This design comes from an exercise in tuning for small area on the open sky130 flow, not from production work.
RTL that was checked went through simulation tests only; none was proved equivalent to the original.
The series may have gaps, and a smaller design here may also do less where the tests do not look.
For runs 2 and 3, only the layout was checked, not whether the RTL still works.

Run 1, metal 3:
Drawn at 1.5 px/um.
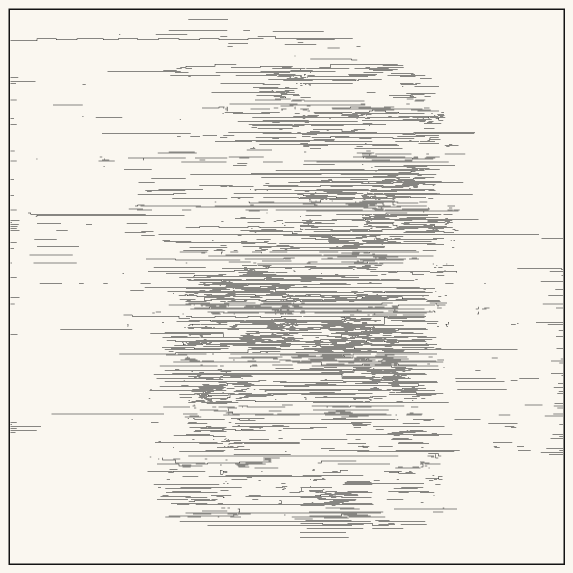
Run 1, signal wires on met1:
Drawn at 2 px/um. Supply wires on this layer in gray.
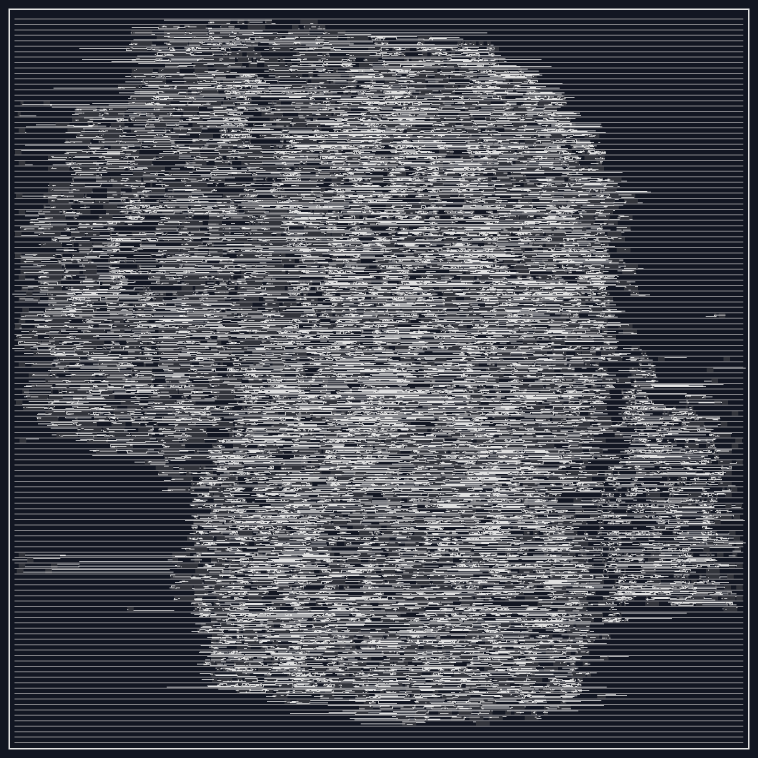
Run 1, cell classes on the final placement:
Drawn at 1 px/um. Fill, decap, tap and diode cells in gray.
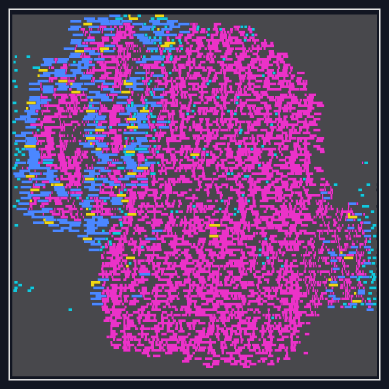
## flow/design.v in outline (module list and top-level ports)
// module feed_forward_neural_network_top: 53 lines
// module ffnn_hidden: 510 lines
// module ffnn_mac: 4742 lines
// module ffnn_fa: 4 lines
module feed_forward_neural_network_top #(parameter
    BITS_PER_WORD = 32,
    INPUT_VECTOR_COUNT = 1,
    INPUT_VECTOR_SIZE=2,
    INPUT_WORD_SIZE=1,
    HIDDEN_LAYER_SIZE = 2,
    OUTPUT_VECTOR_SIZE = 1,
    BIAS_SIZE = 1,
    CLOG2_MAX_WEIGHTS_N = 2,
    CLOG2_MAX_WEIGHTS_M = 2
) (
    input clk,
    input reset_n,
    input weights_en,
    input [0:0] weights_layer_address,
    input [CLOG2_MAX_WEIGHTS_N-1:0] weights_n_address,
    input [CLOG2_MAX_WEIGHTS_M-1:0] weights_m_address,
    input signed [BITS_PER_WORD-1:0] weights_data,
    input in_en,
    input[INPUT_VECTOR_SIZE-1:0] in_data,
    output reg out_en,
    output reg[(BITS_PER_WORD * OUTPUT_VECTOR_SIZE)-1:0] out_data
);
  // ...
==> flow/run.sh <==
#!/bin/bash
# synth_recipe.tcl (not shown) runs the flow's synth.tcl, then flattens the netlist and writes it again
# the make line also repeats each setting of config.mk as NAME=value (left out here)
make -C /OpenROAD-flow-scripts/flow DESIGN_CONFIG=/design/flow/config.mk WORK_HOME=/design/flow/orfs CLKGATE_MAP_FILE= SYNTH_SCRIPT=/design/flow/synth_recipe.tcl finish
==> flow/config.mk <==
export PLATFORM = sky130hd
export DESIGN_NAME = feed_forward_neural_network_top
export DESIGN_NICKNAME = feed_forward_neural_network_top
export VERILOG_FILES = /design/flow/design.v
export SDC_FILE = /design/flow/constraint.sdc
export NUM_CORES = 4
export LEC_CHECK = 0
export ABC_AREA = 1
export CAP_MARGIN = 20
export CORE_MARGIN = 2
export CORE_UTILIZATION = 40
export SLEW_MARGIN = 20
export SYNTH_HIERARCHICAL = 1
==> flow/constraint.sdc <==
create_clock -name core_clock -period 20.0 [get_ports {clk}]
set_input_delay 4.0000 -clock core_clock [delete_from_list [all_inputs] [get_ports {clk}]]
set_output_delay 4.0000 -clock core_clock [all_outputs]
set_load 0.01 [all_outputs]
==> impl_results.md, run 1 <==
- CTS root buffer: clkbuf_16
- Max incr delay on CP: 0.66 ns
- Post-Syn Area per Cell: 10.4 um^2
- Setup TNS: 0 ns
- Largest net degree at the start of global routing: 52
- Netlist Area Pre-Place: 53300 um^2
- # hold bufs at CTS: 0
- Ant diodes: 0
- Clk sinks: 321
- CP required: 20.51 ns
- Pre-CTS WS: 1.60 ns
- Crit. path cell count: 53
- Max-Cap Viols: 0
- GRT busiest layer: met2
- Status: timing/DRC/antenna clean
- Slew Limit Fails: 0
- Setup Viol. Count Final: 0
- Commonest cells after routing, fill and taps aside: fa_1 (1057), xor2_1 (904), o22ai_1 (794)
- Number of nets still failing antenna checks after routing: 0
- Mapped Cells: 5123
- Ys Warns: 7
- Crit path max fanout: 32
- First-pass GRT wire length: 289 mm
- Later-pin clock latency in the skew report: 0.61 ns
- Layout Nets: 5999
- Vias in the first global route: 42100
- FILL cells: 12600
- Worst r2r path cells: 51
- DP HPWL: 140 mm
- HP Class: reg2reg
- Fin. Hold Viols: 0
- Yosys cell types: 44
Notes on 'metal 3' above:
share of all routed wire	14%
wire length on this layer	27.8 mm
via count: 40300
Routed WL: 197 mm
met3 usage: 0.110

Notes on 'signal wires on met1' above:
wire length on this layer	75.2 mm
share of all routed wire	38%
nets with wire on the layer	5447
longest straight run	139 um
main direction	horizontal
met1 GRT Util: 0.377

Notes on 'cell classes on the final placement' above:
color	class	cells	share of their area
yellow	clock drivers and dummy loads	66	2.2%
cyan	remaining buffers and delay cells	230	3.7%
blue	sequential cells	321	17%
magenta	combinational and other logic	4279	77%

run 1: cell type report:
class	instances	area (um^2)	share of cell area
multi-input cells	3875	39900	0.711
well taps	1755	2200	0.0391
repair buffers	230	1990	0.0354
clock buffers	44	952	0.0170
inverters	404	1520	0.0270
clock inverters	22	241	0.00430
flip-flops and latches	321	9310	0.166
run 1: synthesized netlist by cell type (8+ instances only):
library cell / n / area (um^2)
nand2_1: 519 / 1950
inv_1: 393 / 1480
buf_6: 22 / 248
o21ai_0: 50 / 250
o21ai_2: 10 / 87.6
buf_2: 187 / 936
a21oi_1: 34 / 170
nor2_2: 14 / 87.6
edfxtp_1: 288 / 8650
or2_1: 12 / 75.1
fa_1: 1057 / 21200
nor3_1: 11 / 55.1
mux2i_1: 16 / 160
dfxtp_1: 33 / 661
o22ai_1: 794 / 4970
xor2_1: 904 / 7920
o22ai_2: 66 / 826
buf_1: 86 / 323
clkbuf_1: 161 / 604
o21ai_1: 8 / 40.0
nor2_1: 208 / 781
ha_1: 30 / 375
buf_4: 71 / 533
nand3_1: 76 / 380
## Run 2: files that changed since run 1, shown whole
==> flow/design.v <==
module feed_forward_neural_network_top #(parameter
    BITS_PER_WORD = 32,
    INPUT_VECTOR_COUNT = 1,
    INPUT_VECTOR_SIZE=2,
    INPUT_WORD_SIZE=1,
    HIDDEN_LAYER_SIZE = 2,
    OUTPUT_VECTOR_SIZE = 1,
    BIAS_SIZE = 1,
    CLOG2_MAX_WEIGHTS_N = 2,
    CLOG2_MAX_WEIGHTS_M = 2
) (
    input clk,
    input reset_n,
    input weights_en,
    input [0:0] weights_layer_address,
    input [CLOG2_MAX_WEIGHTS_N-1:0] weights_n_address,
    input [CLOG2_MAX_WEIGHTS_M-1:0] weights_m_address,
    input signed [BITS_PER_WORD-1:0] weights_data,
    input in_en,
    input[INPUT_VECTOR_SIZE-1:0] in_data,
    output reg out_en,
    output reg[(BITS_PER_WORD * OUTPUT_VECTOR_SIZE)-1:0] out_data
);
reg [BITS_PER_WORD-1:0] x [INPUT_VECTOR_COUNT-1:0][INPUT_VECTOR_SIZE / INPUT_WORD_SIZE+BIAS_SIZE-1:0];
reg signed [BITS_PER_WORD-1:0]  w1 [INPUT_VECTOR_SIZE / INPUT_WORD_SIZE + BIAS_SIZE-1:0][HIDDEN_LAYER_SIZE-1:0];
reg signed [BITS_PER_WORD-1:0] h1 [INPUT_VECTOR_COUNT-1:0][HIDDEN_LAYER_SIZE+BIAS_SIZE-1:0];
reg signed [BITS_PER_WORD-1:0] w2 [HIDDEN_LAYER_SIZE+BIAS_SIZE-1:0][OUTPUT_VECTOR_SIZE-1:0];
reg [(BITS_PER_WORD * OUTPUT_VECTOR_SIZE)-1:0] out_acc;
localparam MULTIPLY_RESULT_HI_BIT = BITS_PER_WORD + BITS_PER_WORD/2 - 1;
localparam MULTIPLY_RESULT_LOW_BIT = BITS_PER_WORD/2;
reg [(BITS_PER_WORD*2)-1:0] multiply_result;
function automatic [BITS_PER_WORD-1:0] relu ;
    input signed [BITS_PER_WORD-1:0] value;
    begin
        relu = (value[BITS_PER_WORD-1] == 1) ? 0 : value;
    end
endfunction
integer i, j, k;
always @( posedge clk) begin
    if (!reset_n) begin
        out_en <= 0;
        out_data <= 0;
    end else begin
        if (weights_en) begin
            if (weights_layer_address == 0) begin
                if (weights_n_address < INPUT_VECTOR_SIZE / INPUT_WORD_SIZE + BIAS_SIZE && weights_m_address < HIDDEN_LAYER_SIZE)
                    w1[weights_n_address][weights_m_address] <= weights_data;
            end else if (weights_layer_address == 1) begin
                if (weights_n_address < HIDDEN_LAYER_SIZE + BIAS_SIZE && weights_m_address < OUTPUT_VECTOR_SIZE)
                    w2[weights_n_address][weights_m_address] <= weights_data;
            end
        end
        if (in_en) begin    
            for(i = 0; i < INPUT_VECTOR_COUNT; i=i+1) begin
                x[i][0] = 1  << BITS_PER_WORD/2;
                for(j = 0; j < INPUT_VECTOR_SIZE / INPUT_WORD_SIZE; j=j+1) begin
                    x[i][j+1] = (in_data[INPUT_WORD_SIZE * j +: INPUT_WORD_SIZE]  << BITS_PER_WORD/2);
                end
            end
            for(i = 0; i < INPUT_VECTOR_COUNT; i=i+1) begin
                h1[i][0] = 1  << BITS_PER_WORD/2;;
                for(j = 0; j < HIDDEN_LAYER_SIZE; j=j+1) begin
                    h1[i][j+1] = 0;
                    for(k = 0; k < INPUT_VECTOR_SIZE / INPUT_WORD_SIZE + BIAS_SIZE; k=k+1) begin
                        multiply_result =  {{BITS_PER_WORD{x[i][k][BITS_PER_WORD-1]}}, x[i][k]} * {{BITS_PER_WORD{w1[k][j][BITS_PER_WORD-1]}}, w1[k][j]};
                        h1[i][j+1] = h1[i][j+1] + multiply_result[MULTIPLY_RESULT_HI_BIT:MULTIPLY_RESULT_LOW_BIT];
                    end
                     h1[i][j+1] = relu(h1[i][j+1]);
                end
            end
            for(i = 0; i < OUTPUT_VECTOR_SIZE; i=i+1) begin
                out_acc = 0;
                for(j = 0; j < HIDDEN_LAYER_SIZE + BIAS_SIZE; j=j+1) begin
                    for(k = 0; k < INPUT_VECTOR_COUNT; k=k+1) begin
                        multiply_result =  {{BITS_PER_WORD{h1[k][j][BITS_PER_WORD-1]}}, h1[k][j]} * {{BITS_PER_WORD{w2[j][i][BITS_PER_WORD-1]}}, w2[j][i]};
                        out_acc = out_acc + (multiply_result[MULTIPLY_RESULT_HI_BIT:MULTIPLY_RESULT_LOW_BIT] << (i * BITS_PER_WORD));
                    end
                end
            end
            out_en <= 1;
            out_data <= out_acc;
        end
    end
end
endmodule
==> flow/config.mk <==
export PLATFORM = sky130hd
export DESIGN_NAME = feed_forward_neural_network_top
export DESIGN_NICKNAME = feed_forward_neural_network_top
export VERILOG_FILES = /design/flow/design.v
export SDC_FILE = /design/flow/constraint.sdc
export NUM_CORES = 4
export LEC_CHECK = 0
export CAP_MARGIN = 20
export CORE_MARGIN = 2
export CORE_UTILIZATION = 40
export SLEW_MARGIN = 20
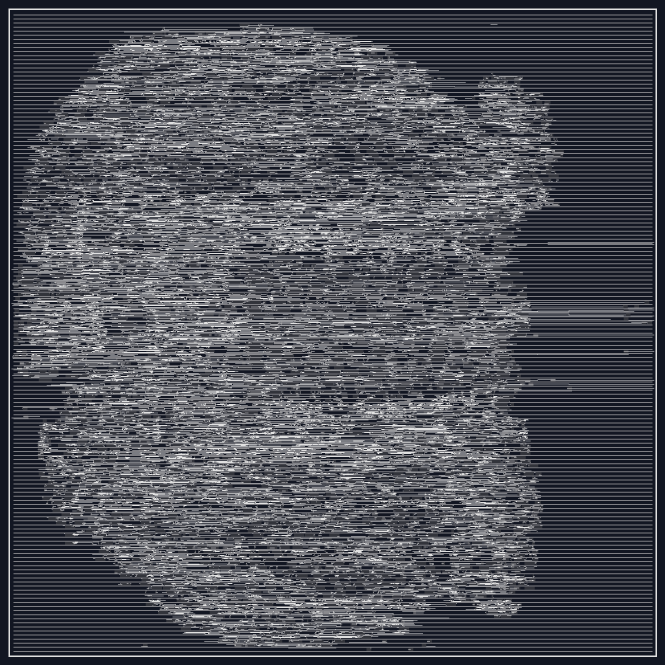
Run 2: signal wires on met1
Drawn at 1.5 px/um. Supply wires on this layer in gray.
nets with wire on the layer	8758
longest straight run	143 um
main direction	horizontal
via count: 51600
met1 GRT Util: 0.325
Routed WL: 208 mm

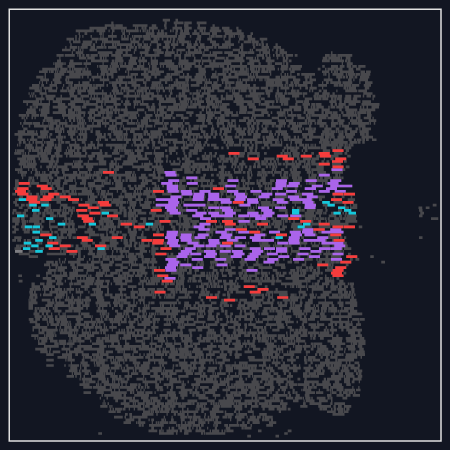
Run 2: sequential cells grouped by signal name
Drawn at 1 px/um.
color	signal	flops
cyan	out_data	32
red	w2	96
purple	w1	192
FF+latch area: 9310 um^2
Seq/total area: 0.120
Post-Route Utilization: 0.431

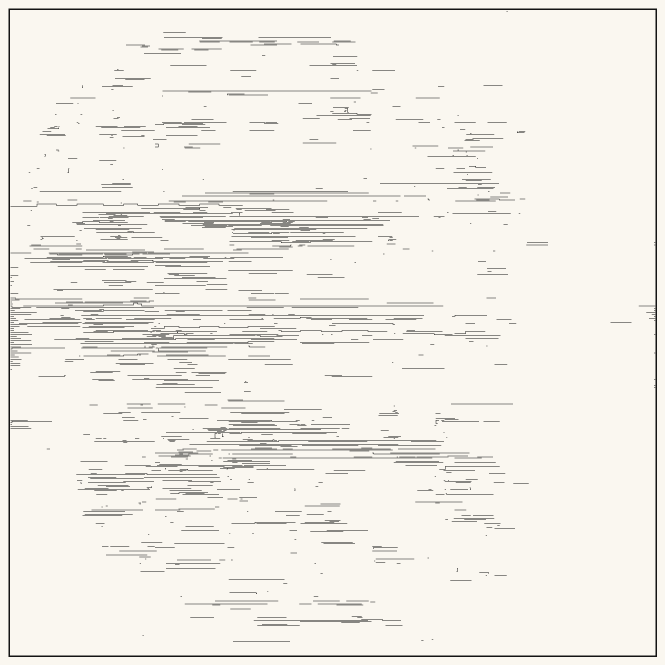
Run 2: metal 3
Drawn at 1.5 px/um.
longest straight run	228 um
share of all routed wire	7.8%

==> impl_results.md, run 2 <==
- Synth area leader: fa_1 (unchanged)
- HP Class: reg2reg (unchanged)
- DR vias/cell: 5.23 (was 6.06)
- # hold bufs at CTS: 0 (unchanged)
- Largest net degree at the start of global routing: 76 (was 52)
- Setup Viol. Count Final: 0 (unchanged)
- Commonest cells after routing, fill and taps aside: inv_1 (1762), fa_1 (1626), nand2_1 (991) (was fa_1 (1057), xor2_1 (904), o22ai_1 (794))
- Ys Warns: 3 (was 7)
- GRT busiest layer: met2 (unchanged)
- Top cell type's share of synthesized area: 0.448 (was 0.397)
- Status: timing/DRC/antenna clean (unchanged)
- Mapped Cells: 7563 (was 5123)
- CTS root buffer: clkbuf_16 (unchanged)
- Number of nets still failing antenna checks after routing: 0 (unchanged)
- Max-Cap Viols: 0 (unchanged)
- Slew Limit Fails: 0 (unchanged)
- Vias in the first global route: 56200 (was 42100)
- Routability cong.: 0.898 (was 0.984)
- Met3 usage: 0.0356 (was 0.110)
- CP required: 20.50 ns (was 20.51 ns)
- Later-pin clock latency in the skew report: 0.62 ns (was 0.61 ns)
- WL met3: 16.3 mm (was 27.8 mm)
- Worst path buffer plus inverter count: 9 (was 7)
- Crit. path cell count: 56 (was 53)
- Ys async rst share: 0 (unchanged)
- Largest cells by area after synthesis: fa_1 (45%), edfxtp_1 (12%), inv_1 (9.1%), ha_1 (8.5%), and2_1 (5.2%) (was fa_1 (40%), edfxtp_1 (16%), xor2_1 (15%), o22ai_1 (9.3%), nand2_1 (3.7%))
- Netlist Area Pre-Place: 72700 um^2 (was 53300 um^2)
- Clk sinks: 321 (unchanged)
- Setup TNS: 0 ns (unchanged)
- FILL cells: 17600 (was 12600)
- Top cell types by occurrence after synthesis: inv_1 (1762), fa_1 (1626), nand2_1 (991) (was fa_1 (1057), xor2_1 (904), o22ai_1 (794))
- DRC: 0 (unchanged)
- Post-DP Area: 76700 um^2 (was 54800 um^2)
- Port Buffers: 75 (unchanged)
- Leading cell type by number of instances after synthesis: inv_1 (was fa_1)
- Setup ws final: 1.04 ns (was 2.14 ns)
- Post-Syn Area per Cell: 9.61 um^2 (was 10.4 um^2)
- Crit path max fanout: 58 (was 32)
- First-pass GRT wire length: 330 mm (was 289 mm)
- Max incr delay on CP: 0.56 ns (was 0.66 ns)
- Layout Nets: 9637 (was 5999)
- Yosys cell types: 86 (was 44)
- Avg WL per Cell: 21.0 um (was 29.6 um)
- Pre-CTS WS: 0.529 ns (was 1.60 ns)
- Initial Util: 0.402 (was 0.404)
- Clock-pin slew on the worst setup and hold paths: 0.07 ns (was 0.06 ns)
- Worst r2r path cells: 59 (was 51)
- Fin. Hold Viols: 0 (unchanged)
[run 2: cell types whose count changed in the layout (fill, tap and decap cells not counted), moves of 96 or more]
cell,change
xor2_1,-846
and2_1,+599
xnor2_1,+114
a21oi_1,+96
fa_1,+569
nand2_1,+476
and3_1,+354
ha_1,+465
inv_1,+1378
o22ai_1,-792
[run 2: layout make-up]
type,count,area share
Clock inverter,23,0.00437
Timing Repair Buffer,277,0.0308
Clock buffer,33,0.00991
Inverter,1764,0.0850
Antenna cell,5,0.000161
Tap cell,2370,0.0381
Multi-Input combinational cell,5079,0.712
Sequential cell,321,0.120
[run 2: cells by family (layout without fill, tap and decap cells)]
kind of cell	after synthesis	count (layout)	synth area share
AND/OR/NAND/NOR	2326	2326	0.161
buffers and inverters	2163	2097	0.112
adder cells (fa/ha/maj)	2121	2121	0.533
AO/OA/AOI/OAI	427	427	0.0399
flip-flops	321	321	0.128
XOR/XNOR	188	188	0.0241
multiplexers	17	17	0.00234
other	0	5	0
--- run 3: outline of the changes from run 2 ---
flow/design.v: 85 -> 5277 lines; modules unchanged: 0
  feed_forward_neural_network_top: edited, 85 -> 53 lines
  ffnn_hidden: new, 478 lines
  ffnn_mac: new, 4742 lines
  ffnn_fa: new, 4 lines
==> module ffnn_fa as of run 3 <==
module ffnn_fa (input a, input b, input c, output s, output co);
assign s = a ^ b ^ c;
assign co = (a & b) | (a & c) | (b & c);
endmodule
==> module ffnn_hidden as of run 3 <==
module ffnn_hidden (
    input  [1:0] x,
    input  [31:0] w0,
    input  [31:0] w1,
    input  [31:0] w2,
    output [30:0] a
);
wire g1;
wire g2;
wire g3;
wire g4;
wire g5;
wire g6;
wire g7;
wire g8;
wire g9;
wire g10;
wire g11;
wire g12;
wire g13;
wire g14;
wire g15;
wire g16;
wire g17;
wire g18;
wire g19;
wire g20;
wire g21;
wire g22;
wire g23;
wire g24;
wire g25;
wire g26;
wire g27;
wire g28;
wire g29;
wire g30;
wire g31;
wire g32;
wire g33;
wire g34;
wire g35;
wire g36;
wire g37;
wire g38;
wire g39;
wire g40;
wire g41;
wire g42;
wire g43;
wire g44;
wire g45;
wire g46;
wire g47;
wire g48;
wire g49;
wire g50;
wire g51;
wire g52;
wire g53;
wire g54;
wire g55;
wire g56;
wire g57;
wire g58;
wire g59;
wire g60;
wire g61;
wire g62;
wire g63;
wire g64;
wire s65;
wire c66;
wire s67;
wire c68;
wire s69;
wire c70;
wire s71;
wire c72;
wire s73;
wire c74;
wire s75;
wire c76;
wire s77;
wire c78;
wire s79;
wire c80;
wire s81;
wire c82;
wire s83;
wire c84;
wire s85;
wire c86;
wire s87;
wire c88;
wire s89;
wire c90;
wire s91;
wire c92;
wire s93;
wire c94;
wire s95;
wire c96;
wire s97;
wire c98;
wire s99;
wire c100;
wire s101;
wire c102;
wire s103;
wire c104;
wire s105;
wire c106;
wire s107;
wire c108;
wire s109;
wire c110;
wire s111;
wire c112;
wire s113;
wire c114;
wire s115;
wire c116;
wire s117;
wire c118;
wire s119;
wire c120;
wire s121;
wire c122;
wire s123;
wire c124;
wire s125;
wire c126;
wire hx127;
wire hs128;
wire hc129;
wire s130;
wire c131;
wire s132;
wire c133;
wire s134;
wire c135;
wire s136;
wire c137;
wire s138;
wire c139;
wire s140;
wire c141;
wire s142;
wire c143;
wire hs144;
wire hc145;
wire s146;
wire c147;
wire s148;
wire c149;
wire s150;
wire c151;
wire s152;
wire c153;
wire s154;
wire c155;
wire s156;
wire c157;
wire s158;
wire c159;
wire s160;
wire c161;
wire s162;
wire c163;
wire s164;
wire c165;
wire s166;
wire c167;
wire s168;
wire c169;
wire s170;
wire c171;
wire s172;
wire c173;
wire s174;
wire c175;
wire mx176;
wire mx177;
wire mx178;
wire mx179;
wire mx180;
wire mx181;
wire mx182;
wire mx183;
wire mx184;
wire hs185;
wire hc186;
wire s187;
wire c188;
wire s189;
wire c190;
wire s191;
wire c192;
wire s193;
wire c194;
wire s195;
wire c196;
wire s197;
wire c198;
wire s199;
wire c200;
wire s201;
wire c202;
wire s203;
wire c204;
wire s205;
wire c206;
wire s207;
wire c208;
wire s209;
wire c210;
wire s211;
wire c212;
wire s213;
wire c214;
wire s215;
wire c216;
wire mx217;
wire mx218;
wire mx219;
wire mx220;
wire mx221;
wire mx222;
wire mx223;
wire mx224;
wire mx225;
wire hs226;
wire hc227;
wire s228;
wire c229;
wire s230;
wire c231;
wire s232;
wire c233;
wire s234;
wire c235;
wire s236;
wire c237;
wire s238;
wire c239;
wire s240;
wire c241;
wire s242;
wire c243;
wire s244;
wire c245;
wire s246;
wire c247;
wire s248;
wire c249;
wire s250;
wire c251;
wire s252;
wire c253;
wire mx254;
wire mx255;
wire mx256;
wire mx257;
wire mx258;
wire mx259;
wire mx260;
assign g1 = x[0] & w1[0];
assign g2 = x[0] & w1[1];
assign g3 = x[0] & w1[2];
assign g4 = x[0] & w1[3];
assign g5 = x[0] & w1[4];
assign g6 = x[0] & w1[5];
assign g7 = x[0] & w1[6];
assign g8 = x[0] & w1[7];
assign g9 = x[0] & w1[8];
assign g10 = x[0] & w1[9];
assign g11 = x[0] & w1[10];
assign g12 = x[0] & w1[11];
assign g13 = x[0] & w1[12];
assign g14 = x[0] & w1[13];
assign g15 = x[0] & w1[14];
assign g16 = x[0] & w1[15];
assign g17 = x[0] & w1[16];
assign g18 = x[0] & w1[17];
assign g19 = x[0] & w1[18];
assign g20 = x[0] & w1[19];
assign g21 = x[0] & w1[20];
assign g22 = x[0] & w1[21];
assign g23 = x[0] & w1[22];
assign g24 = x[0] & w1[23];
assign g25 = x[0] & w1[24];
assign g26 = x[0] & w1[25];
assign g27 = x[0] & w1[26];
assign g28 = x[0] & w1[27];
assign g29 = x[0] & w1[28];
assign g30 = x[0] & w1[29];
assign g31 = x[0] & w1[30];
assign g32 = x[0] & w1[31];
assign g33 = x[1] & w2[0];
assign g34 = x[1] & w2[1];
assign g35 = x[1] & w2[2];
assign g36 = x[1] & w2[3];
assign g37 = x[1] & w2[4];
assign g38 = x[1] & w2[5];
assign g39 = x[1] & w2[6];
assign g40 = x[1] & w2[7];
assign g41 = x[1] & w2[8];
assign g42 = x[1] & w2[9];
assign g43 = x[1] & w2[10];
assign g44 = x[1] & w2[11];
assign g45 = x[1] & w2[12];
assign g46 = x[1] & w2[13];
assign g47 = x[1] & w2[14];
assign g48 = x[1] & w2[15];
assign g49 = x[1] & w2[16];
assign g50 = x[1] & w2[17];
assign g51 = x[1] & w2[18];
assign g52 = x[1] & w2[19];
assign g53 = x[1] & w2[20];
assign g54 = x[1] & w2[21];
assign g55 = x[1] & w2[22];
assign g56 = x[1] & w2[23];
assign g57 = x[1] & w2[24];
assign g58 = x[1] & w2[25];
assign g59 = x[1] & w2[26];
assign g60 = x[1] & w2[27];
assign g61 = x[1] & w2[28];
assign g62 = x[1] & w2[29];
assign g63 = x[1] & w2[30];
assign g64 = x[1] & w2[31];
ffnn_fa us65 (.a(w0[0]), .b(g1), .c(g33), .s(s65), .co(c66));
ffnn_fa us67 (.a(w0[1]), .b(g2), .c(g34), .s(s67), .co(c68));
ffnn_fa us69 (.a(w0[2]), .b(g3), .c(g35), .s(s69), .co(c70));
ffnn_fa us71 (.a(w0[3]), .b(g4), .c(g36), .s(s71), .co(c72));
ffnn_fa us73 (.a(w0[4]), .b(g5), .c(g37), .s(s73), .co(c74));
ffnn_fa us75 (.a(w0[5]), .b(g6), .c(g38), .s(s75), .co(c76));
ffnn_fa us77 (.a(w0[6]), .b(g7), .c(g39), .s(s77), .co(c78));
ffnn_fa us79 (.a(w0[7]), .b(g8), .c(g40), .s(s79), .co(c80));
ffnn_fa us81 (.a(w0[8]), .b(g9), .c(g41), .s(s81), .co(c82));
ffnn_fa us83 (.a(w0[9]), .b(g10), .c(g42), .s(s83), .co(c84));
ffnn_fa us85 (.a(w0[10]), .b(g11), .c(g43), .s(s85), .co(c86));
ffnn_fa us87 (.a(w0[11]), .b(g12), .c(g44), .s(s87), .co(c88));
ffnn_fa us89 (.a(w0[12]), .b(g13), .c(g45), .s(s89), .co(c90));
ffnn_fa us91 (.a(w0[13]), .b(g14), .c(g46), .s(s91), .co(c92));
ffnn_fa us93 (.a(w0[14]), .b(g15), .c(g47), .s(s93), .co(c94));
ffnn_fa us95 (.a(w0[15]), .b(g16), .c(g48), .s(s95), .co(c96));
ffnn_fa us97 (.a(w0[16]), .b(g17), .c(g49), .s(s97), .co(c98));
ffnn_fa us99 (.a(w0[17]), .b(g18), .c(g50), .s(s99), .co(c100));
ffnn_fa us101 (.a(w0[18]), .b(g19), .c(g51), .s(s101), .co(c102));
ffnn_fa us103 (.a(w0[19]), .b(g20), .c(g52), .s(s103), .co(c104));
ffnn_fa us105 (.a(w0[20]), .b(g21), .c(g53), .s(s105), .co(c106));
ffnn_fa us107 (.a(w0[21]), .b(g22), .c(g54), .s(s107), .co(c108));
ffnn_fa us109 (.a(w0[22]), .b(g23), .c(g55), .s(s109), .co(c110));
ffnn_fa us111 (.a(w0[23]), .b(g24), .c(g56), .s(s111), .co(c112));
ffnn_fa us113 (.a(w0[24]), .b(g25), .c(g57), .s(s113), .co(c114));
ffnn_fa us115 (.a(w0[25]), .b(g26), .c(g58), .s(s115), .co(c116));
ffnn_fa us117 (.a(w0[26]), .b(g27), .c(g59), .s(s117), .co(c118));
ffnn_fa us119 (.a(w0[27]), .b(g28), .c(g60), .s(s119), .co(c120));
ffnn_fa us121 (.a(w0[28]), .b(g29), .c(g61), .s(s121), .co(c122));
ffnn_fa us123 (.a(w0[29]), .b(g30), .c(g62), .s(s123), .co(c124));
ffnn_fa us125 (.a(w0[30]), .b(g31), .c(g63), .s(s125), .co(c126));
assign hx127 = w0[31] ^ g32 ^ g64;
assign hs128 = s67 ^ c66;
assign hc129 = s67 & c66;
ffnn_fa us130 (.a(s69), .b(c68), .c(hc129), .s(s130), .co(c131));
ffnn_fa us132 (.a(s71), .b(c70), .c(c131), .s(s132), .co(c133));
ffnn_fa us134 (.a(s73), .b(c72), .c(c133), .s(s134), .co(c135));
ffnn_fa us136 (.a(s75), .b(c74), .c(c135), .s(s136), .co(c137));
ffnn_fa us138 (.a(s77), .b(c76), .c(c137), .s(s138), .co(c139));
ffnn_fa us140 (.a(s79), .b(c78), .c(c139), .s(s140), .co(c141));
ffnn_fa us142 (.a(s81), .b(c80), .c(c141), .s(s142), .co(c143));
assign hs144 = s83 ^ c82;
assign hc145 = s83 & c82;
ffnn_fa us146 (.a(s85), .b(c84), .c(hc145), .s(s146), .co(c147));
ffnn_fa us148 (.a(s87), .b(c86), .c(c147), .s(s148), .co(c149));
ffnn_fa us150 (.a(s89), .b(c88), .c(c149), .s(s150), .co(c151));
ffnn_fa us152 (.a(s91), .b(c90), .c(c151), .s(s152), .co(c153));
ffnn_fa us154 (.a(s93), .b(c92), .c(c153), .s(s154), .co(c155));
ffnn_fa us156 (.a(s95), .b(c94), .c(c155), .s(s156), .co(c157));
ffnn_fa us158 (.a(s97), .b(c96), .c(c157), .s(s158), .co(c159));
ffnn_fa us160 (.a(s83), .b(c82), .c(1'b1), .s(s160), .co(c161));
ffnn_fa us162 (.a(s85), .b(c84), .c(c161), .s(s162), .co(c163));
ffnn_fa us164 (.a(s87), .b(c86), .c(c163), .s(s164), .co(c165));
ffnn_fa us166 (.a(s89), .b(c88), .c(c165), .s(s166), .co(c167));
ffnn_fa us168 (.a(s91), .b(c90), .c(c167), .s(s168), .co(c169));
ffnn_fa us170 (.a(s93), .b(c92), .c(c169), .s(s170), .co(c171));
ffnn_fa us172 (.a(s95), .b(c94), .c(c171), .s(s172), .co(c173));
ffnn_fa us174 (.a(s97), .b(c96), .c(c173), .s(s174), .co(c175));
assign mx176 = c143 ? s160 : hs144;
assign mx177 = c143 ? s162 : s146;
assign mx178 = c143 ? s164 : s148;
assign mx179 = c143 ? s166 : s150;
assign mx180 = c143 ? s168 : s152;
assign mx181 = c143 ? s170 : s154;
assign mx182 = c143 ? s172 : s156;
assign mx183 = c143 ? s174 : s158;
assign mx184 = c143 ? c175 : c159;
assign hs185 = s99 ^ c98;
assign hc186 = s99 & c98;
ffnn_fa us187 (.a(s101), .b(c100), .c(hc186), .s(s187), .co(c188));
ffnn_fa us189 (.a(s103), .b(c102), .c(c188), .s(s189), .co(c190));
ffnn_fa us191 (.a(s105), .b(c104), .c(c190), .s(s191), .co(c192));
ffnn_fa us193 (.a(s107), .b(c106), .c(c192), .s(s193), .co(c194));
ffnn_fa us195 (.a(s109), .b(c108), .c(c194), .s(s195), .co(c196));
ffnn_fa us197 (.a(s111), .b(c110), .c(c196), .s(s197), .co(c198));
ffnn_fa us199 (.a(s113), .b(c112), .c(c198), .s(s199), .co(c200));
ffnn_fa us201 (.a(s99), .b(c98), .c(1'b1), .s(s201), .co(c202));
ffnn_fa us203 (.a(s101), .b(c100), .c(c202), .s(s203), .co(c204));
ffnn_fa us205 (.a(s103), .b(c102), .c(c204), .s(s205), .co(c206));
ffnn_fa us207 (.a(s105), .b(c104), .c(c206), .s(s207), .co(c208));
ffnn_fa us209 (.a(s107), .b(c106), .c(c208), .s(s209), .co(c210));
ffnn_fa us211 (.a(s109), .b(c108), .c(c210), .s(s211), .co(c212));
ffnn_fa us213 (.a(s111), .b(c110), .c(c212), .s(s213), .co(c214));
ffnn_fa us215 (.a(s113), .b(c112), .c(c214), .s(s215), .co(c216));
assign mx217 = mx184 ? s201 : hs185;
assign mx218 = mx184 ? s203 : s187;
assign mx219 = mx184 ? s205 : s189;
assign mx220 = mx184 ? s207 : s191;
assign mx221 = mx184 ? s209 : s193;
assign mx222 = mx184 ? s211 : s195;
assign mx223 = mx184 ? s213 : s197;
assign mx224 = mx184 ? s215 : s199;
assign mx225 = mx184 ? c216 : c200;
assign hs226 = s115 ^ c114;
assign hc227 = s115 & c114;
ffnn_fa us228 (.a(s117), .b(c116), .c(hc227), .s(s228), .co(c229));
ffnn_fa us230 (.a(s119), .b(c118), .c(c229), .s(s230), .co(c231));
ffnn_fa us232 (.a(s121), .b(c120), .c(c231), .s(s232), .co(c233));
ffnn_fa us234 (.a(s123), .b(c122), .c(c233), .s(s234), .co(c235));
ffnn_fa us236 (.a(s125), .b(c124), .c(c235), .s(s236), .co(c237));
ffnn_fa us238 (.a(hx127), .b(c126), .c(c237), .s(s238), .co(c239));
ffnn_fa us240 (.a(s115), .b(c114), .c(1'b1), .s(s240), .co(c241));
ffnn_fa us242 (.a(s117), .b(c116), .c(c241), .s(s242), .co(c243));
ffnn_fa us244 (.a(s119), .b(c118), .c(c243), .s(s244), .co(c245));
ffnn_fa us246 (.a(s121), .b(c120), .c(c245), .s(s246), .co(c247));
ffnn_fa us248 (.a(s123), .b(c122), .c(c247), .s(s248), .co(c249));
ffnn_fa us250 (.a(s125), .b(c124), .c(c249), .s(s250), .co(c251));
ffnn_fa us252 (.a(hx127), .b(c126), .c(c251), .s(s252), .co(c253));
assign mx254 = mx225 ? s240 : hs226;
assign mx255 = mx225 ? s242 : s228;
assign mx256 = mx225 ? s244 : s230;
assign mx257 = mx225 ? s246 : s232;
assign mx258 = mx225 ? s248 : s234;
assign mx259 = mx225 ? s250 : s236;
assign mx260 = mx225 ? s252 : s238;
assign a[0] = s65 & ~mx260;
assign a[1] = hs128 & ~mx260;
assign a[2] = s130 & ~mx260;
assign a[3] = s132 & ~mx260;
assign a[4] = s134 & ~mx260;
assign a[5] = s136 & ~mx260;
assign a[6] = s138 & ~mx260;
assign a[7] = s140 & ~mx260;
assign a[8] = s142 & ~mx260;
assign a[9] = mx176 & ~mx260;
assign a[10] = mx177 & ~mx260;
assign a[11] = mx178 & ~mx260;
assign a[12] = mx179 & ~mx260;
assign a[13] = mx180 & ~mx260;
assign a[14] = mx181 & ~mx260;
assign a[15] = mx182 & ~mx260;
assign a[16] = mx183 & ~mx260;
assign a[17] = mx217 & ~mx260;
assign a[18] = mx218 & ~mx260;
assign a[19] = mx219 & ~mx260;
assign a[20] = mx220 & ~mx260;
assign a[21] = mx221 & ~mx260;
assign a[22] = mx222 & ~mx260;
assign a[23] = mx223 & ~mx260;
assign a[24] = mx224 & ~mx260;
assign a[25] = mx254 & ~mx260;
assign a[26] = mx255 & ~mx260;
assign a[27] = mx256 & ~mx260;
assign a[28] = mx257 & ~mx260;
assign a[29] = mx258 & ~mx260;
assign a[30] = mx259 & ~mx260;
endmodule
==> module feed_forward_neural_network_top as of run 3 <==
module feed_forward_neural_network_top #(parameter
    BITS_PER_WORD = 32,
    INPUT_VECTOR_COUNT = 1,
    INPUT_VECTOR_SIZE=2,
    INPUT_WORD_SIZE=1,
    HIDDEN_LAYER_SIZE = 2,
    OUTPUT_VECTOR_SIZE = 1,
    BIAS_SIZE = 1,
    CLOG2_MAX_WEIGHTS_N = 2,
    CLOG2_MAX_WEIGHTS_M = 2
) (
    input clk,
    input reset_n,
    input weights_en,
    input [0:0] weights_layer_address,
    input [CLOG2_MAX_WEIGHTS_N-1:0] weights_n_address,
    input [CLOG2_MAX_WEIGHTS_M-1:0] weights_m_address,
    input signed [BITS_PER_WORD-1:0] weights_data,
    input in_en,
    input[INPUT_VECTOR_SIZE-1:0] in_data,
    output reg out_en,
    output reg[(BITS_PER_WORD * OUTPUT_VECTOR_SIZE)-1:0] out_data
);
reg [31:0] w1_00, w1_01, w1_10, w1_11, w1_20, w1_21;
reg [31:0] w2_0, w2_1, w2_2;
wire wr1 = reset_n & weights_en & ~weights_layer_address[0] & ~weights_m_address[1];
wire wr2 = reset_n & weights_en &  weights_layer_address[0] & (weights_m_address == 2'd0);
always @(posedge clk) begin
    if (wr1 && weights_n_address == 2'd0 && !weights_m_address[0]) w1_00 <= weights_data;
    if (wr1 && weights_n_address == 2'd0 &&  weights_m_address[0]) w1_01 <= weights_data;
    if (wr1 && weights_n_address == 2'd1 && !weights_m_address[0]) w1_10 <= weights_data;
    if (wr1 && weights_n_address == 2'd1 &&  weights_m_address[0]) w1_11 <= weights_data;
    if (wr1 && weights_n_address == 2'd2 && !weights_m_address[0]) w1_20 <= weights_data;
    if (wr1 && weights_n_address == 2'd2 &&  weights_m_address[0]) w1_21 <= weights_data;
    if (wr2 && weights_n_address == 2'd0) w2_0 <= weights_data;
    if (wr2 && weights_n_address == 2'd1) w2_1 <= weights_data;
    if (wr2 && weights_n_address == 2'd2) w2_2 <= weights_data;
end
wire [30:0] a0, a1;
ffnn_hidden hid0 (.x(in_data), .w0(w1_00), .w1(w1_10), .w2(w1_20), .a(a0));
ffnn_hidden hid1 (.x(in_data), .w0(w1_01), .w1(w1_11), .w2(w1_21), .a(a1));
wire [31:0] y;
ffnn_mac mac (.a0(a0), .a1(a1), .w2_0(w2_0), .w2_1(w2_1), .w2_2(w2_2), .y(y));
always @(posedge clk) begin
    if (!reset_n) begin
        out_en <= 1'b0;
        out_data <= 32'd0;
    end else if (in_en) begin
        out_en <= 1'b1;
        out_data <= y;
    end
end
endmodule
==> flow/flow/run.sh (new file) <==
#!/bin/bash
# The standard layout, except that ABC maps the combinational logic with an
# area-oriented script (flow/abc_area.script, selected by ABC_AREA=1) instead of
# ORFS's delay-driven one. Everything else is ORFS's own scripts, unchanged.
set -euo pipefail
work=$(pwd)
rm -rf "$work/scripts"
cp -r "$FLOW_HOME/scripts" "$work/scripts"
cp "$work/flow/abc_area.script" "$work/scripts/abc_area.script"
bash "$work/standard.sh" SCRIPTS_DIR="$work/scripts" finish > "$work/standard.log" 2>&1
==> flow/flow/abc_area.script (new file) <==
&get -n
&st
&dch
&nf -R 1000
&put
==> flow/standard.sh (new file) <==
#!/bin/bash
# synth_recipe.tcl (not shown) runs the flow's synth.tcl, then flattens the netlist and writes it again
# the make line also repeats each setting of config.mk as NAME=value (left out here)
make -C /OpenROAD-flow-scripts/flow DESIGN_CONFIG=/design/flow/config.mk WORK_HOME=/design/flow/orfs CLKGATE_MAP_FILE= SYNTH_SCRIPT=/design/flow/synth_recipe.tcl "${@:-finish}"
--- a/flow/config.mk
+++ b/flow/config.mk
@@ -6,6 +6,8 @@
 export NUM_CORES = 4
 export LEC_CHECK = 0
+export ABC_AREA = 1
 export CAP_MARGIN = 20
 export CORE_MARGIN = 2
 export CORE_UTILIZATION = 40
 export SLEW_MARGIN = 20
+export SYNTH_HIERARCHICAL = 1
removed: flow/run.sh
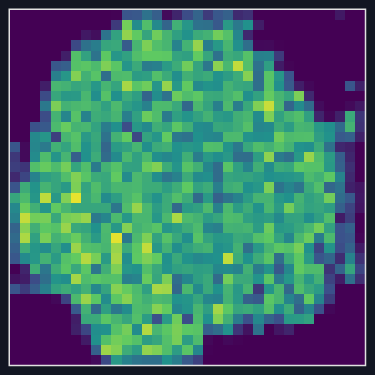
Run 3: cell density map
Drawn at 1 px/um. 35 x 35 tiles, from dark purple (low) to yellow (high), 0 to 100% covered.
emptiest ninth of the die	upper right
nearly empty tiles	21%
mean over tiles	42%
Post-Route Utilization: 0.455
Initial Util: 0.404
core area: 122000 um^2

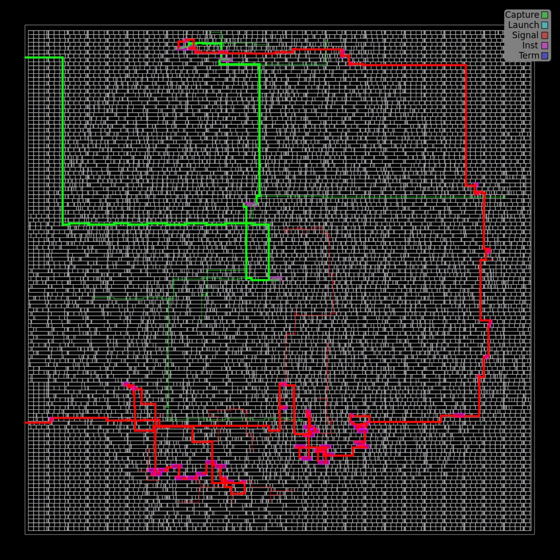
Run 3: the worst timing path
final non-filler cell total: 5875
setup ws final: 0.815 ns

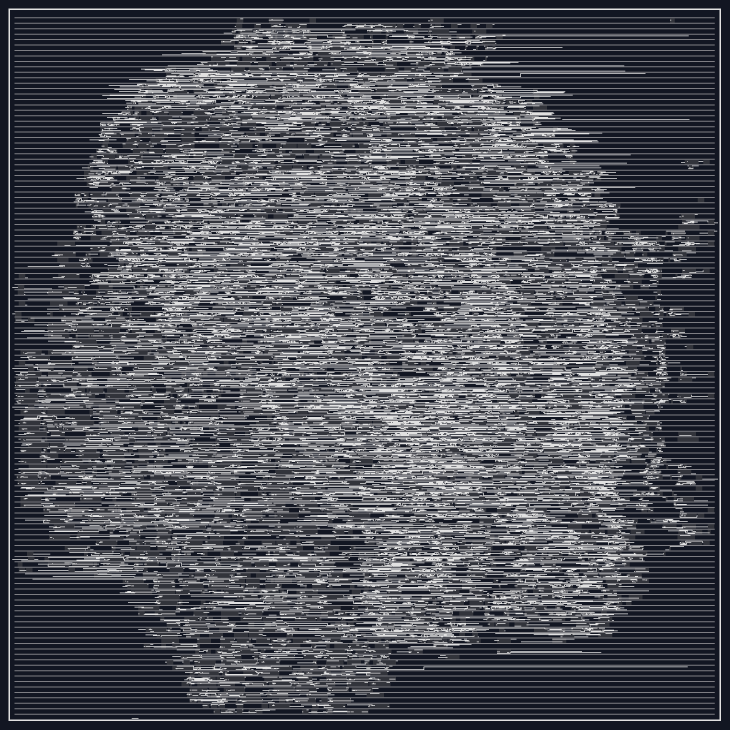
Run 3: signal wires on met1
Drawn at 2 px/um. Supply wires on this layer in gray.
main direction	horizontal
share of all routed wire	37%
wire length on this layer	69.7 mm
nets with wire on the layer	4624
longest straight run	132 um

==> impl_results.md, run 3 <==
- Avg WL per Cell: 32.1 um (was 21.0 um)
- Worst r2r path cells: 50 (was 59)
- Top cell types by occurrence after synthesis: fa_1 (1057), xnor2_1 (929), a22oi_1 (860) (was inv_1 (1762), fa_1 (1626), nand2_1 (991))
- Comb_multi_in: 3521 (was 5079)
- Routed WL: 189 mm (was 208 mm)
- First-pass GRT wire length: 278 mm (was 330 mm)
- Port Buffers: 75 (unchanged)
- Routability cong.: 0.998 (was 0.898)
- Netlist Area Pre-Place: 49200 um^2 (was 72700 um^2)
- Post-Syn Area per Cell: 12.7 um^2 (was 9.61 um^2)
- Max-Cap Viols: 0 (unchanged)
- Via count: 37300 (was 51600)
- Slew Limit Fails: 0 (unchanged)
- Clock-pin slew on the worst setup and hold paths: 0.06 ns (was 0.07 ns)
- Mapped Cells: 3884 (was 7563)
- FF+latch area: 9310 um^2 (unchanged)
- Yosys cell types: 37 (was 86)
- Seq cells: 321 (unchanged)
- Max incr delay on CP: 0.57 ns (was 0.56 ns)
- Non-clock inverters: 53 (was 1764)
- HP Class: reg2reg (unchanged)
- Largest cells by area after synthesis: fa_1 (43%), edfxtp_1 (18%), xnor2_1 (17%), a22oi_1 (13%), and2_0 (1.6%) (was fa_1 (45%), edfxtp_1 (12%), inv_1 (9.1%), ha_1 (8.5%), and2_1 (5.2%))
- Clk tree area frac: 0.0245 (was 0.0143)
- CP required: 20.54 ns (was 20.50 ns)
- Largest net degree at the start of global routing: 66 (was 76)
- DRC: 0 (unchanged)
- Status: timing/DRC/antenna clean (unchanged)
- Crit path max fanout: 31 (was 58)
- Synth area leader: fa_1 (unchanged)
- Ys async rst share: 0 (unchanged)
- Fin. Hold Viols: 0 (unchanged)
- Clkbuf count: 47 (was 33)
- Number of nets still failing antenna checks after routing: 0 (unchanged)
- Crit. path cell count: 52 (was 56)
- Commonest cells after routing, fill and taps aside: fa_1 (1057), xnor2_1 (929), a22oi_1 (860) (was inv_1 (1762), fa_1 (1626), nand2_1 (991))
- DR vias/cell: 6.34 (was 5.23)
- Later-pin clock latency in the skew report: 0.62 ns (about the same)
- N_taps: 1625 (was 2370)
- Nonclk buf count: 281 (was 277)
- Top cell category: multi-input gates (unchanged)
- Buffering overhead: 0.0417 (was 0.0308)
- Seq/total area: 0.168 (was 0.120)
- DP HPWL: 134 mm (was 168 mm)
- Top cell type's share of synthesized area: 0.430 (was 0.448)
- Layout Nets: 5349 (was 9637)
- Worst path buffer plus inverter count: 7 (was 9)
- # hold bufs at CTS: 0 (unchanged)
[run 3: cell families after synthesis]
| group | after synthesis | share of synthesized area |
|---|---|---|
| adder cells (fa/ha/maj) | 1087 | 0.437 |
| other | 3 | 0.000229 |
| AO/OA/AOI/OAI | 1007 | 0.147 |
| multiplexers | 50 | 0.0102 |
| flip-flops | 321 | 0.189 |
| buffers and inverters | 53 | 0.00404 |
| XOR/XNOR | 956 | 0.170 |
| AND/OR/NAND/NOR | 407 | 0.0418 |
[run 3: per-layer routing]
metal | track usage | part of all wire | up-vias
li1 | - | - | 14600
met1 | 0.384 | 0.37 | 19300
met2 | 0.462 | 0.44 | 2629
met3 | 0.0993 | 0.13 | 648
met4 | 0.151 | 0.061 | 6
met5 | 0 | 0.00024 | -
[run 3: metrics by stage]
stage	std cells	util	instance area, um^2	setup WS [ns]
3_3_place_gp	5800	0.443	54000	0.267
2_1_floorplan	3895	-	49300	0.0358
6_report	5875	0.455	55400	0.815
3_5_place_dp	5800	0.443	54000	0.135
4_1_cts	5873	0.455	55400	0.730
5_1_grt	5874	0.455	55400	0.0214
--- run 4: outline of the changes from run 3 ---
flow/design.v: 5277 -> 5277 lines; modules unchanged: 1
  feed_forward_neural_network_top: edited, 53 -> 53 lines
  ffnn_hidden: edited, 478 -> 478 lines
  ffnn_mac: edited, 4742 -> 4742 lines
==> module feed_forward_neural_network_top as of run 4 <==
module feed_forward_neural_network_top #(parameter
    BITS_PER_WORD = 32,
    INPUT_VECTOR_COUNT = 1,
    INPUT_VECTOR_SIZE=2,
    INPUT_WORD_SIZE=1,
    HIDDEN_LAYER_SIZE = 2,
    OUTPUT_VECTOR_SIZE = 1,
    BIAS_SIZE = 1,
    CLOG2_MAX_WEIGHTS_N = 2,
    CLOG2_MAX_WEIGHTS_M = 2
) (
    input clk,
    input reset_n,
    input weights_en,
    input [0:0] weights_layer_address,
    input [CLOG2_MAX_WEIGHTS_N-1:0] weights_n_address,
    input [CLOG2_MAX_WEIGHTS_M-1:0] weights_m_address,
    input signed [BITS_PER_WORD-1:0] weights_data,
    input in_en,
    input[INPUT_VECTOR_SIZE-1:0] in_data,
    output reg out_en,
    output reg[(BITS_PER_WORD * OUTPUT_VECTOR_SIZE)-1:0] out_data
);
reg [31:0] w1_00, w1_01, w1_10, w1_11, w1_20, w1_21;
reg [31:0] w2_0, w2_1, w2_2;
wire wr1 = reset_n & weights_en & ~weights_layer_address[0] & ~weights_m_address[1];
wire wr2 = reset_n & weights_en &  weights_layer_address[0] & (weights_m_address == 2'd0);
always @(posedge clk) begin
    if (wr1 && weights_n_address == 2'd0 && !weights_m_address[0]) w1_00 <= weights_data;
    if (wr1 && weights_n_address == 2'd0 &&  weights_m_address[0]) w1_01 <= weights_data;
    if (wr1 && weights_n_address == 2'd1 && !weights_m_address[0]) w1_10 <= weights_data;
    if (wr1 && weights_n_address == 2'd1 &&  weights_m_address[0]) w1_11 <= weights_data;
    if (wr1 && weights_n_address == 2'd2 && !weights_m_address[0]) w1_20 <= weights_data;
    if (wr1 && weights_n_address == 2'd2 &&  weights_m_address[0]) w1_21 <= weights_data;
    if (wr2 && weights_n_address == 2'd0) w2_0 <= weights_data;
    if (wr2 && weights_n_address == 2'd1) w2_1 <= weights_data;
    if (wr2 && weights_n_address == 2'd2) w2_2 <= weights_data;
end
wire [30:0] an0, an1;
ffnn_hidden hid0 (.x(in_data), .w0(w1_00), .w1(w1_10), .w2(w1_20), .an(an0));
ffnn_hidden hid1 (.x(in_data), .w0(w1_01), .w1(w1_11), .w2(w1_21), .an(an1));
wire [31:0] y;
ffnn_mac mac (.an0(an0), .an1(an1), .w2_0(w2_0), .w2_1(w2_1), .w2_2(w2_2), .y(y));
always @(posedge clk) begin
    if (!reset_n) begin
        out_en <= 1'b0;
        out_data <= 32'd0;
    end else if (in_en) begin
        out_en <= 1'b1;
        out_data <= y;
    end
end
endmodule
==> module ffnn_hidden as of run 4 <==
module ffnn_hidden (
    input  [1:0] x,
    input  [31:0] w0,
    input  [31:0] w1,
    input  [31:0] w2,
    output [30:0] an
);
wire g1;
wire g2;
wire g3;
wire g4;
wire g5;
wire g6;
wire g7;
wire g8;
wire g9;
wire g10;
wire g11;
wire g12;
wire g13;
wire g14;
wire g15;
wire g16;
wire g17;
wire g18;
wire g19;
wire g20;
wire g21;
wire g22;
wire g23;
wire g24;
wire g25;
wire g26;
wire g27;
wire g28;
wire g29;
wire g30;
wire g31;
wire g32;
wire g33;
wire g34;
wire g35;
wire g36;
wire g37;
wire g38;
wire g39;
wire g40;
wire g41;
wire g42;
wire g43;
wire g44;
wire g45;
wire g46;
wire g47;
wire g48;
wire g49;
wire g50;
wire g51;
wire g52;
wire g53;
wire g54;
wire g55;
wire g56;
wire g57;
wire g58;
wire g59;
wire g60;
wire g61;
wire g62;
wire g63;
wire g64;
wire s65;
wire c66;
wire s67;
wire c68;
wire s69;
wire c70;
wire s71;
wire c72;
wire s73;
wire c74;
wire s75;
wire c76;
wire s77;
wire c78;
wire s79;
wire c80;
wire s81;
wire c82;
wire s83;
wire c84;
wire s85;
wire c86;
wire s87;
wire c88;
wire s89;
wire c90;
wire s91;
wire c92;
wire s93;
wire c94;
wire s95;
wire c96;
wire s97;
wire c98;
wire s99;
wire c100;
wire s101;
wire c102;
wire s103;
wire c104;
wire s105;
wire c106;
wire s107;
wire c108;
wire s109;
wire c110;
wire s111;
wire c112;
wire s113;
wire c114;
wire s115;
wire c116;
wire s117;
wire c118;
wire s119;
wire c120;
wire s121;
wire c122;
wire s123;
wire c124;
wire s125;
wire c126;
wire hx127;
wire hs128;
wire hc129;
wire s130;
wire c131;
wire s132;
wire c133;
wire s134;
wire c135;
wire s136;
wire c137;
wire s138;
wire c139;
wire s140;
wire c141;
wire s142;
wire c143;
wire hs144;
wire hc145;
wire s146;
wire c147;
wire s148;
wire c149;
wire s150;
wire c151;
wire s152;
wire c153;
wire s154;
wire c155;
wire s156;
wire c157;
wire s158;
wire c159;
wire s160;
wire c161;
wire s162;
wire c163;
wire s164;
wire c165;
wire s166;
wire c167;
wire s168;
wire c169;
wire s170;
wire c171;
wire s172;
wire c173;
wire s174;
wire c175;
wire mx176;
wire mx177;
wire mx178;
wire mx179;
wire mx180;
wire mx181;
wire mx182;
wire mx183;
wire mx184;
wire hs185;
wire hc186;
wire s187;
wire c188;
wire s189;
wire c190;
wire s191;
wire c192;
wire s193;
wire c194;
wire s195;
wire c196;
wire s197;
wire c198;
wire s199;
wire c200;
wire s201;
wire c202;
wire s203;
wire c204;
wire s205;
wire c206;
wire s207;
wire c208;
wire s209;
wire c210;
wire s211;
wire c212;
wire s213;
wire c214;
wire s215;
wire c216;
wire mx217;
wire mx218;
wire mx219;
wire mx220;
wire mx221;
wire mx222;
wire mx223;
wire mx224;
wire mx225;
wire hs226;
wire hc227;
wire s228;
wire c229;
wire s230;
wire c231;
wire s232;
wire c233;
wire s234;
wire c235;
wire s236;
wire c237;
wire s238;
wire c239;
wire s240;
wire c241;
wire s242;
wire c243;
wire s244;
wire c245;
wire s246;
wire c247;
wire s248;
wire c249;
wire s250;
wire c251;
wire s252;
wire c253;
wire mx254;
wire mx255;
wire mx256;
wire mx257;
wire mx258;
wire mx259;
wire mx260;
assign g1 = x[0] & w1[0];
assign g2 = x[0] & w1[1];
assign g3 = x[0] & w1[2];
assign g4 = x[0] & w1[3];
assign g5 = x[0] & w1[4];
assign g6 = x[0] & w1[5];
assign g7 = x[0] & w1[6];
assign g8 = x[0] & w1[7];
assign g9 = x[0] & w1[8];
assign g10 = x[0] & w1[9];
assign g11 = x[0] & w1[10];
assign g12 = x[0] & w1[11];
assign g13 = x[0] & w1[12];
assign g14 = x[0] & w1[13];
assign g15 = x[0] & w1[14];
assign g16 = x[0] & w1[15];
assign g17 = x[0] & w1[16];
assign g18 = x[0] & w1[17];
assign g19 = x[0] & w1[18];
assign g20 = x[0] & w1[19];
assign g21 = x[0] & w1[20];
assign g22 = x[0] & w1[21];
assign g23 = x[0] & w1[22];
assign g24 = x[0] & w1[23];
assign g25 = x[0] & w1[24];
assign g26 = x[0] & w1[25];
assign g27 = x[0] & w1[26];
assign g28 = x[0] & w1[27];
assign g29 = x[0] & w1[28];
assign g30 = x[0] & w1[29];
assign g31 = x[0] & w1[30];
assign g32 = x[0] & w1[31];
assign g33 = x[1] & w2[0];
assign g34 = x[1] & w2[1];
assign g35 = x[1] & w2[2];
assign g36 = x[1] & w2[3];
assign g37 = x[1] & w2[4];
assign g38 = x[1] & w2[5];
assign g39 = x[1] & w2[6];
assign g40 = x[1] & w2[7];
assign g41 = x[1] & w2[8];
assign g42 = x[1] & w2[9];
assign g43 = x[1] & w2[10];
assign g44 = x[1] & w2[11];
assign g45 = x[1] & w2[12];
assign g46 = x[1] & w2[13];
assign g47 = x[1] & w2[14];
assign g48 = x[1] & w2[15];
assign g49 = x[1] & w2[16];
assign g50 = x[1] & w2[17];
assign g51 = x[1] & w2[18];
assign g52 = x[1] & w2[19];
assign g53 = x[1] & w2[20];
assign g54 = x[1] & w2[21];
assign g55 = x[1] & w2[22];
assign g56 = x[1] & w2[23];
assign g57 = x[1] & w2[24];
assign g58 = x[1] & w2[25];
assign g59 = x[1] & w2[26];
assign g60 = x[1] & w2[27];
assign g61 = x[1] & w2[28];
assign g62 = x[1] & w2[29];
assign g63 = x[1] & w2[30];
assign g64 = x[1] & w2[31];
ffnn_fa us65 (.a(w0[0]), .b(g1), .c(g33), .s(s65), .co(c66));
ffnn_fa us67 (.a(w0[1]), .b(g2), .c(g34), .s(s67), .co(c68));
ffnn_fa us69 (.a(w0[2]), .b(g3), .c(g35), .s(s69), .co(c70));
ffnn_fa us71 (.a(w0[3]), .b(g4), .c(g36), .s(s71), .co(c72));
ffnn_fa us73 (.a(w0[4]), .b(g5), .c(g37), .s(s73), .co(c74));
ffnn_fa us75 (.a(w0[5]), .b(g6), .c(g38), .s(s75), .co(c76));
ffnn_fa us77 (.a(w0[6]), .b(g7), .c(g39), .s(s77), .co(c78));
ffnn_fa us79 (.a(w0[7]), .b(g8), .c(g40), .s(s79), .co(c80));
ffnn_fa us81 (.a(w0[8]), .b(g9), .c(g41), .s(s81), .co(c82));
ffnn_fa us83 (.a(w0[9]), .b(g10), .c(g42), .s(s83), .co(c84));
ffnn_fa us85 (.a(w0[10]), .b(g11), .c(g43), .s(s85), .co(c86));
ffnn_fa us87 (.a(w0[11]), .b(g12), .c(g44), .s(s87), .co(c88));
ffnn_fa us89 (.a(w0[12]), .b(g13), .c(g45), .s(s89), .co(c90));
ffnn_fa us91 (.a(w0[13]), .b(g14), .c(g46), .s(s91), .co(c92));
ffnn_fa us93 (.a(w0[14]), .b(g15), .c(g47), .s(s93), .co(c94));
ffnn_fa us95 (.a(w0[15]), .b(g16), .c(g48), .s(s95), .co(c96));
ffnn_fa us97 (.a(w0[16]), .b(g17), .c(g49), .s(s97), .co(c98));
ffnn_fa us99 (.a(w0[17]), .b(g18), .c(g50), .s(s99), .co(c100));
ffnn_fa us101 (.a(w0[18]), .b(g19), .c(g51), .s(s101), .co(c102));
ffnn_fa us103 (.a(w0[19]), .b(g20), .c(g52), .s(s103), .co(c104));
ffnn_fa us105 (.a(w0[20]), .b(g21), .c(g53), .s(s105), .co(c106));
ffnn_fa us107 (.a(w0[21]), .b(g22), .c(g54), .s(s107), .co(c108));
ffnn_fa us109 (.a(w0[22]), .b(g23), .c(g55), .s(s109), .co(c110));
ffnn_fa us111 (.a(w0[23]), .b(g24), .c(g56), .s(s111), .co(c112));
ffnn_fa us113 (.a(w0[24]), .b(g25), .c(g57), .s(s113), .co(c114));
ffnn_fa us115 (.a(w0[25]), .b(g26), .c(g58), .s(s115), .co(c116));
ffnn_fa us117 (.a(w0[26]), .b(g27), .c(g59), .s(s117), .co(c118));
ffnn_fa us119 (.a(w0[27]), .b(g28), .c(g60), .s(s119), .co(c120));
ffnn_fa us121 (.a(w0[28]), .b(g29), .c(g61), .s(s121), .co(c122));
ffnn_fa us123 (.a(w0[29]), .b(g30), .c(g62), .s(s123), .co(c124));
ffnn_fa us125 (.a(w0[30]), .b(g31), .c(g63), .s(s125), .co(c126));
assign hx127 = w0[31] ^ g32 ^ g64;
assign hs128 = s67 ^ c66;
assign hc129 = s67 & c66;
ffnn_fa us130 (.a(s69), .b(c68), .c(hc129), .s(s130), .co(c131));
ffnn_fa us132 (.a(s71), .b(c70), .c(c131), .s(s132), .co(c133));
ffnn_fa us134 (.a(s73), .b(c72), .c(c133), .s(s134), .co(c135));
ffnn_fa us136 (.a(s75), .b(c74), .c(c135), .s(s136), .co(c137));
ffnn_fa us138 (.a(s77), .b(c76), .c(c137), .s(s138), .co(c139));
ffnn_fa us140 (.a(s79), .b(c78), .c(c139), .s(s140), .co(c141));
ffnn_fa us142 (.a(s81), .b(c80), .c(c141), .s(s142), .co(c143));
assign hs144 = s83 ^ c82;
assign hc145 = s83 & c82;
ffnn_fa us146 (.a(s85), .b(c84), .c(hc145), .s(s146), .co(c147));
ffnn_fa us148 (.a(s87), .b(c86), .c(c147), .s(s148), .co(c149));
ffnn_fa us150 (.a(s89), .b(c88), .c(c149), .s(s150), .co(c151));
ffnn_fa us152 (.a(s91), .b(c90), .c(c151), .s(s152), .co(c153));
ffnn_fa us154 (.a(s93), .b(c92), .c(c153), .s(s154), .co(c155));
ffnn_fa us156 (.a(s95), .b(c94), .c(c155), .s(s156), .co(c157));
ffnn_fa us158 (.a(s97), .b(c96), .c(c157), .s(s158), .co(c159));
ffnn_fa us160 (.a(s83), .b(c82), .c(1'b1), .s(s160), .co(c161));
ffnn_fa us162 (.a(s85), .b(c84), .c(c161), .s(s162), .co(c163));
ffnn_fa us164 (.a(s87), .b(c86), .c(c163), .s(s164), .co(c165));
ffnn_fa us166 (.a(s89), .b(c88), .c(c165), .s(s166), .co(c167));
ffnn_fa us168 (.a(s91), .b(c90), .c(c167), .s(s168), .co(c169));
ffnn_fa us170 (.a(s93), .b(c92), .c(c169), .s(s170), .co(c171));
ffnn_fa us172 (.a(s95), .b(c94), .c(c171), .s(s172), .co(c173));
ffnn_fa us174 (.a(s97), .b(c96), .c(c173), .s(s174), .co(c175));
assign mx176 = c143 ? s160 : hs144;
assign mx177 = c143 ? s162 : s146;
assign mx178 = c143 ? s164 : s148;
assign mx179 = c143 ? s166 : s150;
assign mx180 = c143 ? s168 : s152;
assign mx181 = c143 ? s170 : s154;
assign mx182 = c143 ? s172 : s156;
assign mx183 = c143 ? s174 : s158;
assign mx184 = c143 ? c175 : c159;
assign hs185 = s99 ^ c98;
assign hc186 = s99 & c98;
ffnn_fa us187 (.a(s101), .b(c100), .c(hc186), .s(s187), .co(c188));
ffnn_fa us189 (.a(s103), .b(c102), .c(c188), .s(s189), .co(c190));
ffnn_fa us191 (.a(s105), .b(c104), .c(c190), .s(s191), .co(c192));
ffnn_fa us193 (.a(s107), .b(c106), .c(c192), .s(s193), .co(c194));
ffnn_fa us195 (.a(s109), .b(c108), .c(c194), .s(s195), .co(c196));
ffnn_fa us197 (.a(s111), .b(c110), .c(c196), .s(s197), .co(c198));
ffnn_fa us199 (.a(s113), .b(c112), .c(c198), .s(s199), .co(c200));
ffnn_fa us201 (.a(s99), .b(c98), .c(1'b1), .s(s201), .co(c202));
ffnn_fa us203 (.a(s101), .b(c100), .c(c202), .s(s203), .co(c204));
ffnn_fa us205 (.a(s103), .b(c102), .c(c204), .s(s205), .co(c206));
ffnn_fa us207 (.a(s105), .b(c104), .c(c206), .s(s207), .co(c208));
ffnn_fa us209 (.a(s107), .b(c106), .c(c208), .s(s209), .co(c210));
ffnn_fa us211 (.a(s109), .b(c108), .c(c210), .s(s211), .co(c212));
ffnn_fa us213 (.a(s111), .b(c110), .c(c212), .s(s213), .co(c214));
ffnn_fa us215 (.a(s113), .b(c112), .c(c214), .s(s215), .co(c216));
assign mx217 = mx184 ? s201 : hs185;
assign mx218 = mx184 ? s203 : s187;
assign mx219 = mx184 ? s205 : s189;
assign mx220 = mx184 ? s207 : s191;
assign mx221 = mx184 ? s209 : s193;
assign mx222 = mx184 ? s211 : s195;
assign mx223 = mx184 ? s213 : s197;
assign mx224 = mx184 ? s215 : s199;
assign mx225 = mx184 ? c216 : c200;
assign hs226 = s115 ^ c114;
assign hc227 = s115 & c114;
ffnn_fa us228 (.a(s117), .b(c116), .c(hc227), .s(s228), .co(c229));
ffnn_fa us230 (.a(s119), .b(c118), .c(c229), .s(s230), .co(c231));
ffnn_fa us232 (.a(s121), .b(c120), .c(c231), .s(s232), .co(c233));
ffnn_fa us234 (.a(s123), .b(c122), .c(c233), .s(s234), .co(c235));
ffnn_fa us236 (.a(s125), .b(c124), .c(c235), .s(s236), .co(c237));
ffnn_fa us238 (.a(hx127), .b(c126), .c(c237), .s(s238), .co(c239));
ffnn_fa us240 (.a(s115), .b(c114), .c(1'b1), .s(s240), .co(c241));
ffnn_fa us242 (.a(s117), .b(c116), .c(c241), .s(s242), .co(c243));
ffnn_fa us244 (.a(s119), .b(c118), .c(c243), .s(s244), .co(c245));
ffnn_fa us246 (.a(s121), .b(c120), .c(c245), .s(s246), .co(c247));
ffnn_fa us248 (.a(s123), .b(c122), .c(c247), .s(s248), .co(c249));
ffnn_fa us250 (.a(s125), .b(c124), .c(c249), .s(s250), .co(c251));
ffnn_fa us252 (.a(hx127), .b(c126), .c(c251), .s(s252), .co(c253));
assign mx254 = mx225 ? s240 : hs226;
assign mx255 = mx225 ? s242 : s228;
assign mx256 = mx225 ? s244 : s230;
assign mx257 = mx225 ? s246 : s232;
assign mx258 = mx225 ? s248 : s234;
assign mx259 = mx225 ? s250 : s236;
assign mx260 = mx225 ? s252 : s238;
assign an[0] = ~(s65 & ~mx260);
assign an[1] = ~(hs128 & ~mx260);
assign an[2] = ~(s130 & ~mx260);
assign an[3] = ~(s132 & ~mx260);
assign an[4] = ~(s134 & ~mx260);
assign an[5] = ~(s136 & ~mx260);
assign an[6] = ~(s138 & ~mx260);
assign an[7] = ~(s140 & ~mx260);
assign an[8] = ~(s142 & ~mx260);
assign an[9] = ~(mx176 & ~mx260);
assign an[10] = ~(mx177 & ~mx260);
assign an[11] = ~(mx178 & ~mx260);
assign an[12] = ~(mx179 & ~mx260);
assign an[13] = ~(mx180 & ~mx260);
assign an[14] = ~(mx181 & ~mx260);
assign an[15] = ~(mx182 & ~mx260);
assign an[16] = ~(mx183 & ~mx260);
assign an[17] = ~(mx217 & ~mx260);
assign an[18] = ~(mx218 & ~mx260);
assign an[19] = ~(mx219 & ~mx260);
assign an[20] = ~(mx220 & ~mx260);
assign an[21] = ~(mx221 & ~mx260);
assign an[22] = ~(mx222 & ~mx260);
assign an[23] = ~(mx223 & ~mx260);
assign an[24] = ~(mx224 & ~mx260);
assign an[25] = ~(mx254 & ~mx260);
assign an[26] = ~(mx255 & ~mx260);
assign an[27] = ~(mx256 & ~mx260);
assign an[28] = ~(mx257 & ~mx260);
assign an[29] = ~(mx258 & ~mx260);
assign an[30] = ~(mx259 & ~mx260);
endmodule
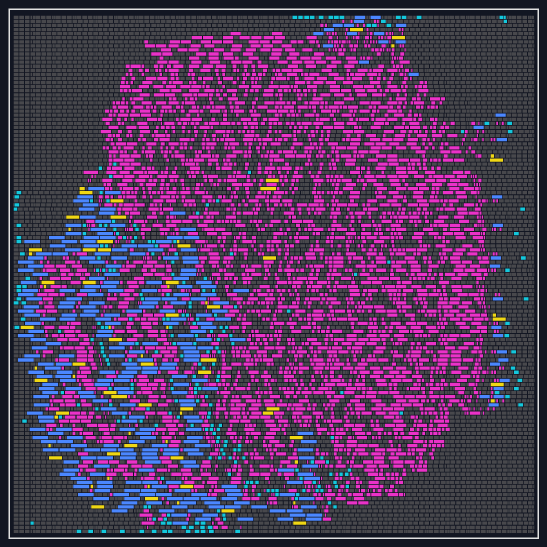
Run 4: cell classes on the final placement
Drawn at 1.5 px/um. Fill, decap, tap and diode cells in gray.
color	class	cells	share of their area
magenta	combinational and other logic	3596	76%
cyan	remaining buffers and delay cells	263	4.1%
yellow	clock drivers and dummy loads	73	2.5%
blue	sequential cells	321	18%
fin area: 54200 um^2
Post-Route Utilization: 0.452
Seq/total area: 0.172
num rows: 127
core area: 120000 um^2

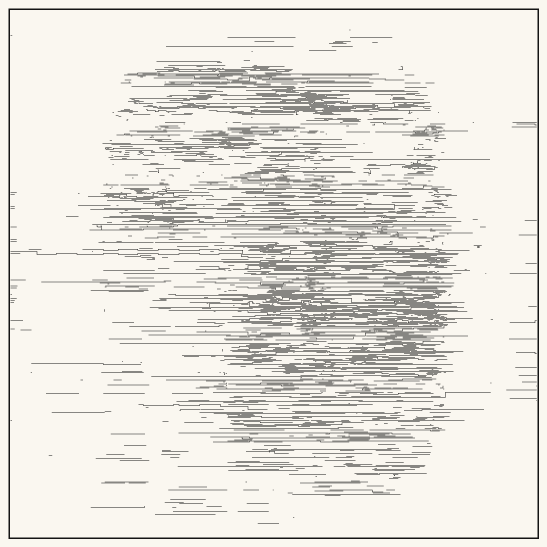
Run 4: metal 3
Drawn at 1.5 px/um.
share of all routed wire	15%
longest straight run	177 um
nets with wire on the layer	545
wire length on this layer	29.4 mm

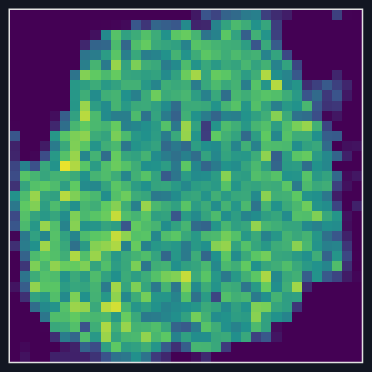
Run 4: cell density map
Drawn at 1 px/um. 35 x 35 tiles, from dark purple (low) to yellow (high), 0 to 100% covered.
fullest tile	97%
mean over tiles	42%
tiles over 75% full	8.2%
emptiest ninth of the die	upper left
nearly empty tiles	22%

==> impl_results.md, run 4 <==
- Status: timing/DRC/antenna clean (unchanged)
- Xor-xnor portion of the synthesized cell area: 0.176 (was 0.170)
- FF+latch area: 9310 um^2 (unchanged)
- Initial Util: 0.403 (was 0.404)
- Fraction of area in multi-input gates: 0.724 (was 0.726)
- CP required: 20.54 ns (about the same)
- Yosys cell types: 41 (was 37)
- Dpl cells: 5792 (was 5800)
- First-pass GRT wire length: 281 mm (was 278 mm)
- Post-DP Area: 52900 um^2 (was 54000 um^2)
- Leading cell type by number of instances after synthesis: fa_1 (unchanged)
- Post-Syn Area per Cell: 12.4 um^2 (was 12.7 um^2)
- CTS root buffer: clkbuf_16 (unchanged)
- Routability cong.: 1.00 (was 0.998)
- Crit path max fanout: 28 (was 31)
- Setup ws final: 0.887 ns (was 0.815 ns)
- Commonest cells after routing, fill and taps aside: fa_1 (1058), o22ai_1 (860), xnor2_1 (531) (was fa_1 (1057), xnor2_1 (929), a22oi_1 (860))
- HP Class: reg2reg (unchanged)
- Setup TNS: 0 ns (unchanged)
- Mapped Cells: 3906 (was 3884)
- Simple-Gate Fraction of Synth Area: 0.0417 (was 0.0418)
- Clock-pin slew on the worst setup and hold paths: 0.05 ns (was 0.06 ns)
- Nonclk buf count: 263 (was 281)
- DRC: 0 (unchanged)
- Number of nets still failing antenna checks after routing: 0 (unchanged)
- Largest net degree at the start of global routing: 66 (unchanged)
- Top cell category: multi-input gates (unchanged)
- Via count: 38300 (was 37300)
- Synth Area in Compound Gates: 0.128 (was 0.147)
- Multiplexer share of the synthesized area: 0.0115 (was 0.0102)
- Non-clock inverters: 54 (was 53)
- Clkbuf count: 45 (was 47)
- Comb_multi_in: 3542 (was 3521)
- Top cell type's share of synthesized area: 0.438 (was 0.430)
- Port Buffers: 75 (unchanged)
- FILL cells: 11000 (was 11100)
- Largest family of logic cells by synthesized area: adder cells (unchanged)
- Max-Cap Viols: 0 (unchanged)
- Ant diodes: 1 (unchanged)
- N_taps: 1612 (was 1625)
- DR vias/cell: 6.53 (was 6.34)
- Ys Warns: 7 (unchanged)
- Synth area leader: fa_1 (unchanged)
- Area occupied by multi-input gates: 39200 um^2 (was 40200 um^2)
- Netlist Area Pre-Place: 48300 um^2 (was 49200 um^2)
-- run 4: per-layer routing --
layer / vias to the layer above / share of wire / GRT usage / wire length [um]
met1: 19700 / 0.37 / 0.405 / 71100
met5: - / 0.00025 / 0.00235 / 49
met2: 3108 / 0.42 / 0.456 / 80200
li1: 14700 / - / - / -
met4: 4 / 0.061 / 0.155 / 11800
met3: 755 / 0.15 / 0.134 / 29400
-- run 4: worst max-delay path, delay by kind of cell --
kind                     cells  cell delay, ns
multiplexers                 3            0.72
AND/OR/NAND/NOR              9            1.82
AO/OA/AOI/OAI                7            1.77
XOR/XNOR                     2            0.27
adder cells (fa/ha/maj)     24            9.79
buffers and inverters        6            1.26
==> run 4 -> run 5 <==
--- a/flow/config.mk
+++ b/flow/config.mk
@@ -6,8 +6,9 @@
 export NUM_CORES = 4
 export LEC_CHECK = 0
 export ABC_AREA = 1
-export CAP_MARGIN = 20
+export CAP_MARGIN = 5
 export CORE_MARGIN = 2
 export CORE_UTILIZATION = 40
-export SLEW_MARGIN = 20
+export CTS_BUF_LIST = sky130_fd_sc_hd__clkbuf_2 sky130_fd_sc_hd__clkbuf_4
+export SLEW_MARGIN = 5
 export SYNTH_HIERARCHICAL = 1
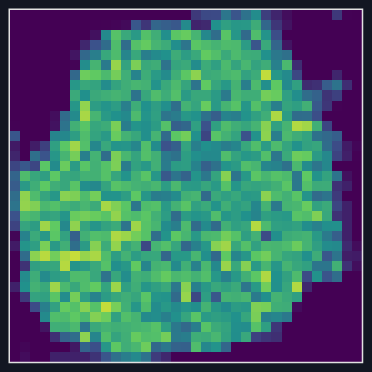
Run 5: cell density map
Drawn at 1 px/um. 35 x 35 tiles, from dark purple (low) to yellow (high), 0 to 100% covered.
tiles over 75% full	7.9%
nearly empty tiles	22%
mean over tiles	42%

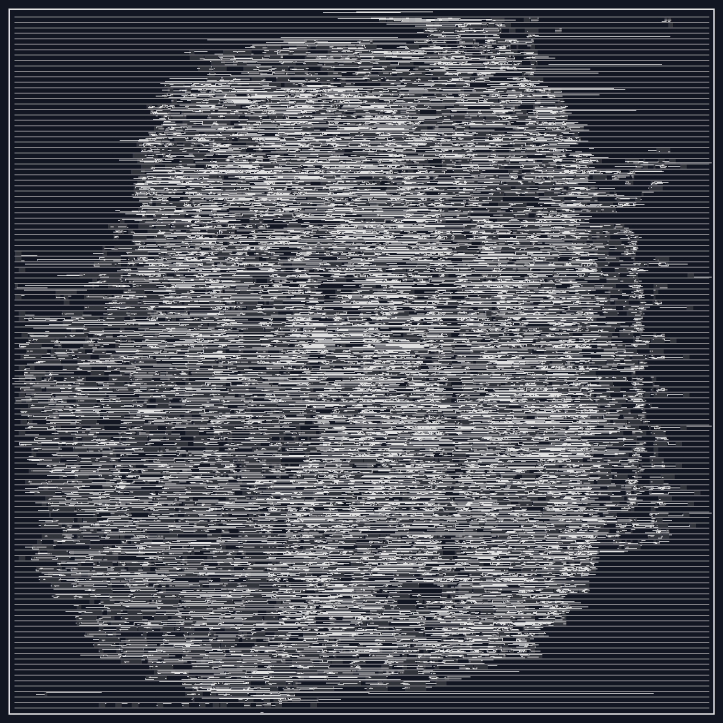
Run 5: signal wires on met1
Drawn at 2 px/um. Supply wires on this layer in gray.
nets with wire on the layer	4695
wire length on this layer	71.2 mm
share of all routed wire	37%
longest straight run	143 um
via count: 38600
met1 GRT Util: 0.405
Routed WL: 193 mm

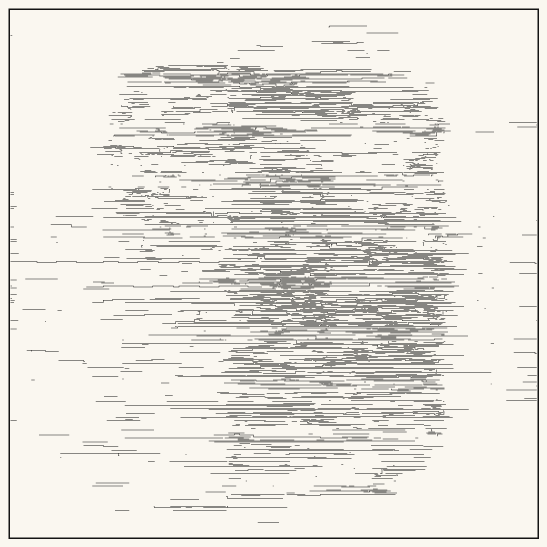
Run 5: metal 3
Drawn at 1.5 px/um.
main direction	horizontal
longest straight run	177 um
wire length on this layer	29.2 mm
nets with wire on the layer	551

==> impl_results.md, run 5 <==
- Avg WL per Cell: 32.4 um (was 32.8 um)
- Clock-pin slew on the worst setup and hold paths: 0.06 ns (was 0.05 ns)
- Commonest cells after routing, fill and taps aside: fa_1 (1058), o22ai_1 (860), xnor2_1 (531) (unchanged)
- Setup Viol. Count Final: 0 (unchanged)
- Core area: 120000 um^2 (unchanged)
- DRC: 0 (unchanged)
- Pre-CTS WS: 0.194 ns (was 0.172 ns)
- Setup ws final: 1.15 ns (was 0.887 ns)
- HP Class: reg2reg (unchanged)
- Netlist Area Pre-Place: 48300 um^2 (unchanged)
- Max incr delay on CP: 0.50 ns (about the same)
- Max-Cap Viols: 0 (unchanged)
- First-pass GRT wire length: 283 mm (was 281 mm)
- Top cell type's share of synthesized area: 0.438 (unchanged)
- Top cell by count, worst path: fa_1 (unchanged)
- CP top delay family: adder cells (unchanged)
- Slew Limit Fails: 0 (unchanged)
- Worst path buffer plus inverter count: 5 (was 6)
- Crit. path cell count: 51 (unchanged)
- Leading cell type by number of instances after synthesis: fa_1 (unchanged)
- Later-pin clock latency in the skew report: 1.06 ns (was 0.64 ns)
- Routability cong.: 1.00 (unchanged)
- # hold bufs at CTS: 0 (unchanged)
- CP required: 20.94 ns (was 20.54 ns)
- CTS root buffer: clkbuf_4 (was clkbuf_16)
- Synth area leader: fa_1 (unchanged)
- Status: timing/DRC/antenna clean (unchanged)
- Worst r2r path cells: 50 (unchanged)
- Top cell types by occurrence after synthesis: fa_1 (1058), o22ai_1 (860), xnor2_1 (558) (unchanged)
- Ys async rst share: 0 (unchanged)
- Crit path max fanout: 28 (unchanged)
- Largest cells by area after synthesis: fa_1 (44%), edfxtp_1 (18%), o22ai_1 (11%), xnor2_1 (10%), xor2_1 (7.5%) (unchanged)
- Ys Warns: 7 (unchanged)
- Layout Nets: 5399 (was 5353)
- DR vias/cell: 6.50 (was 6.53)
- Vias in the first global route: 40700 (was 40200)
- Fin. Hold Viols: 0 (unchanged)
- Port Buffers: 75 (unchanged)
- Dpl cells: 5792 (unchanged)
- Setup TNS: 0 ns (unchanged)
- Fin area: 54100 um^2 (was 54200 um^2)
- DP HPWL: 130 mm (was 129 mm)
- Post-Route Utilization: 0.451 (was 0.452)
- Mapped Cells: 3906 (unchanged)
- FF+latch area: 9310 um^2 (unchanged)
- Area occupied by multi-input gates: 39200 um^2 (unchanged)
- Initial Util: 0.403 (unchanged)
- Largest net degree at the start of global routing: 66 (unchanged)
- FILL cells: 11100 (was 11000)
## run 5: cell counts after synthesis
No cell type changed its count.
## run 5: cell type report
type                    count  area share
multi-input cells        3542       0.726
flip-flops and latches    321       0.172
repair buffers            263      0.0396
well taps                1612      0.0373
clock buffers             123      0.0171
clock inverters            29     0.00403
inverters                  54     0.00375
diodes                      3    0.000139
## run 5: logic make-up (layout without fill, tap and decap cells)
kind of cell | after synthesis | in the layout | share of synthesized area
multiplexers | 50 | 50 | 0.0115
AO/OA/AOI/OAI | 1010 | 1010 | 0.128
buffers and inverters | 54 | 469 | 0.00419
XOR/XNOR | 971 | 971 | 0.176
other | 3 | 17 | 0.000233
adder cells (fa/ha/maj) | 1088 | 1088 | 0.446
flip-flops | 321 | 321 | 0.193
AND/OR/NAND/NOR | 409 | 409 | 0.0417
## run 5: metal layers
metal | track usage | vias to the layer above | wire length, um
met4 | 0.165 | 4 | 12200
met2 | 0.458 | 3241 | 80300
li1 | - | 14900 | -
met5 | 0 | - | 34
met1 | 0.405 | 19700 | 71200
met3 | 0.133 | 834 | 29200
==> run 5 -> run 6 <==
--- a/flow/config.mk
+++ b/flow/config.mk
@@ -8,7 +8,7 @@
 export ABC_AREA = 1
 export CAP_MARGIN = 5
 export CORE_MARGIN = 2
-export CORE_UTILIZATION = 40
+export CORE_UTILIZATION = 65
 export CTS_BUF_LIST = sky130_fd_sc_hd__clkbuf_2 sky130_fd_sc_hd__clkbuf_4
 export SLEW_MARGIN = 5
 export SYNTH_HIERARCHICAL = 1
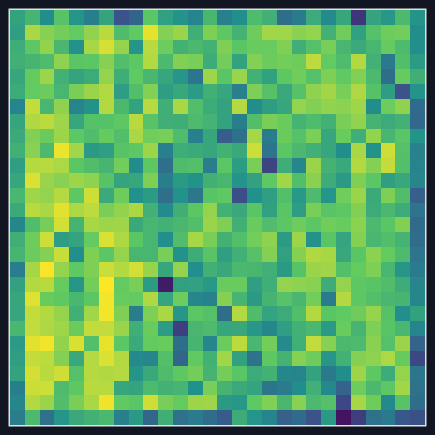
Run 6: cell density map
Drawn at 1.5 px/um. 28 x 28 tiles, from dark purple (low) to yellow (high), 0 to 100% covered.
fullest tile	100%
tiles over 75% full	38%
mean over tiles	68%
Post-Route Utilization: 0.719
Initial Util: 0.653
core area: 74100 um^2

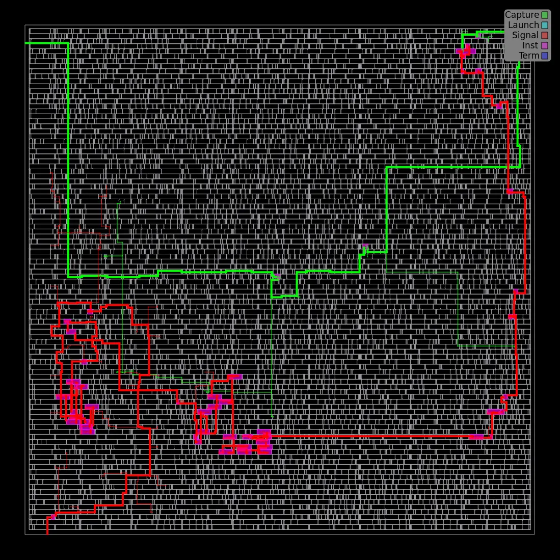
Run 6: the worst timing path
Setup TNS: 0 ns
post-route minimum period: 19.26 ns
final non-filler cell total: 5301

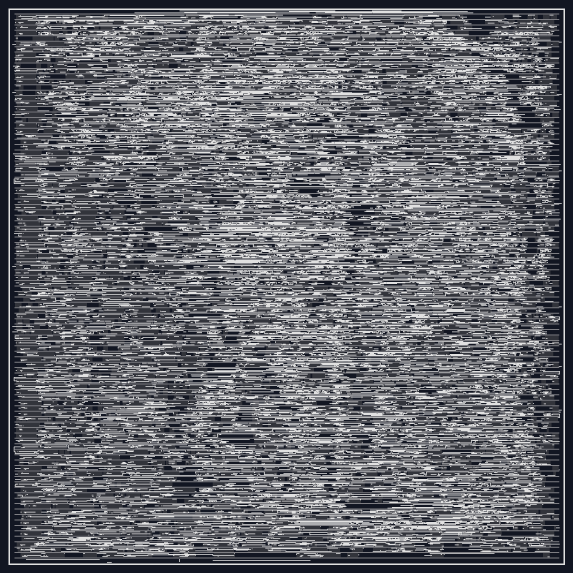
Run 6: signal wires on met1
Drawn at 2 px/um. Supply wires on this layer in gray.
wire length on this layer	61.5 mm
share of all routed wire	32%
nets with wire on the layer	4781
met1 GRT Util: 0.616
Routed WL: 192 mm

==> impl_results.md, run 6 <==
- HP Class: reg2reg (unchanged)
- Max incr delay on CP: 0.50 ns (about the same)
- Max-Cap Viols: 0 (unchanged)
- Number of nets still failing antenna checks after routing: 0 (unchanged)
- Routability cong.: 1.06 (was 1.00)
- Netlist Area Pre-Place: 48300 um^2 (unchanged)
- Largest net degree at the start of global routing: 66 (unchanged)
- FILL cells: 5227 (was 11100)
- Status: timing/DRC/antenna clean (unchanged)
- Worst r2r path cells: 49 (was 50)
- DRC: 0 (unchanged)
- Via count: 40700 (was 38600)
- DP HPWL: 132 mm (was 130 mm)
- FF+latch area: 9310 um^2 (unchanged)
- DR vias/cell: 7.68 (was 6.50)
- Fin. Hold Viols: 0 (unchanged)
- Slew HR: 0.104 (was 0.222)
- Top cell types by occurrence after synthesis: fa_1 (1058), o22ai_1 (860), xnor2_1 (558) (unchanged)
- Num rows: 100 (was 127)
- First-pass GRT wire length: 280 mm (was 283 mm)
- Ys async rst share: 0 (unchanged)
- Yosys cell types: 41 (unchanged)
- Vias in the first global route: 43000 (was 40700)
- Ys Warns: 7 (unchanged)
- Avg WL per Cell: 36.3 um (was 32.4 um)
- CP top delay family: adder cells (unchanged)
- Worst path buffer plus inverter count: 5 (unchanged)
- Later-pin clock latency in the skew report: 0.90 ns (was 1.06 ns)
- Crit. path cell count: 50 (was 51)
- Largest cells by area after synthesis: fa_1 (44%), edfxtp_1 (18%), o22ai_1 (11%), xnor2_1 (10%), xor2_1 (7.5%) (unchanged)
- Post-Syn Area per Cell: 12.4 um^2 (unchanged)
- Layout Nets: 5391 (was 5399)
- CTS root buffer: clkbuf_4 (unchanged)
- Dpl cells: 5143 (was 5792)
- Port Buffers: 75 (unchanged)
- Clock-pin slew on the worst setup and hold paths: 0.06 ns (about the same)
- Clk sinks: 321 (unchanged)
- Slew Limit Fails: 0 (unchanged)
- Synth area leader: fa_1 (unchanged)
- Leading cell type by number of instances after synthesis: fa_1 (unchanged)
-- run 6: metrics by stage --
step	setup slack [ns]	setup TNS, ns	cell area (um^2)
floorplan	0.313	0	48400
global placement	0.342	0	52100
detailed placement	-0.00604	-0.00604	52100
CTS	0.972	0	53200
global route	0.157	0	53200
finish	0.736	0	53200
-- run 6: cell families after synthesis --
logic type      share of synthesized area
mux                                0.0115
simple gates                       0.0417
compound gates                      0.128
buf+inv                           0.00419
flops                               0.193
other cells                      0.000233
xor+xnor                            0.176
fa+ha+maj                           0.446
-- run 6: area by class of cell --
cell class                 count  area share
multi-input combinational   3542       0.737
clock buffer                 114      0.0161
antenna                        7    0.000329
inverter                      54     0.00381
timing repair buffer         257      0.0395
tap                          969      0.0228
sequential                   321       0.175
clock inverter                37     0.00555
-- run 6: metal layers --
metal | vias to the layer above | GRT usage | part of all wire
met3 | 1523 | 0.272 | 0.19
met5 | - | 0.00813 | 0.00059
met1 | 19900 | 0.616 | 0.32
met2 | 4355 | 0.710 | 0.40
met4 | 10 | 0.317 | 0.091
li1 | 14900 | - | -
==> run 6 -> run 7 <==
--- a/flow/config.mk
+++ b/flow/config.mk
@@ -8,7 +8,9 @@
 export ABC_AREA = 1
 export CAP_MARGIN = 5
 export CORE_MARGIN = 2
-export CORE_UTILIZATION = 65
-export CTS_BUF_LIST = sky130_fd_sc_hd__clkbuf_2 sky130_fd_sc_hd__clkbuf_4
+export CORE_UTILIZATION = 40
+export CTS_BUF_LIST = sky130_fd_sc_hd__clkbuf_4 sky130_fd_sc_hd__clkbuf_8
+export CTS_CLUSTER_DIAMETER = 80
+export CTS_CLUSTER_SIZE = 14
 export SLEW_MARGIN = 5
 export SYNTH_HIERARCHICAL = 1
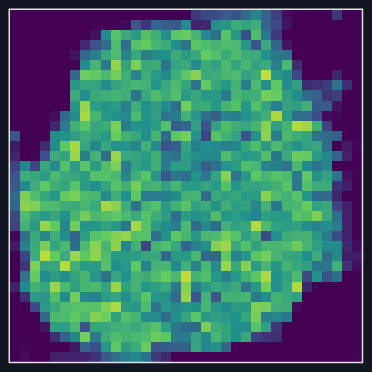
Run 7: cell density map
Drawn at 1 px/um. 35 x 35 tiles, from dark purple (low) to yellow (high), 0 to 100% covered.
emptiest ninth of the die	upper left
fullest tile	91%
nearly empty tiles	22%
Post-Route Utilization: 0.446
core area: 120000 um^2
Initial Util: 0.403

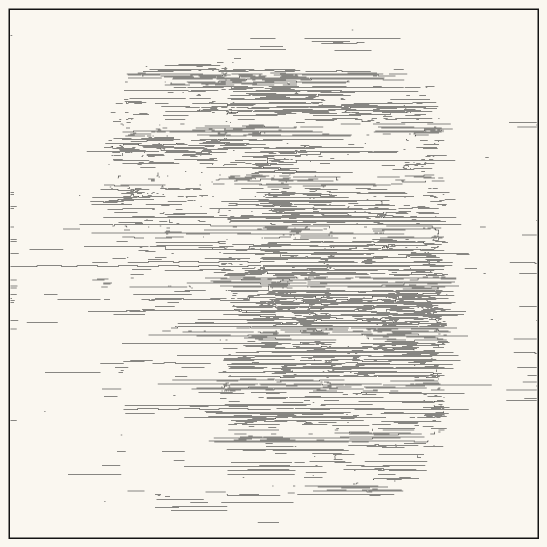
Run 7: metal 3
Drawn at 1.5 px/um.
longest straight run	177 um
share of all routed wire	15%
main direction	horizontal
met3 usage: 0.133
via count: 38300
Routed WL: 192 mm

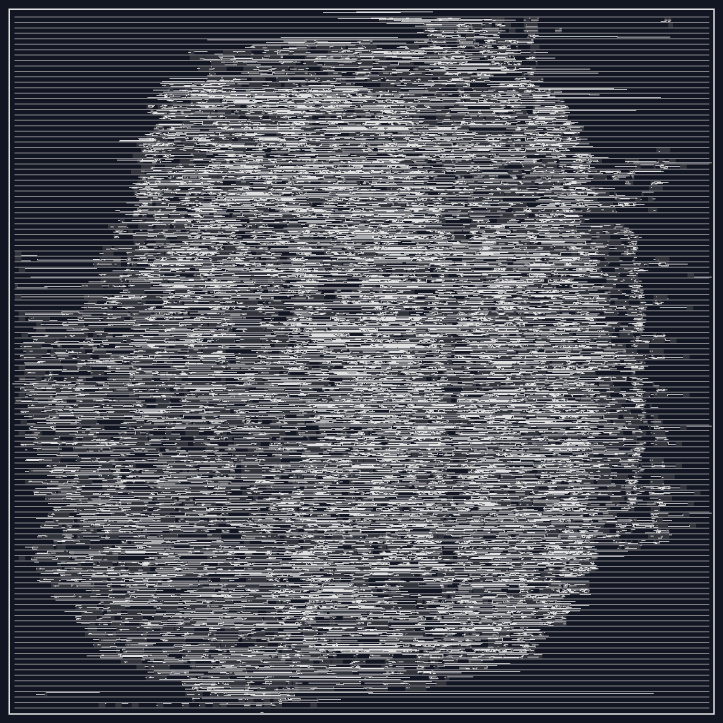
Run 7: signal wires on met1
Drawn at 2 px/um. Supply wires on this layer in gray.
wire length on this layer	71.5 mm
nets with wire on the layer	4657
share of all routed wire	37%
longest straight run	143 um
met1 GRT Util: 0.404

==> impl_results.md, run 7 <==
- Avg WL per Cell: 32.8 um (was 36.3 um)
- Vias in the first global route: 40200 (was 43000)
- Area occupied by multi-input gates: 39200 um^2 (about the same)
- Synth area leader: fa_1 (unchanged)
- Clock-pin slew on the worst setup and hold paths: 0.08 ns (was 0.06 ns)
- Routability cong.: 1.00 (was 1.06)
- Num rows: 127 (was 100)
- Buffering overhead: 0.0400 (was 0.0395)
- CP top delay family: adder cells (unchanged)
- # hold bufs at CTS: 0 (unchanged)
- Mapped Cells: 3906 (unchanged)
- Largest cells by area after synthesis: fa_1 (44%), edfxtp_1 (18%), o22ai_1 (11%), xnor2_1 (10%), xor2_1 (7.5%) (unchanged)
- Top cell type's share of synthesized area: 0.438 (unchanged)
- Later-pin clock latency in the skew report: 0.70 ns (was 0.90 ns)
- Netlist Area Pre-Place: 48300 um^2 (unchanged)
- Clk tree area frac: 0.0112 (was 0.0216)
- Top cell by count, worst path: fa_1 (unchanged)
- Ant diodes: 2 (was 7)
- Layout Nets: 5347 (was 5391)
- Worst path buffer plus inverter count: 5 (unchanged)
- Slew Limit Fails: 0 (unchanged)
- Post-DP Area: 52900 um^2 (was 52100 um^2)
- Clkbuf count: 34 (was 114)
- Max-Cap Viols: 0 (unchanged)
- Fin area: 53500 um^2 (was 53200 um^2)
- DR vias/cell: 6.55 (was 7.68)
- HP Class: reg2reg (unchanged)
- Fin. Hold Viols: 0 (unchanged)
- Ys async rst share: 0 (unchanged)
- Commonest cells after routing, fill and taps aside: fa_1 (1058), o22ai_1 (860), xnor2_1 (531) (was fa_1 (1058), o22ai_1 (860), xnor2_1 (532))
- Status: timing/DRC/antenna clean (unchanged)
- Yosys cell types: 41 (unchanged)
- CP required: 20.63 ns (was 20.83 ns)
- Worst r2r path cells: 50 (was 49)
- FF+latch area: 9310 um^2 (unchanged)
- Comb_multi_in: 3542 (unchanged)
- Number of nets still failing antenna checks after routing: 0 (unchanged)
- Crit. path cell count: 51 (was 50)
- Non-clock inverters: 54 (unchanged)
- DP HPWL: 130 mm (was 132 mm)
- Leading cell type by number of instances after synthesis: fa_1 (unchanged)
- Slew HR: 0.194 (was 0.104)
- Post-Syn Area per Cell: 12.4 um^2 (unchanged)
- Seq/total area: 0.174 (was 0.175)
- Seq cells: 321 (unchanged)
- Nonclk buf count: 263 (was 257)
## run 7: cell counts after synthesis
No cell type changed its count.
## run 7: per-stage QoR
stage / setup WS [ns] / hold WS, ns / instances / utilization
global placement: 0.245 / 0.435 / 5792 / 0.441
global route: 0.176 / 0.488 / 5840 / 0.446
floorplan: 0.313 / 0.495 / 3917 / -
detailed placement: 0.194 / 0.463 / 5792 / 0.441
finish: 0.864 / 0.472 / 5841 / 0.446
CTS: 0.947 / 0.482 / 5839 / 0.446
## run 7: logic make-up after synthesis
kind of cell,count (synthesis),share of synthesized area
XOR/XNOR,971,0.176
AO/OA/AOI/OAI,1010,0.128
other,3,0.000233
AND/OR/NAND/NOR,409,0.0417
adder cells (fa/ha/maj),1088,0.446
flip-flops,321,0.193
buffers and inverters,54,0.00419
multiplexers,50,0.0115
## run 7: routing by layer
layer | share of wire | GRT usage | vias to the layer above
li1 | - | - | 14700
met1 | 0.37 | 0.404 | 19700
met2 | 0.42 | 0.457 | 3116
met3 | 0.15 | 0.133 | 781
met4 | 0.059 | 0.150 | 2
met5 | 0.00010 | 0 | -
==> run 7 -> run 8 <==
--- a/flow/config.mk
+++ b/flow/config.mk
@@ -9,8 +9,8 @@
 export CAP_MARGIN = 5
 export CORE_MARGIN = 2
 export CORE_UTILIZATION = 40
-export CTS_BUF_LIST = sky130_fd_sc_hd__clkbuf_4 sky130_fd_sc_hd__clkbuf_8
-export CTS_CLUSTER_DIAMETER = 80
-export CTS_CLUSTER_SIZE = 14
+export CTS_BUF_LIST = sky130_fd_sc_hd__clkbuf_8
+export CTS_CLUSTER_DIAMETER = 60
+export CTS_CLUSTER_SIZE = 18
 export SLEW_MARGIN = 5
 export SYNTH_HIERARCHICAL = 1
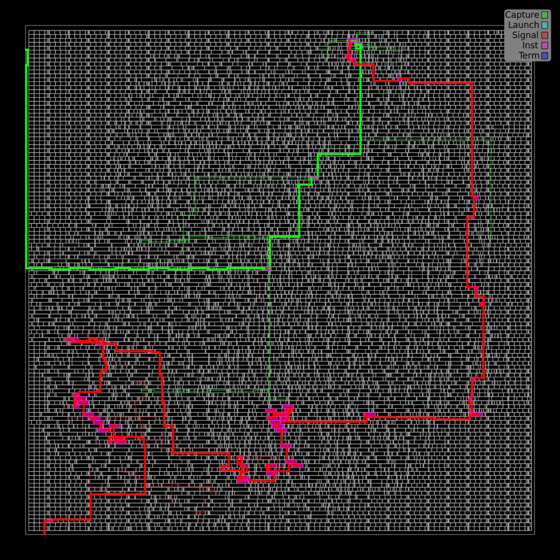
Run 8: the worst timing path
setup ws final: 0.878 ns
post-route minimum period: 19.12 ns

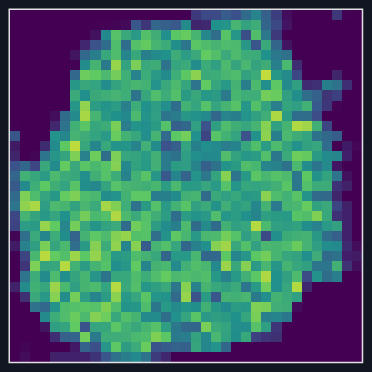
Run 8: cell density map
Drawn at 1 px/um. 35 x 35 tiles, from dark purple (low) to yellow (high), 0 to 100% covered.
tiles over 75% full	7.5%
emptiest ninth of the die	upper left
fullest tile	91%
nearly empty tiles	22%
mean over tiles	42%

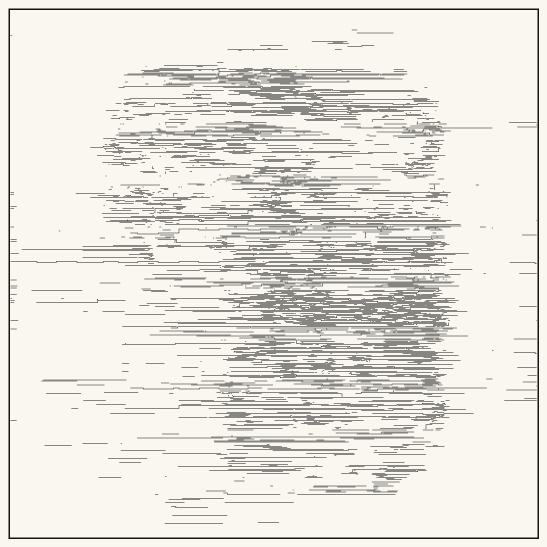
Run 8: metal 3
Drawn at 1.5 px/um.
wire length on this layer	29.6 mm
longest straight run	177 um
nets with wire on the layer	543
share of all routed wire	15%
Routed WL: 192 mm
met3 usage: 0.135
via count: 38300

==> impl_results.md, run 8 <==
- # hold bufs at CTS: 0 (unchanged)
- Slew Limit Fails: 0 (unchanged)
- Top cell by count, worst path: fa_1 (unchanged)
- Final non-filler cell total: 5857 (was 5841)
- Max incr delay on CP: 0.50 ns (about the same)
- Core area: 120000 um^2 (unchanged)
- First-pass GRT wire length: 282 mm (was 281 mm)
- Setup Viol. Count Final: 0 (unchanged)
- Xor-xnor portion of the synthesized cell area: 0.176 (unchanged)
- Routability cong.: 1.00 (unchanged)
- Top cell types by occurrence after synthesis: fa_1 (1058), o22ai_1 (860), xnor2_1 (558) (unchanged)
- Port Buffers: 75 (unchanged)
- Initial Util: 0.403 (unchanged)
- Post-Route Utilization: 0.448 (was 0.446)
- Later-pin clock latency in the skew report: 0.72 ns (was 0.70 ns)
- Post-DP Area: 52900 um^2 (unchanged)
- HP Class: reg2reg (unchanged)
- Layout Nets: 5349 (was 5347)
- Vias in the first global route: 40200 (about the same)
- Mapped Cells: 3906 (unchanged)
- Yosys cell types: 41 (unchanged)
- Final hold slack: 0.474 ns (was 0.472 ns)
- DR vias/cell: 6.55 (about the same)
- Crit path max fanout: 28 (unchanged)
- Fin area: 53700 um^2 (was 53500 um^2)
- Setup TNS: 0 ns (unchanged)
- Fin. Hold Viols: 0 (unchanged)
- Status: timing/DRC/antenna clean (unchanged)
- Max-Cap Viols: 0 (unchanged)
- Netlist Area Pre-Place: 48300 um^2 (unchanged)
- Pre-CTS WS: 0.194 ns (unchanged)
- CP top delay family: adder cells (unchanged)
- Ys async rst share: 0 (unchanged)
- Largest cells by area after synthesis: fa_1 (44%), edfxtp_1 (18%), o22ai_1 (11%), xnor2_1 (10%), xor2_1 (7.5%) (unchanged)
- Number of nets still failing antenna checks after routing: 0 (unchanged)
- Multiplexer share of the synthesized area: 0.0115 (unchanged)
- CTS root buffer: clkbuf_8 (unchanged)
- Worst path buffer plus inverter count: 5 (unchanged)
- Synth Area in Compound Gates: 0.128 (unchanged)
-- run 8: changes by cell type in the layout (fill, tap and decap cells not counted), sizes merged --
cell,change
clkinvlp,+1
clkbuf,+2
inv,+9
clkinv,+2
bufinv,+2
-- run 8: area by class of cell --
class                      instances  area (um^2)  area share
multi-input combinational       3542        39200       0.731
inverter                          54          203     0.00377
tap                             1612         2020      0.0375
antenna                            2         5.00   0.0000932
sequential                       321         9310       0.173
clock inverter                    27          297     0.00552
clock buffer                      36          495     0.00922
timing repair buffer             263         2140      0.0399
-- run 8: per-layer routing --
layer  routed length [um]  track usage
met1                71000        0.404
met2                80000        0.458
met3                29600        0.135
met4                11800        0.153
met5                   17            0
==> run 8 -> run 9 <==
==> flow/flow/run.sh (replaced) <==
#!/bin/bash
# The standard layout, except that ABC maps the combinational logic with an
# area-oriented script (flow/abc_area.script, selected by ABC_AREA=1) instead of
# ORFS's delay-driven one, and the port buffers are the smallest buffer cell.
# Everything else is ORFS's own scripts, unchanged.
set -euo pipefail
work=$(pwd)
rm -rf "$work/scripts"
cp -r "$FLOW_HOME/scripts" "$work/scripts"
cp "$work/flow/abc_area.script" "$work/scripts/abc_area.script"
bash "$work/standard.sh" SCRIPTS_DIR="$work/scripts" BUFFER_PORTS_ARGS="-buffer_cell sky130_fd_sc_hd__buf_1" finish > "$work/standard.log" 2>&1
--- a/flow/config.mk
+++ b/flow/config.mk
@@ -9,8 +9,9 @@
 export CAP_MARGIN = 5
 export CORE_MARGIN = 2
 export CORE_UTILIZATION = 40
-export CTS_BUF_LIST = sky130_fd_sc_hd__clkbuf_8
-export CTS_CLUSTER_DIAMETER = 60
-export CTS_CLUSTER_SIZE = 18
+export CTS_BUF_LIST = sky130_fd_sc_hd__clkbuf_4 sky130_fd_sc_hd__clkbuf_8
+export CTS_CLUSTER_DIAMETER = 80
+export CTS_CLUSTER_SIZE = 14
+export GPL_TIMING_DRIVEN = 0
 export SLEW_MARGIN = 5
 export SYNTH_HIERARCHICAL = 1
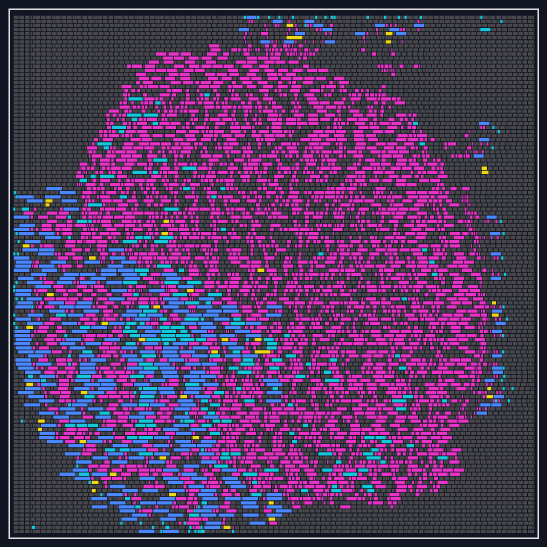
Run 9: cell classes on the final placement
Drawn at 1.5 px/um. Fill, decap, tap and diode cells in gray.
color	class	cells	share of their area
yellow	clock drivers and dummy loads	42	1.1%
cyan	remaining buffers and delay cells	264	7.1%
blue	sequential cells	321	17%
magenta	combinational and other logic	3596	74%
Seq/total area: 0.167
fin area: 55700 um^2

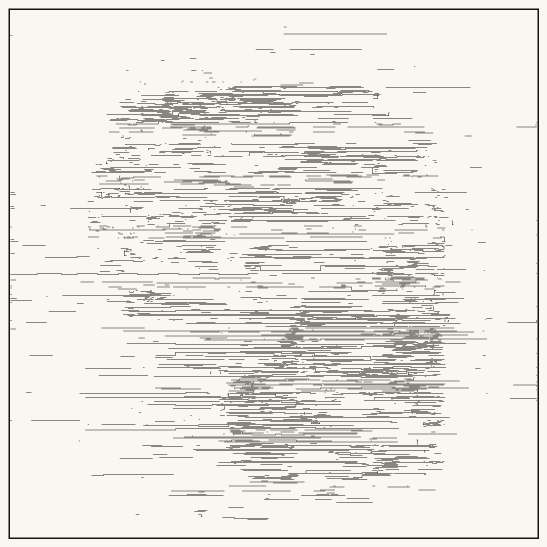
Run 9: metal 3
Drawn at 1.5 px/um.
wire length on this layer	24.0 mm
nets with wire on the layer	615
share of all routed wire	13%
longest straight run	169 um

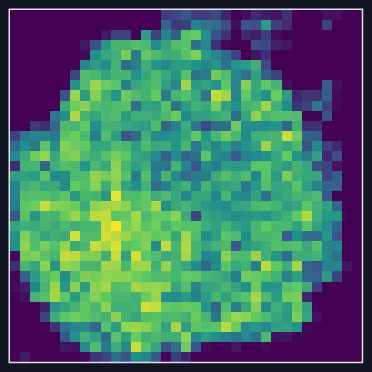
Run 9: cell density map
Drawn at 1 px/um. 35 x 35 tiles, from dark purple (low) to yellow (high), 0 to 100% covered.
tiles over 75% full	14%
nearly empty tiles	23%
fullest tile	100%
densest ninth of the die	middle left
emptiest ninth of the die	upper right
mean over tiles	43%

==> impl_results.md, run 9 <==
- Post-Route Utilization: 0.464 (was 0.448)
- Final hold slack: 0.480 ns (was 0.474 ns)
- Max-Cap Viols: 0 (unchanged)
- CP required: 20.68 ns (was 20.66 ns)
- Slew HR: 0.0856 (was 0.211)
- DRC: 0 (unchanged)
- Top cell types by occurrence after synthesis: fa_1 (1058), o22ai_1 (860), xnor2_1 (558) (unchanged)
- Leading cell type by number of instances after synthesis: fa_1 (unchanged)
- Ys Warns: 7 (unchanged)
- Vias in the first global route: 39900 (was 40200)
- Top cell by count, worst path: fa_1 (unchanged)
- Setup TNS: 0 ns (unchanged)
- Via count: 37900 (was 38300)
- Initial Util: 0.403 (unchanged)
- Fmax: 51.7 MHz (was 52.3 MHz)
- Worst path buffer plus inverter count: 8 (was 5)
- Fin. Hold Viols: 0 (unchanged)
- Top Ports: 76 (unchanged)
- Largest cells by area after synthesis: fa_1 (44%), edfxtp_1 (18%), o22ai_1 (11%), xnor2_1 (10%), xor2_1 (7.5%) (unchanged)
- CTS root buffer: clkbuf_8 (unchanged)
- Crit path max fanout: 34 (was 28)
- Setup Viol. Count Final: 0 (unchanged)
- First-pass GRT wire length: 276 mm (was 282 mm)
- Final non-filler cell total: 5837 (was 5857)
- Avg WL per Cell: 32.1 um (was 32.9 um)
- Clk sinks: 321 (unchanged)
- CP top delay family: adder cells (unchanged)
- Port Buffers: 75 (unchanged)
- Post-DP Area: 54800 um^2 (was 52900 um^2)
- Top cell type's share of synthesized area: 0.438 (unchanged)
- Worst r2r path cells: 50 (unchanged)
- Largest net degree at the start of global routing: 37 (was 66)
- Layout Nets: 5345 (was 5349)
- Synth area leader: fa_1 (unchanged)
- Pre-CTS WS: -2.66 ns (was 0.194 ns)
- Post-Syn Area per Cell: 12.4 um^2 (unchanged)
- DR vias/cell: 6.50 (was 6.55)
- Commonest non-fill, non-tap cell in the layout: fa_1 (unchanged)
- HP Class: reg2reg (unchanged)
- Die Y: 352 um (unchanged)
- Setup ws final: 0.670 ns (was 0.878 ns)
- Commonest cells after routing, fill and taps aside: fa_1 (1057), o22ai_1 (860), xnor2_1 (528) (was fa_1 (1058), o22ai_1 (860), xnor2_1 (531))
- Netlist Area Pre-Place: 48300 um^2 (unchanged)
- Status: timing/DRC/antenna clean (unchanged)
- Post-route minimum period: 19.33 ns (was 19.12 ns)
- Dpl cells: 5781 (was 5792)
- DP HPWL: 143 mm (was 130 mm)
- Core area: 120000 um^2 (unchanged)
- Ys async rst share: 0 (unchanged)
- Mapped Cells: 3906 (unchanged)
## run 9: cell counts after synthesis
No cell type changed its count.
## run 9: timing repair
| item | CTS | global route |
|---|---|---|
| setup buffers | 4 | 7 |
| setup endpoints to repair | 21 | 10 |
| gates cloned | 0 | 0 |
| resized for setup | 15 | 11 |
## run 9: layer usage
layer | GRT usage | wire length, um
met5 | 0 | 13
met2 | 0.467 | 81900
met3 | 0.0941 | 24000
met4 | 0.163 | 12700
met1 | 0.393 | 68900
## run 9: layout make-up
type	instances	area (um^2)
clock inverter	11	149
inverter	54	223
tap	1612	2020
multi-input combinational	3542	39700
fill	10800	64300
clock buffer	31	427
antenna	2	5.00
timing repair buffer	264	3820
sequential	321	9310
## run 9: logic make-up after synthesis
| kind of cell | synth area share |
|---|---|
| adders and majority gates | 0.446 |
| AOI/OAI and AO/OA | 0.128 |
| xor gates and xnor gates | 0.176 |
| and+or+nand+nor | 0.0417 |
| DFF | 0.193 |
| buffers and inverters | 0.00419 |
| muxes | 0.0115 |
| other | 0.000233 |
==> run 9 -> run 10 <==
--- a/flow/config.mk
+++ b/flow/config.mk
@@ -12,6 +12,5 @@
 export CTS_BUF_LIST = sky130_fd_sc_hd__clkbuf_4 sky130_fd_sc_hd__clkbuf_8
 export CTS_CLUSTER_DIAMETER = 80
 export CTS_CLUSTER_SIZE = 14
-export GPL_TIMING_DRIVEN = 0
 export SLEW_MARGIN = 5
 export SYNTH_HIERARCHICAL = 1
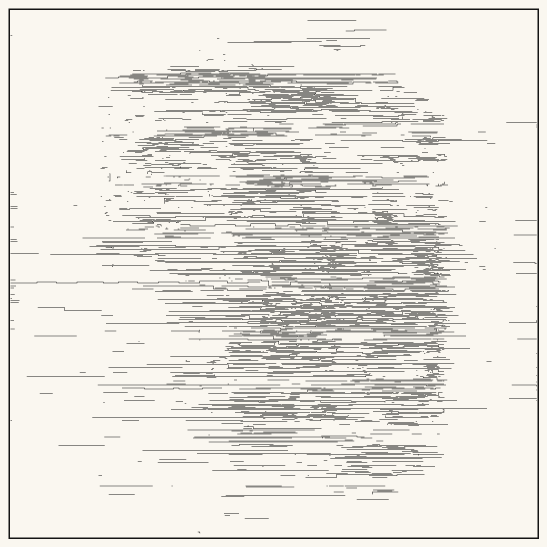
Run 10: metal 3
Drawn at 1.5 px/um.
share of all routed wire	15%
nets with wire on the layer	558
longest straight run	155 um

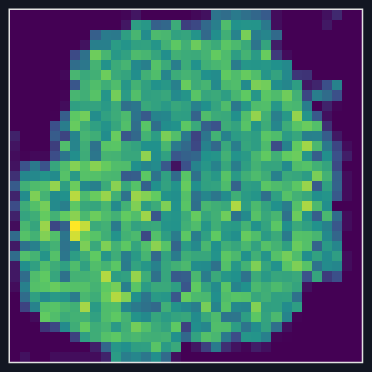
Run 10: cell density map
Drawn at 1 px/um. 35 x 35 tiles, from dark purple (low) to yellow (high), 0 to 100% covered.
fullest tile	100%
nearly empty tiles	22%
emptiest ninth of the die	upper left
tiles over 75% full	6.9%
mean over tiles	41%
Post-Route Utilization: 0.443

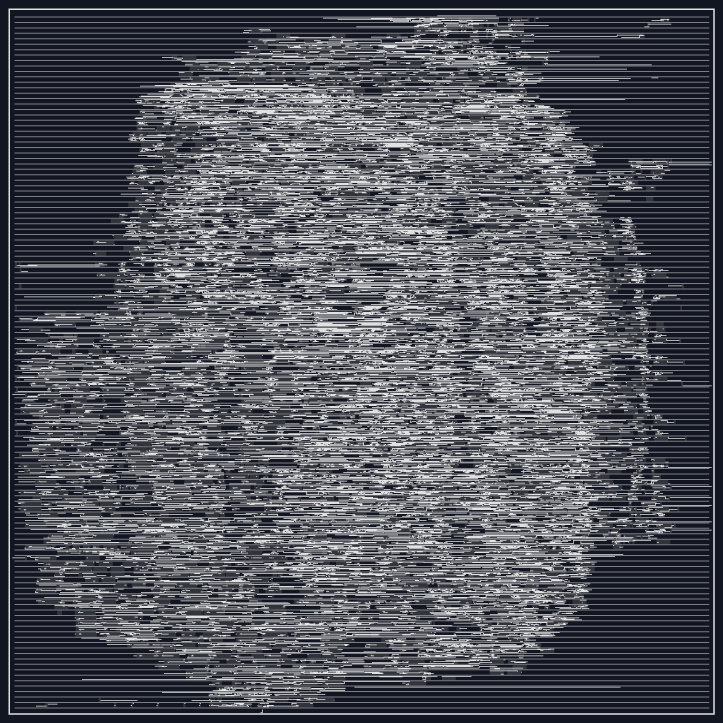
Run 10: signal wires on met1
Drawn at 2 px/um. Supply wires on this layer in gray.
wire length on this layer	70.8 mm
longest straight run	133 um
met1 GRT Util: 0.407
via count: 38200
Routed WL: 194 mm

==> impl_results.md, run 10 <==
- Non-clock inverters: 54 (unchanged)
- Routability cong.: 1.02 (was 0.970)
- FF+latch area: 9310 um^2 (unchanged)
- CTS-repair resized insts: 0 (was 15)
- Mapped Cells: 3906 (unchanged)
- Fin. Hold Viols: 0 (unchanged)
- Top cell by count, worst path: fa_1 (unchanged)
- WL met3: 29.3 mm (was 24.0 mm)
- Initial Util: 0.403 (unchanged)
- Largest cells by area after synthesis: fa_1 (44%), edfxtp_1 (18%), o22ai_1 (11%), xnor2_1 (10%), xor2_1 (7.5%) (unchanged)
- CP required: 20.61 ns (was 20.68 ns)
- Vias in the first global route: 40100 (was 39900)
- Synth area leader: fa_1 (unchanged)
- Setup ws final: 1.02 ns (was 0.670 ns)
- Core area: 120000 um^2 (unchanged)
- Top Ports: 76 (unchanged)
- Met3 usage: 0.132 (was 0.0941)
- Die Y: 352 um (unchanged)
- Fin area: 53200 um^2 (was 55700 um^2)
- Seq/total area: 0.175 (was 0.167)
- Port Buffers: 75 (unchanged)
- Met2 usage: 0.461 (was 0.467)
- Clkbuf count: 34 (was 31)
- Setup TNS: 0 ns (unchanged)
- Area occupied by multi-input gates: 39300 um^2 (was 39700 um^2)
- Status: timing/DRC/antenna clean (unchanged)
- Top cell type's share of synthesized area: 0.438 (unchanged)
- Slew HR: 0.147 (was 0.0856)
- Buffering overhead: 0.0334 (was 0.0687)
- CTS root buffer: clkbuf_8 (unchanged)
- HP Class: reg2reg (unchanged)
- Slew Limit Fails: 0 (unchanged)
==> run 10: changes by cell type in the layout (fill, tap and decap cells not counted), moves of 7 or more <==
| cell | before | now |
|---|---|---|
| buf_8 | 24 | 0 |
| a21oi_2 | 5 | 21 |
| inv_2 | 0 | 7 |
| nand2_1 | 65 | 113 |
| buf_4 | 15 | 193 |
| buf_16 | 54 | 0 |
| clkinv_2 | 16 | 0 |
| nand2_2 | 44 | 0 |
| buf_6 | 43 | 0 |
| a21oi_4 | 25 | 3 |
| buf_12 | 55 | 2 |
| clkinv_1 | 38 | 49 |
==> run 10: cells by family (layout without fill, tap and decap cells) <==
group	Yosys count	after routing	synth area share
AO/OA/AOI/OAI	1010	1010	0.128
XOR/XNOR	971	971	0.176
adder cells (fa/ha/maj)	1088	1088	0.446
buffers and inverters	54	371	0.00419
flip-flops	321	321	0.193
multiplexers	50	50	0.0115
other	3	16	0.000233
AND/OR/NAND/NOR	409	409	0.0417
==> run 10: critical path: cells and delay by family <==
family	cells	cell delay, ns
simple gates	9	1.75
compound gates	7	1.64
mux	3	0.82
buf+inv	5	1.03
fa+ha+maj	25	10.05
xor+xnor	2	0.26
==> run 10 -> run 11 <==
--- a/flow/config.mk
+++ b/flow/config.mk
@@ -8,7 +8,7 @@
 export ABC_AREA = 1
 export CAP_MARGIN = 5
 export CORE_MARGIN = 2
-export CORE_UTILIZATION = 40
+export CORE_UTILIZATION = 52
 export CTS_BUF_LIST = sky130_fd_sc_hd__clkbuf_4 sky130_fd_sc_hd__clkbuf_8
 export CTS_CLUSTER_DIAMETER = 80
 export CTS_CLUSTER_SIZE = 14
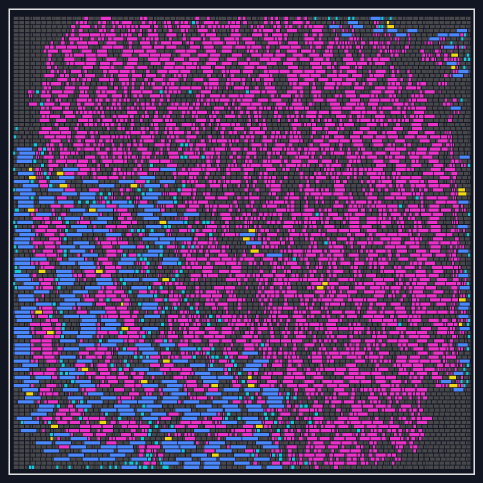
Run 11: cell classes on the final placement
Drawn at 1.5 px/um. Fill, decap, tap and diode cells in gray.
color	class	cells	share of their area
cyan	remaining buffers and delay cells	267	3.4%
magenta	combinational and other logic	3596	77%
yellow	clock drivers and dummy loads	43	1.1%
blue	sequential cells	321	18%
fin area: 52600 um^2
Seq/total area: 0.177
num rows: 111
core area: 91900 um^2

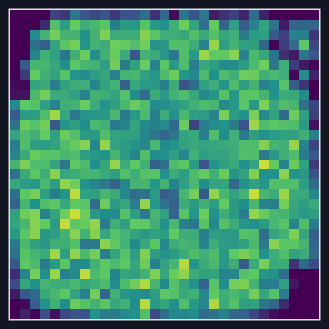
Run 11: cell density map
Drawn at 1 px/um. 31 x 31 tiles, from dark purple (low) to yellow (high), 0 to 100% covered.
tiles over 75% full	11%
fullest tile	92%
nearly empty tiles	4.5%

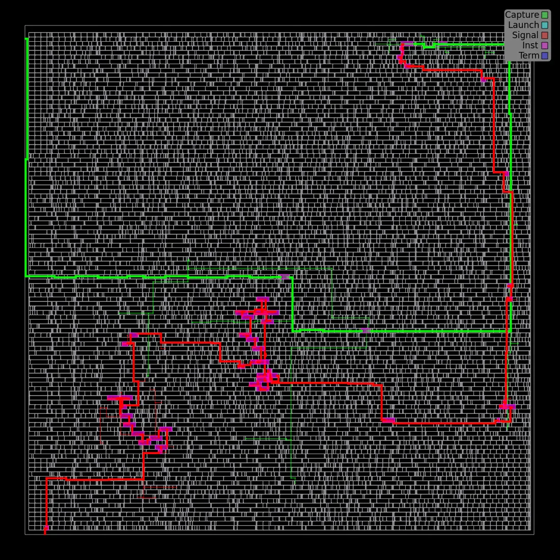
Run 11: the worst timing path
final non-filler cell total: 5475
Post-Route Utilization: 0.572
post-route minimum period: 19.01 ns

==> impl_results.md, run 11 <==
- DRC: 0 (unchanged)
- Top cell type's share of synthesized area: 0.438 (unchanged)
- N_taps: 1243 (was 1612)
- Top cell by count, worst path: fa_1 (unchanged)
- Top Ports: 76 (unchanged)
- CTS root buffer: clkbuf_8 (unchanged)
- Crit path max fanout: 16 (was 23)
- Fin. Hold Viols: 0 (unchanged)
- Later-pin clock latency in the skew report: 0.78 ns (was 0.73 ns)
- Post-Syn Area per Cell: 12.4 um^2 (unchanged)
- Routability cong.: 1.04 (was 1.02)
- Non-clock inverters: 54 (unchanged)
- Post-DP Area: 52000 um^2 (was 52500 um^2)
- Clk sinks: 321 (unchanged)
- Setup TNS: 0 ns (unchanged)
- Max incr delay on CP: 0.54 ns (was 0.49 ns)
- Pre-CTS WS: 0.267 ns (was 0.336 ns)
- Fraction of area in multi-input gates: 0.746 (was 0.738)
- Nonclk buf count: 267 (was 270)
- Largest cells by area after synthesis: fa_1 (44%), edfxtp_1 (18%), o22ai_1 (11%), xnor2_1 (10%), xor2_1 (7.5%) (unchanged)
- Commonest non-fill, non-tap cell in the layout: fa_1 (unchanged)
- Ys async rst share: 0 (unchanged)
- Clk tree area frac: 0.0104 (was 0.0115)
- FF+latch area: 9310 um^2 (unchanged)
- Status: timing/DRC/antenna clean (unchanged)
- Initial Util: 0.526 (was 0.403)
- Top cell types by occurrence after synthesis: fa_1 (1058), o22ai_1 (860), xnor2_1 (558) (unchanged)
- Slew Limit Fails: 0 (unchanged)
- Fmax: 52.6 MHz (was 52.7 MHz)
- FILL cells: 7855 (was 11100)
- Post-CTS Setup Bufs: 0 (unchanged)
- Avg WL per Cell: 34.3 um (was 33.1 um)
- Area occupied by multi-input gates: 39200 um^2 (was 39300 um^2)
- Via count: 37800 (was 38200)
- Mapped Cells: 3906 (unchanged)
- WL met3: 28.3 mm (was 29.3 mm)
- Setup Viol. Count Final: 0 (unchanged)
- DP HPWL: 130 mm (was 132 mm)
- Top cell category: multi-input gates (unchanged)
- Ant diodes: 5 (was 2)
- Setup ws final: 0.992 ns (was 1.02 ns)
- Dpl cells: 5427 (was 5799)
- Buffering overhead: 0.0329 (was 0.0334)
- Comb_multi_in: 3542 (unchanged)
- Seq cells: 321 (unchanged)
- CTS-repair resized insts: 0 (unchanged)
- Commonest cells after routing, fill and taps aside: fa_1 (1058), o22ai_1 (860), xnor2_1 (531) (unchanged)
- CP required: 20.70 ns (was 20.61 ns)
- Max layer used: met5 (unchanged)
- First-pass GRT wire length: 276 mm (was 283 mm)
- Met2 WL: 79.7 mm (was 81.2 mm)
- Max-Cap Viols: 0 (unchanged)
-- run 11: cells by family after synthesis --
group	Yosys count	share of synthesized area
muxes	50	0.0115
and+or+nand+nor	409	0.0417
AOI/OAI and AO/OA	1010	0.128
xor gates and xnor gates	971	0.176
DFF	321	0.193
adders and majority gates	1088	0.446
buffers and inverters	54	0.00419
other	3	0.000233
-- run 11: worst max-delay path, delay by kind of cell --
| family | cells | cell delay [ns] |
|---|---|---|
| adders and majority gates | 25 | 10.12 |
| and+or+nand+nor | 9 | 1.81 |
| AOI/OAI and AO/OA | 7 | 1.70 |
| muxes | 3 | 1.32 |
| buffers and inverters | 3 | 0.47 |
| xor gates and xnor gates | 2 | 0.26 |
-- run 11: per-layer routing --
layer / track usage / up-vias
li1: - / 14700
met1: 0.526 / 19400
met2: 0.590 / 3042
met3: 0.165 / 717
met4: 0.189 / 12
met5: 0.0116 / -
==> run 11 -> run 12 <==
==> flow/flow/run.sh (replaced) <==
#!/bin/bash
# The standard layout, except that ABC maps the combinational logic with an
# area-oriented script (flow/abc_area.script, selected by ABC_AREA=1) instead of
# ORFS's delay-driven one, the port buffers are the smallest buffer cell, and the
# resizer repairs with the smaller buffers only (the platform's don't-use list plus
# buf_4 and up). Everything else is ORFS's own scripts, unchanged.
set -euo pipefail
work=$(pwd)
rm -rf "$work/scripts"
cp -r "$FLOW_HOME/scripts" "$work/scripts"
cp "$work/flow/abc_area.script" "$work/scripts/abc_area.script"
dont_use=" sky130_fd_sc_hd__probe_p_8 sky130_fd_sc_hd__probec_p_8 sky130_fd_sc_hd__lpflow_bleeder_1 sky130_fd_sc_hd__lpflow_clkbufkapwr_1 sky130_fd_sc_hd__lpflow_clkbufkapwr_16 sky130_fd_sc_hd__lpflow_clkbufkapwr_2 sky130_fd_sc_hd__lpflow_clkbufkapwr_4 sky130_fd_sc_hd__lpflow_clkbufkapwr_8 sky130_fd_sc_hd__lpflow_clkinvkapwr_1 sky130_fd_sc_hd__lpflow_clkinvkapwr_16 sky130_fd_sc_hd__lpflow_clkinvkapwr_2 sky130_fd_sc_hd__lpflow_clkinvkapwr_4 sky130_fd_sc_hd__lpflow_clkinvkapwr_8 sky130_fd_sc_hd__lpflow_decapkapwr_12 sky130_fd_sc_hd__lpflow_decapkapwr_3 sky130_fd_sc_hd__lpflow_decapkapwr_4 sky130_fd_sc_hd__lpflow_decapkapwr_6 sky130_fd_sc_hd__lpflow_decapkapwr_8 sky130_fd_sc_hd__lpflow_inputiso0n_1 sky130_fd_sc_hd__lpflow_inputiso0p_1 sky130_fd_sc_hd__lpflow_inputiso1n_1 sky130_fd_sc_hd__lpflow_inputiso1p_1 sky130_fd_sc_hd__lpflow_inputisolatch_1 sky130_fd_sc_hd__lpflow_isobufsrc_1 sky130_fd_sc_hd__lpflow_isobufsrc_16 sky130_fd_sc_hd__lpflow_isobufsrc_2 sky130_fd_sc_hd__lpflow_isobufsrc_4 sky130_fd_sc_hd__lpflow_isobufsrc_8 sky130_fd_sc_hd__lpflow_isobufsrckapwr_16 sky130_fd_sc_hd__lpflow_lsbuf_lh_hl_isowell_tap_1 sky130_fd_sc_hd__lpflow_lsbuf_lh_hl_isowell_tap_2 sky130_fd_sc_hd__lpflow_lsbuf_lh_hl_isowell_tap_4 sky130_fd_sc_hd__lpflow_lsbuf_lh_isowell_4 sky130_fd_sc_hd__lpflow_lsbuf_lh_isowell_tap_1 sky130_fd_sc_hd__lpflow_lsbuf_lh_isowell_tap_2 sky130_fd_sc_hd__lpflow_lsbuf_lh_isowell_tap_4 #  sky130_fd_sc_hd__buf_4 sky130_fd_sc_hd__buf_6 sky130_fd_sc_hd__buf_8 sky130_fd_sc_hd__buf_12 sky130_fd_sc_hd__buf_16"
bash "$work/standard.sh" SCRIPTS_DIR="$work/scripts" BUFFER_PORTS_ARGS="-buffer_cell sky130_fd_sc_hd__buf_1" DONT_USE_CELLS="$dont_use" finish > "$work/standard.log" 2>&1
--- a/flow/config.mk
+++ b/flow/config.mk
@@ -8,7 +8,7 @@
 export ABC_AREA = 1
 export CAP_MARGIN = 5
 export CORE_MARGIN = 2
-export CORE_UTILIZATION = 52
+export CORE_UTILIZATION = 40
 export CTS_BUF_LIST = sky130_fd_sc_hd__clkbuf_4 sky130_fd_sc_hd__clkbuf_8
 export CTS_CLUSTER_DIAMETER = 80
 export CTS_CLUSTER_SIZE = 14
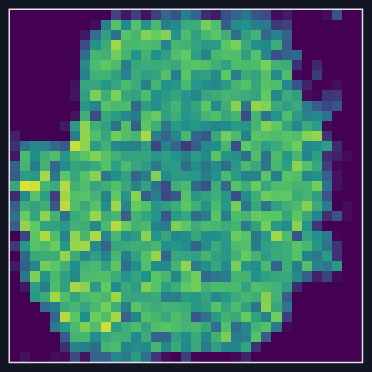
Run 12: cell density map
Drawn at 1 px/um. 35 x 35 tiles, from dark purple (low) to yellow (high), 0 to 100% covered.
emptiest ninth of the die	upper left
mean over tiles	42%
nearly empty tiles	23%
tiles over 75% full	7.4%
fullest tile	95%
Post-Route Utilization: 0.448
core area: 120000 um^2

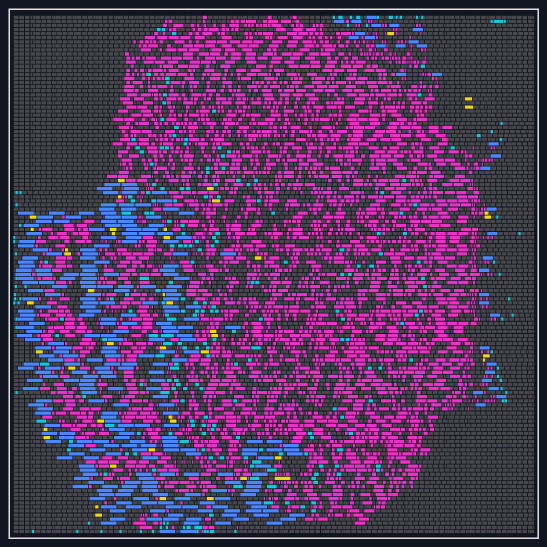
Run 12: cell classes on the final placement
Drawn at 1.5 px/um. Fill, decap, tap and diode cells in gray.
color	class	cells	share of their area
magenta	combinational and other logic	3596	76%
cyan	remaining buffers and delay cells	276	4.6%
yellow	clock drivers and dummy loads	45	1.1%
blue	sequential cells	321	18%
Seq/total area: 0.173
num rows: 127
fin area: 53700 um^2

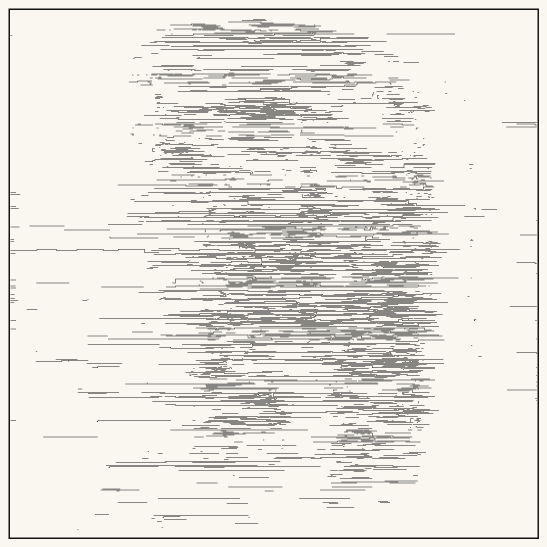
Run 12: metal 3
Drawn at 1.5 px/um.
nets with wire on the layer	651
main direction	horizontal

==> impl_results.md, run 12 <==
- Ant diodes: 4 (was 5)
- Post-CTS Setup Bufs: 0 (unchanged)
- Top cell by count, worst path: fa_1 (unchanged)
- Seq cells: 321 (unchanged)
- Fraction of area in multi-input gates: 0.731 (was 0.746)
- Adder-cell share of the synthesized area: 0.446 (unchanged)
- Post-Syn Area per Cell: 12.4 um^2 (unchanged)
- Setup Viol. Count Final: 0 (unchanged)
- Initial Util: 0.403 (was 0.526)
- Worst r2r path cells: 48 (unchanged)
- Routability cong.: 1.02 (was 1.04)
- Largest cells by area after synthesis: fa_1 (44%), edfxtp_1 (18%), o22ai_1 (11%), xnor2_1 (10%), xor2_1 (7.5%) (unchanged)
- Layout Nets: 5356 (was 5348)
- Netlist Area Pre-Place: 48300 um^2 (unchanged)
- Area occupied by multi-input gates: 39300 um^2 (was 39200 um^2)
- Clock-pin slew on the worst setup and hold paths: 0.10 ns (was 0.09 ns)
- CP top delay family: adder cells (unchanged)
- Status: timing/DRC/antenna clean (unchanged)
- DR vias/cell: 6.51 (was 6.91)
## run 12: cell types whose count changed in the layout (fill, tap and decap cells not counted), moves of 3 or more
cell,change
clkdlybuf4s18_2,+76
bufbuf_8,+20
clkbuf_4,+5
dlygate4sd1_1,+102
nand2_2,+3
nand2_1,-3
buf_4,-192
## run 12: per-stage QoR
step | util | cells | hold WS [ns]
6_report | 0.448 | 5854 | 0.474
5_1_grt | 0.448 | 5853 | 0.500
4_1_cts | 0.447 | 5848 | 0.473
3_5_place_dp | 0.443 | 5803 | 0.447
3_3_place_gp | 0.443 | 5803 | 0.440
2_1_floorplan | - | 3917 | 0.495
## run 12: worst reg2reg max path, delay by kind of cell, from the launching register on
kind / cells / cell delay [ns]
fa+ha+maj: 25 / 10.20
xor+xnor: 2 / 0.26
buf+inv: 2 / 0.20
simple gates: 10 / 2.10
mux: 3 / 1.23
flops: 1 / 0.38
compound gates: 6 / 1.53
## run 12: metal layers
layer,track usage,up-vias,share of wire
met5,0.00510,-,0.0015
met4,0.139,6,0.055
met3,0.127,663,0.15
met2,0.462,3155,0.43
met1,0.408,19600,0.37
li1,-,14700,-

[separate check: timing with driven ports]
In the flow no input, the clock included, has a driving cell. The finished layouts below were timed again as built, in two steps.
Step 1, drivers: a clkbuf_16 drives clk and a buf_2 each remaining input, both assumed.
Step 2 moves the port delays by t, midway between the first and last clock arrival at a register: inputs arrive t later, outputs are due t later. That takes back most of the time a late clock gives input paths.
Three values: ideal ports, drivers, drivers and shift; two values: the first two.
run	t, ns	slack for setup (ns)	worst setup path after step 2	clock arrival spread, ns	slew at the worst register clock pin (ns)
run 1	0.675	2.144 / 2.200 / 1.525	input to register	0.041 / 0.042	0.07 / 0.07
run 2	0.677	1.040 / 1.025 / 0.347	input to register	0.024 / 0.025	0.08 / 0.08
run 3	0.687	0.815 / 0.862 / 0.175	input to register	0.038 / 0.038	0.06 / 0.06
run 4	0.684	0.887 / 0.931 / 0.247	input to register	0.064 / 0.064	0.06 / 0.06
run 5	1.053	1.154 / 1.193 / 0.139	input to register	0.148 / 0.149	0.08 / 0.08
run 6	0.919	0.736 / 0.776 / -0.144	input to register	0.109 / 0.109	0.08 / 0.08
run 7	0.733	0.864 / 0.904 / 0.171	input to register	0.092 / 0.092	0.11 / 0.11
run 8	0.753	0.878 / 0.918 / 0.165	input to register	0.074 / 0.074	0.11 / 0.11
run 9	0.802	0.670 / 0.684 / -0.118	input to register	0.047 / 0.046	0.11 / 0.11
run 10	0.757	1.018 / 1.062 / 0.305	input to register	0.084 / 0.084	0.10 / 0.10
run 11	0.797	0.992 / 1.038 / 0.241	input to register	0.098 / 0.098	0.10 / 0.10
run 12	0.803	0.777 / 0.823 / 0.020	input to register	0.041 / 0.042	0.11 / 0.11
With both steps, setup timing fails in run 6 and run 9, where it was met with ideal ports. For run 5, which loses most, drivers alone change the setup slack by +0.039 ns; drivers and shift together by -1.015 ns.
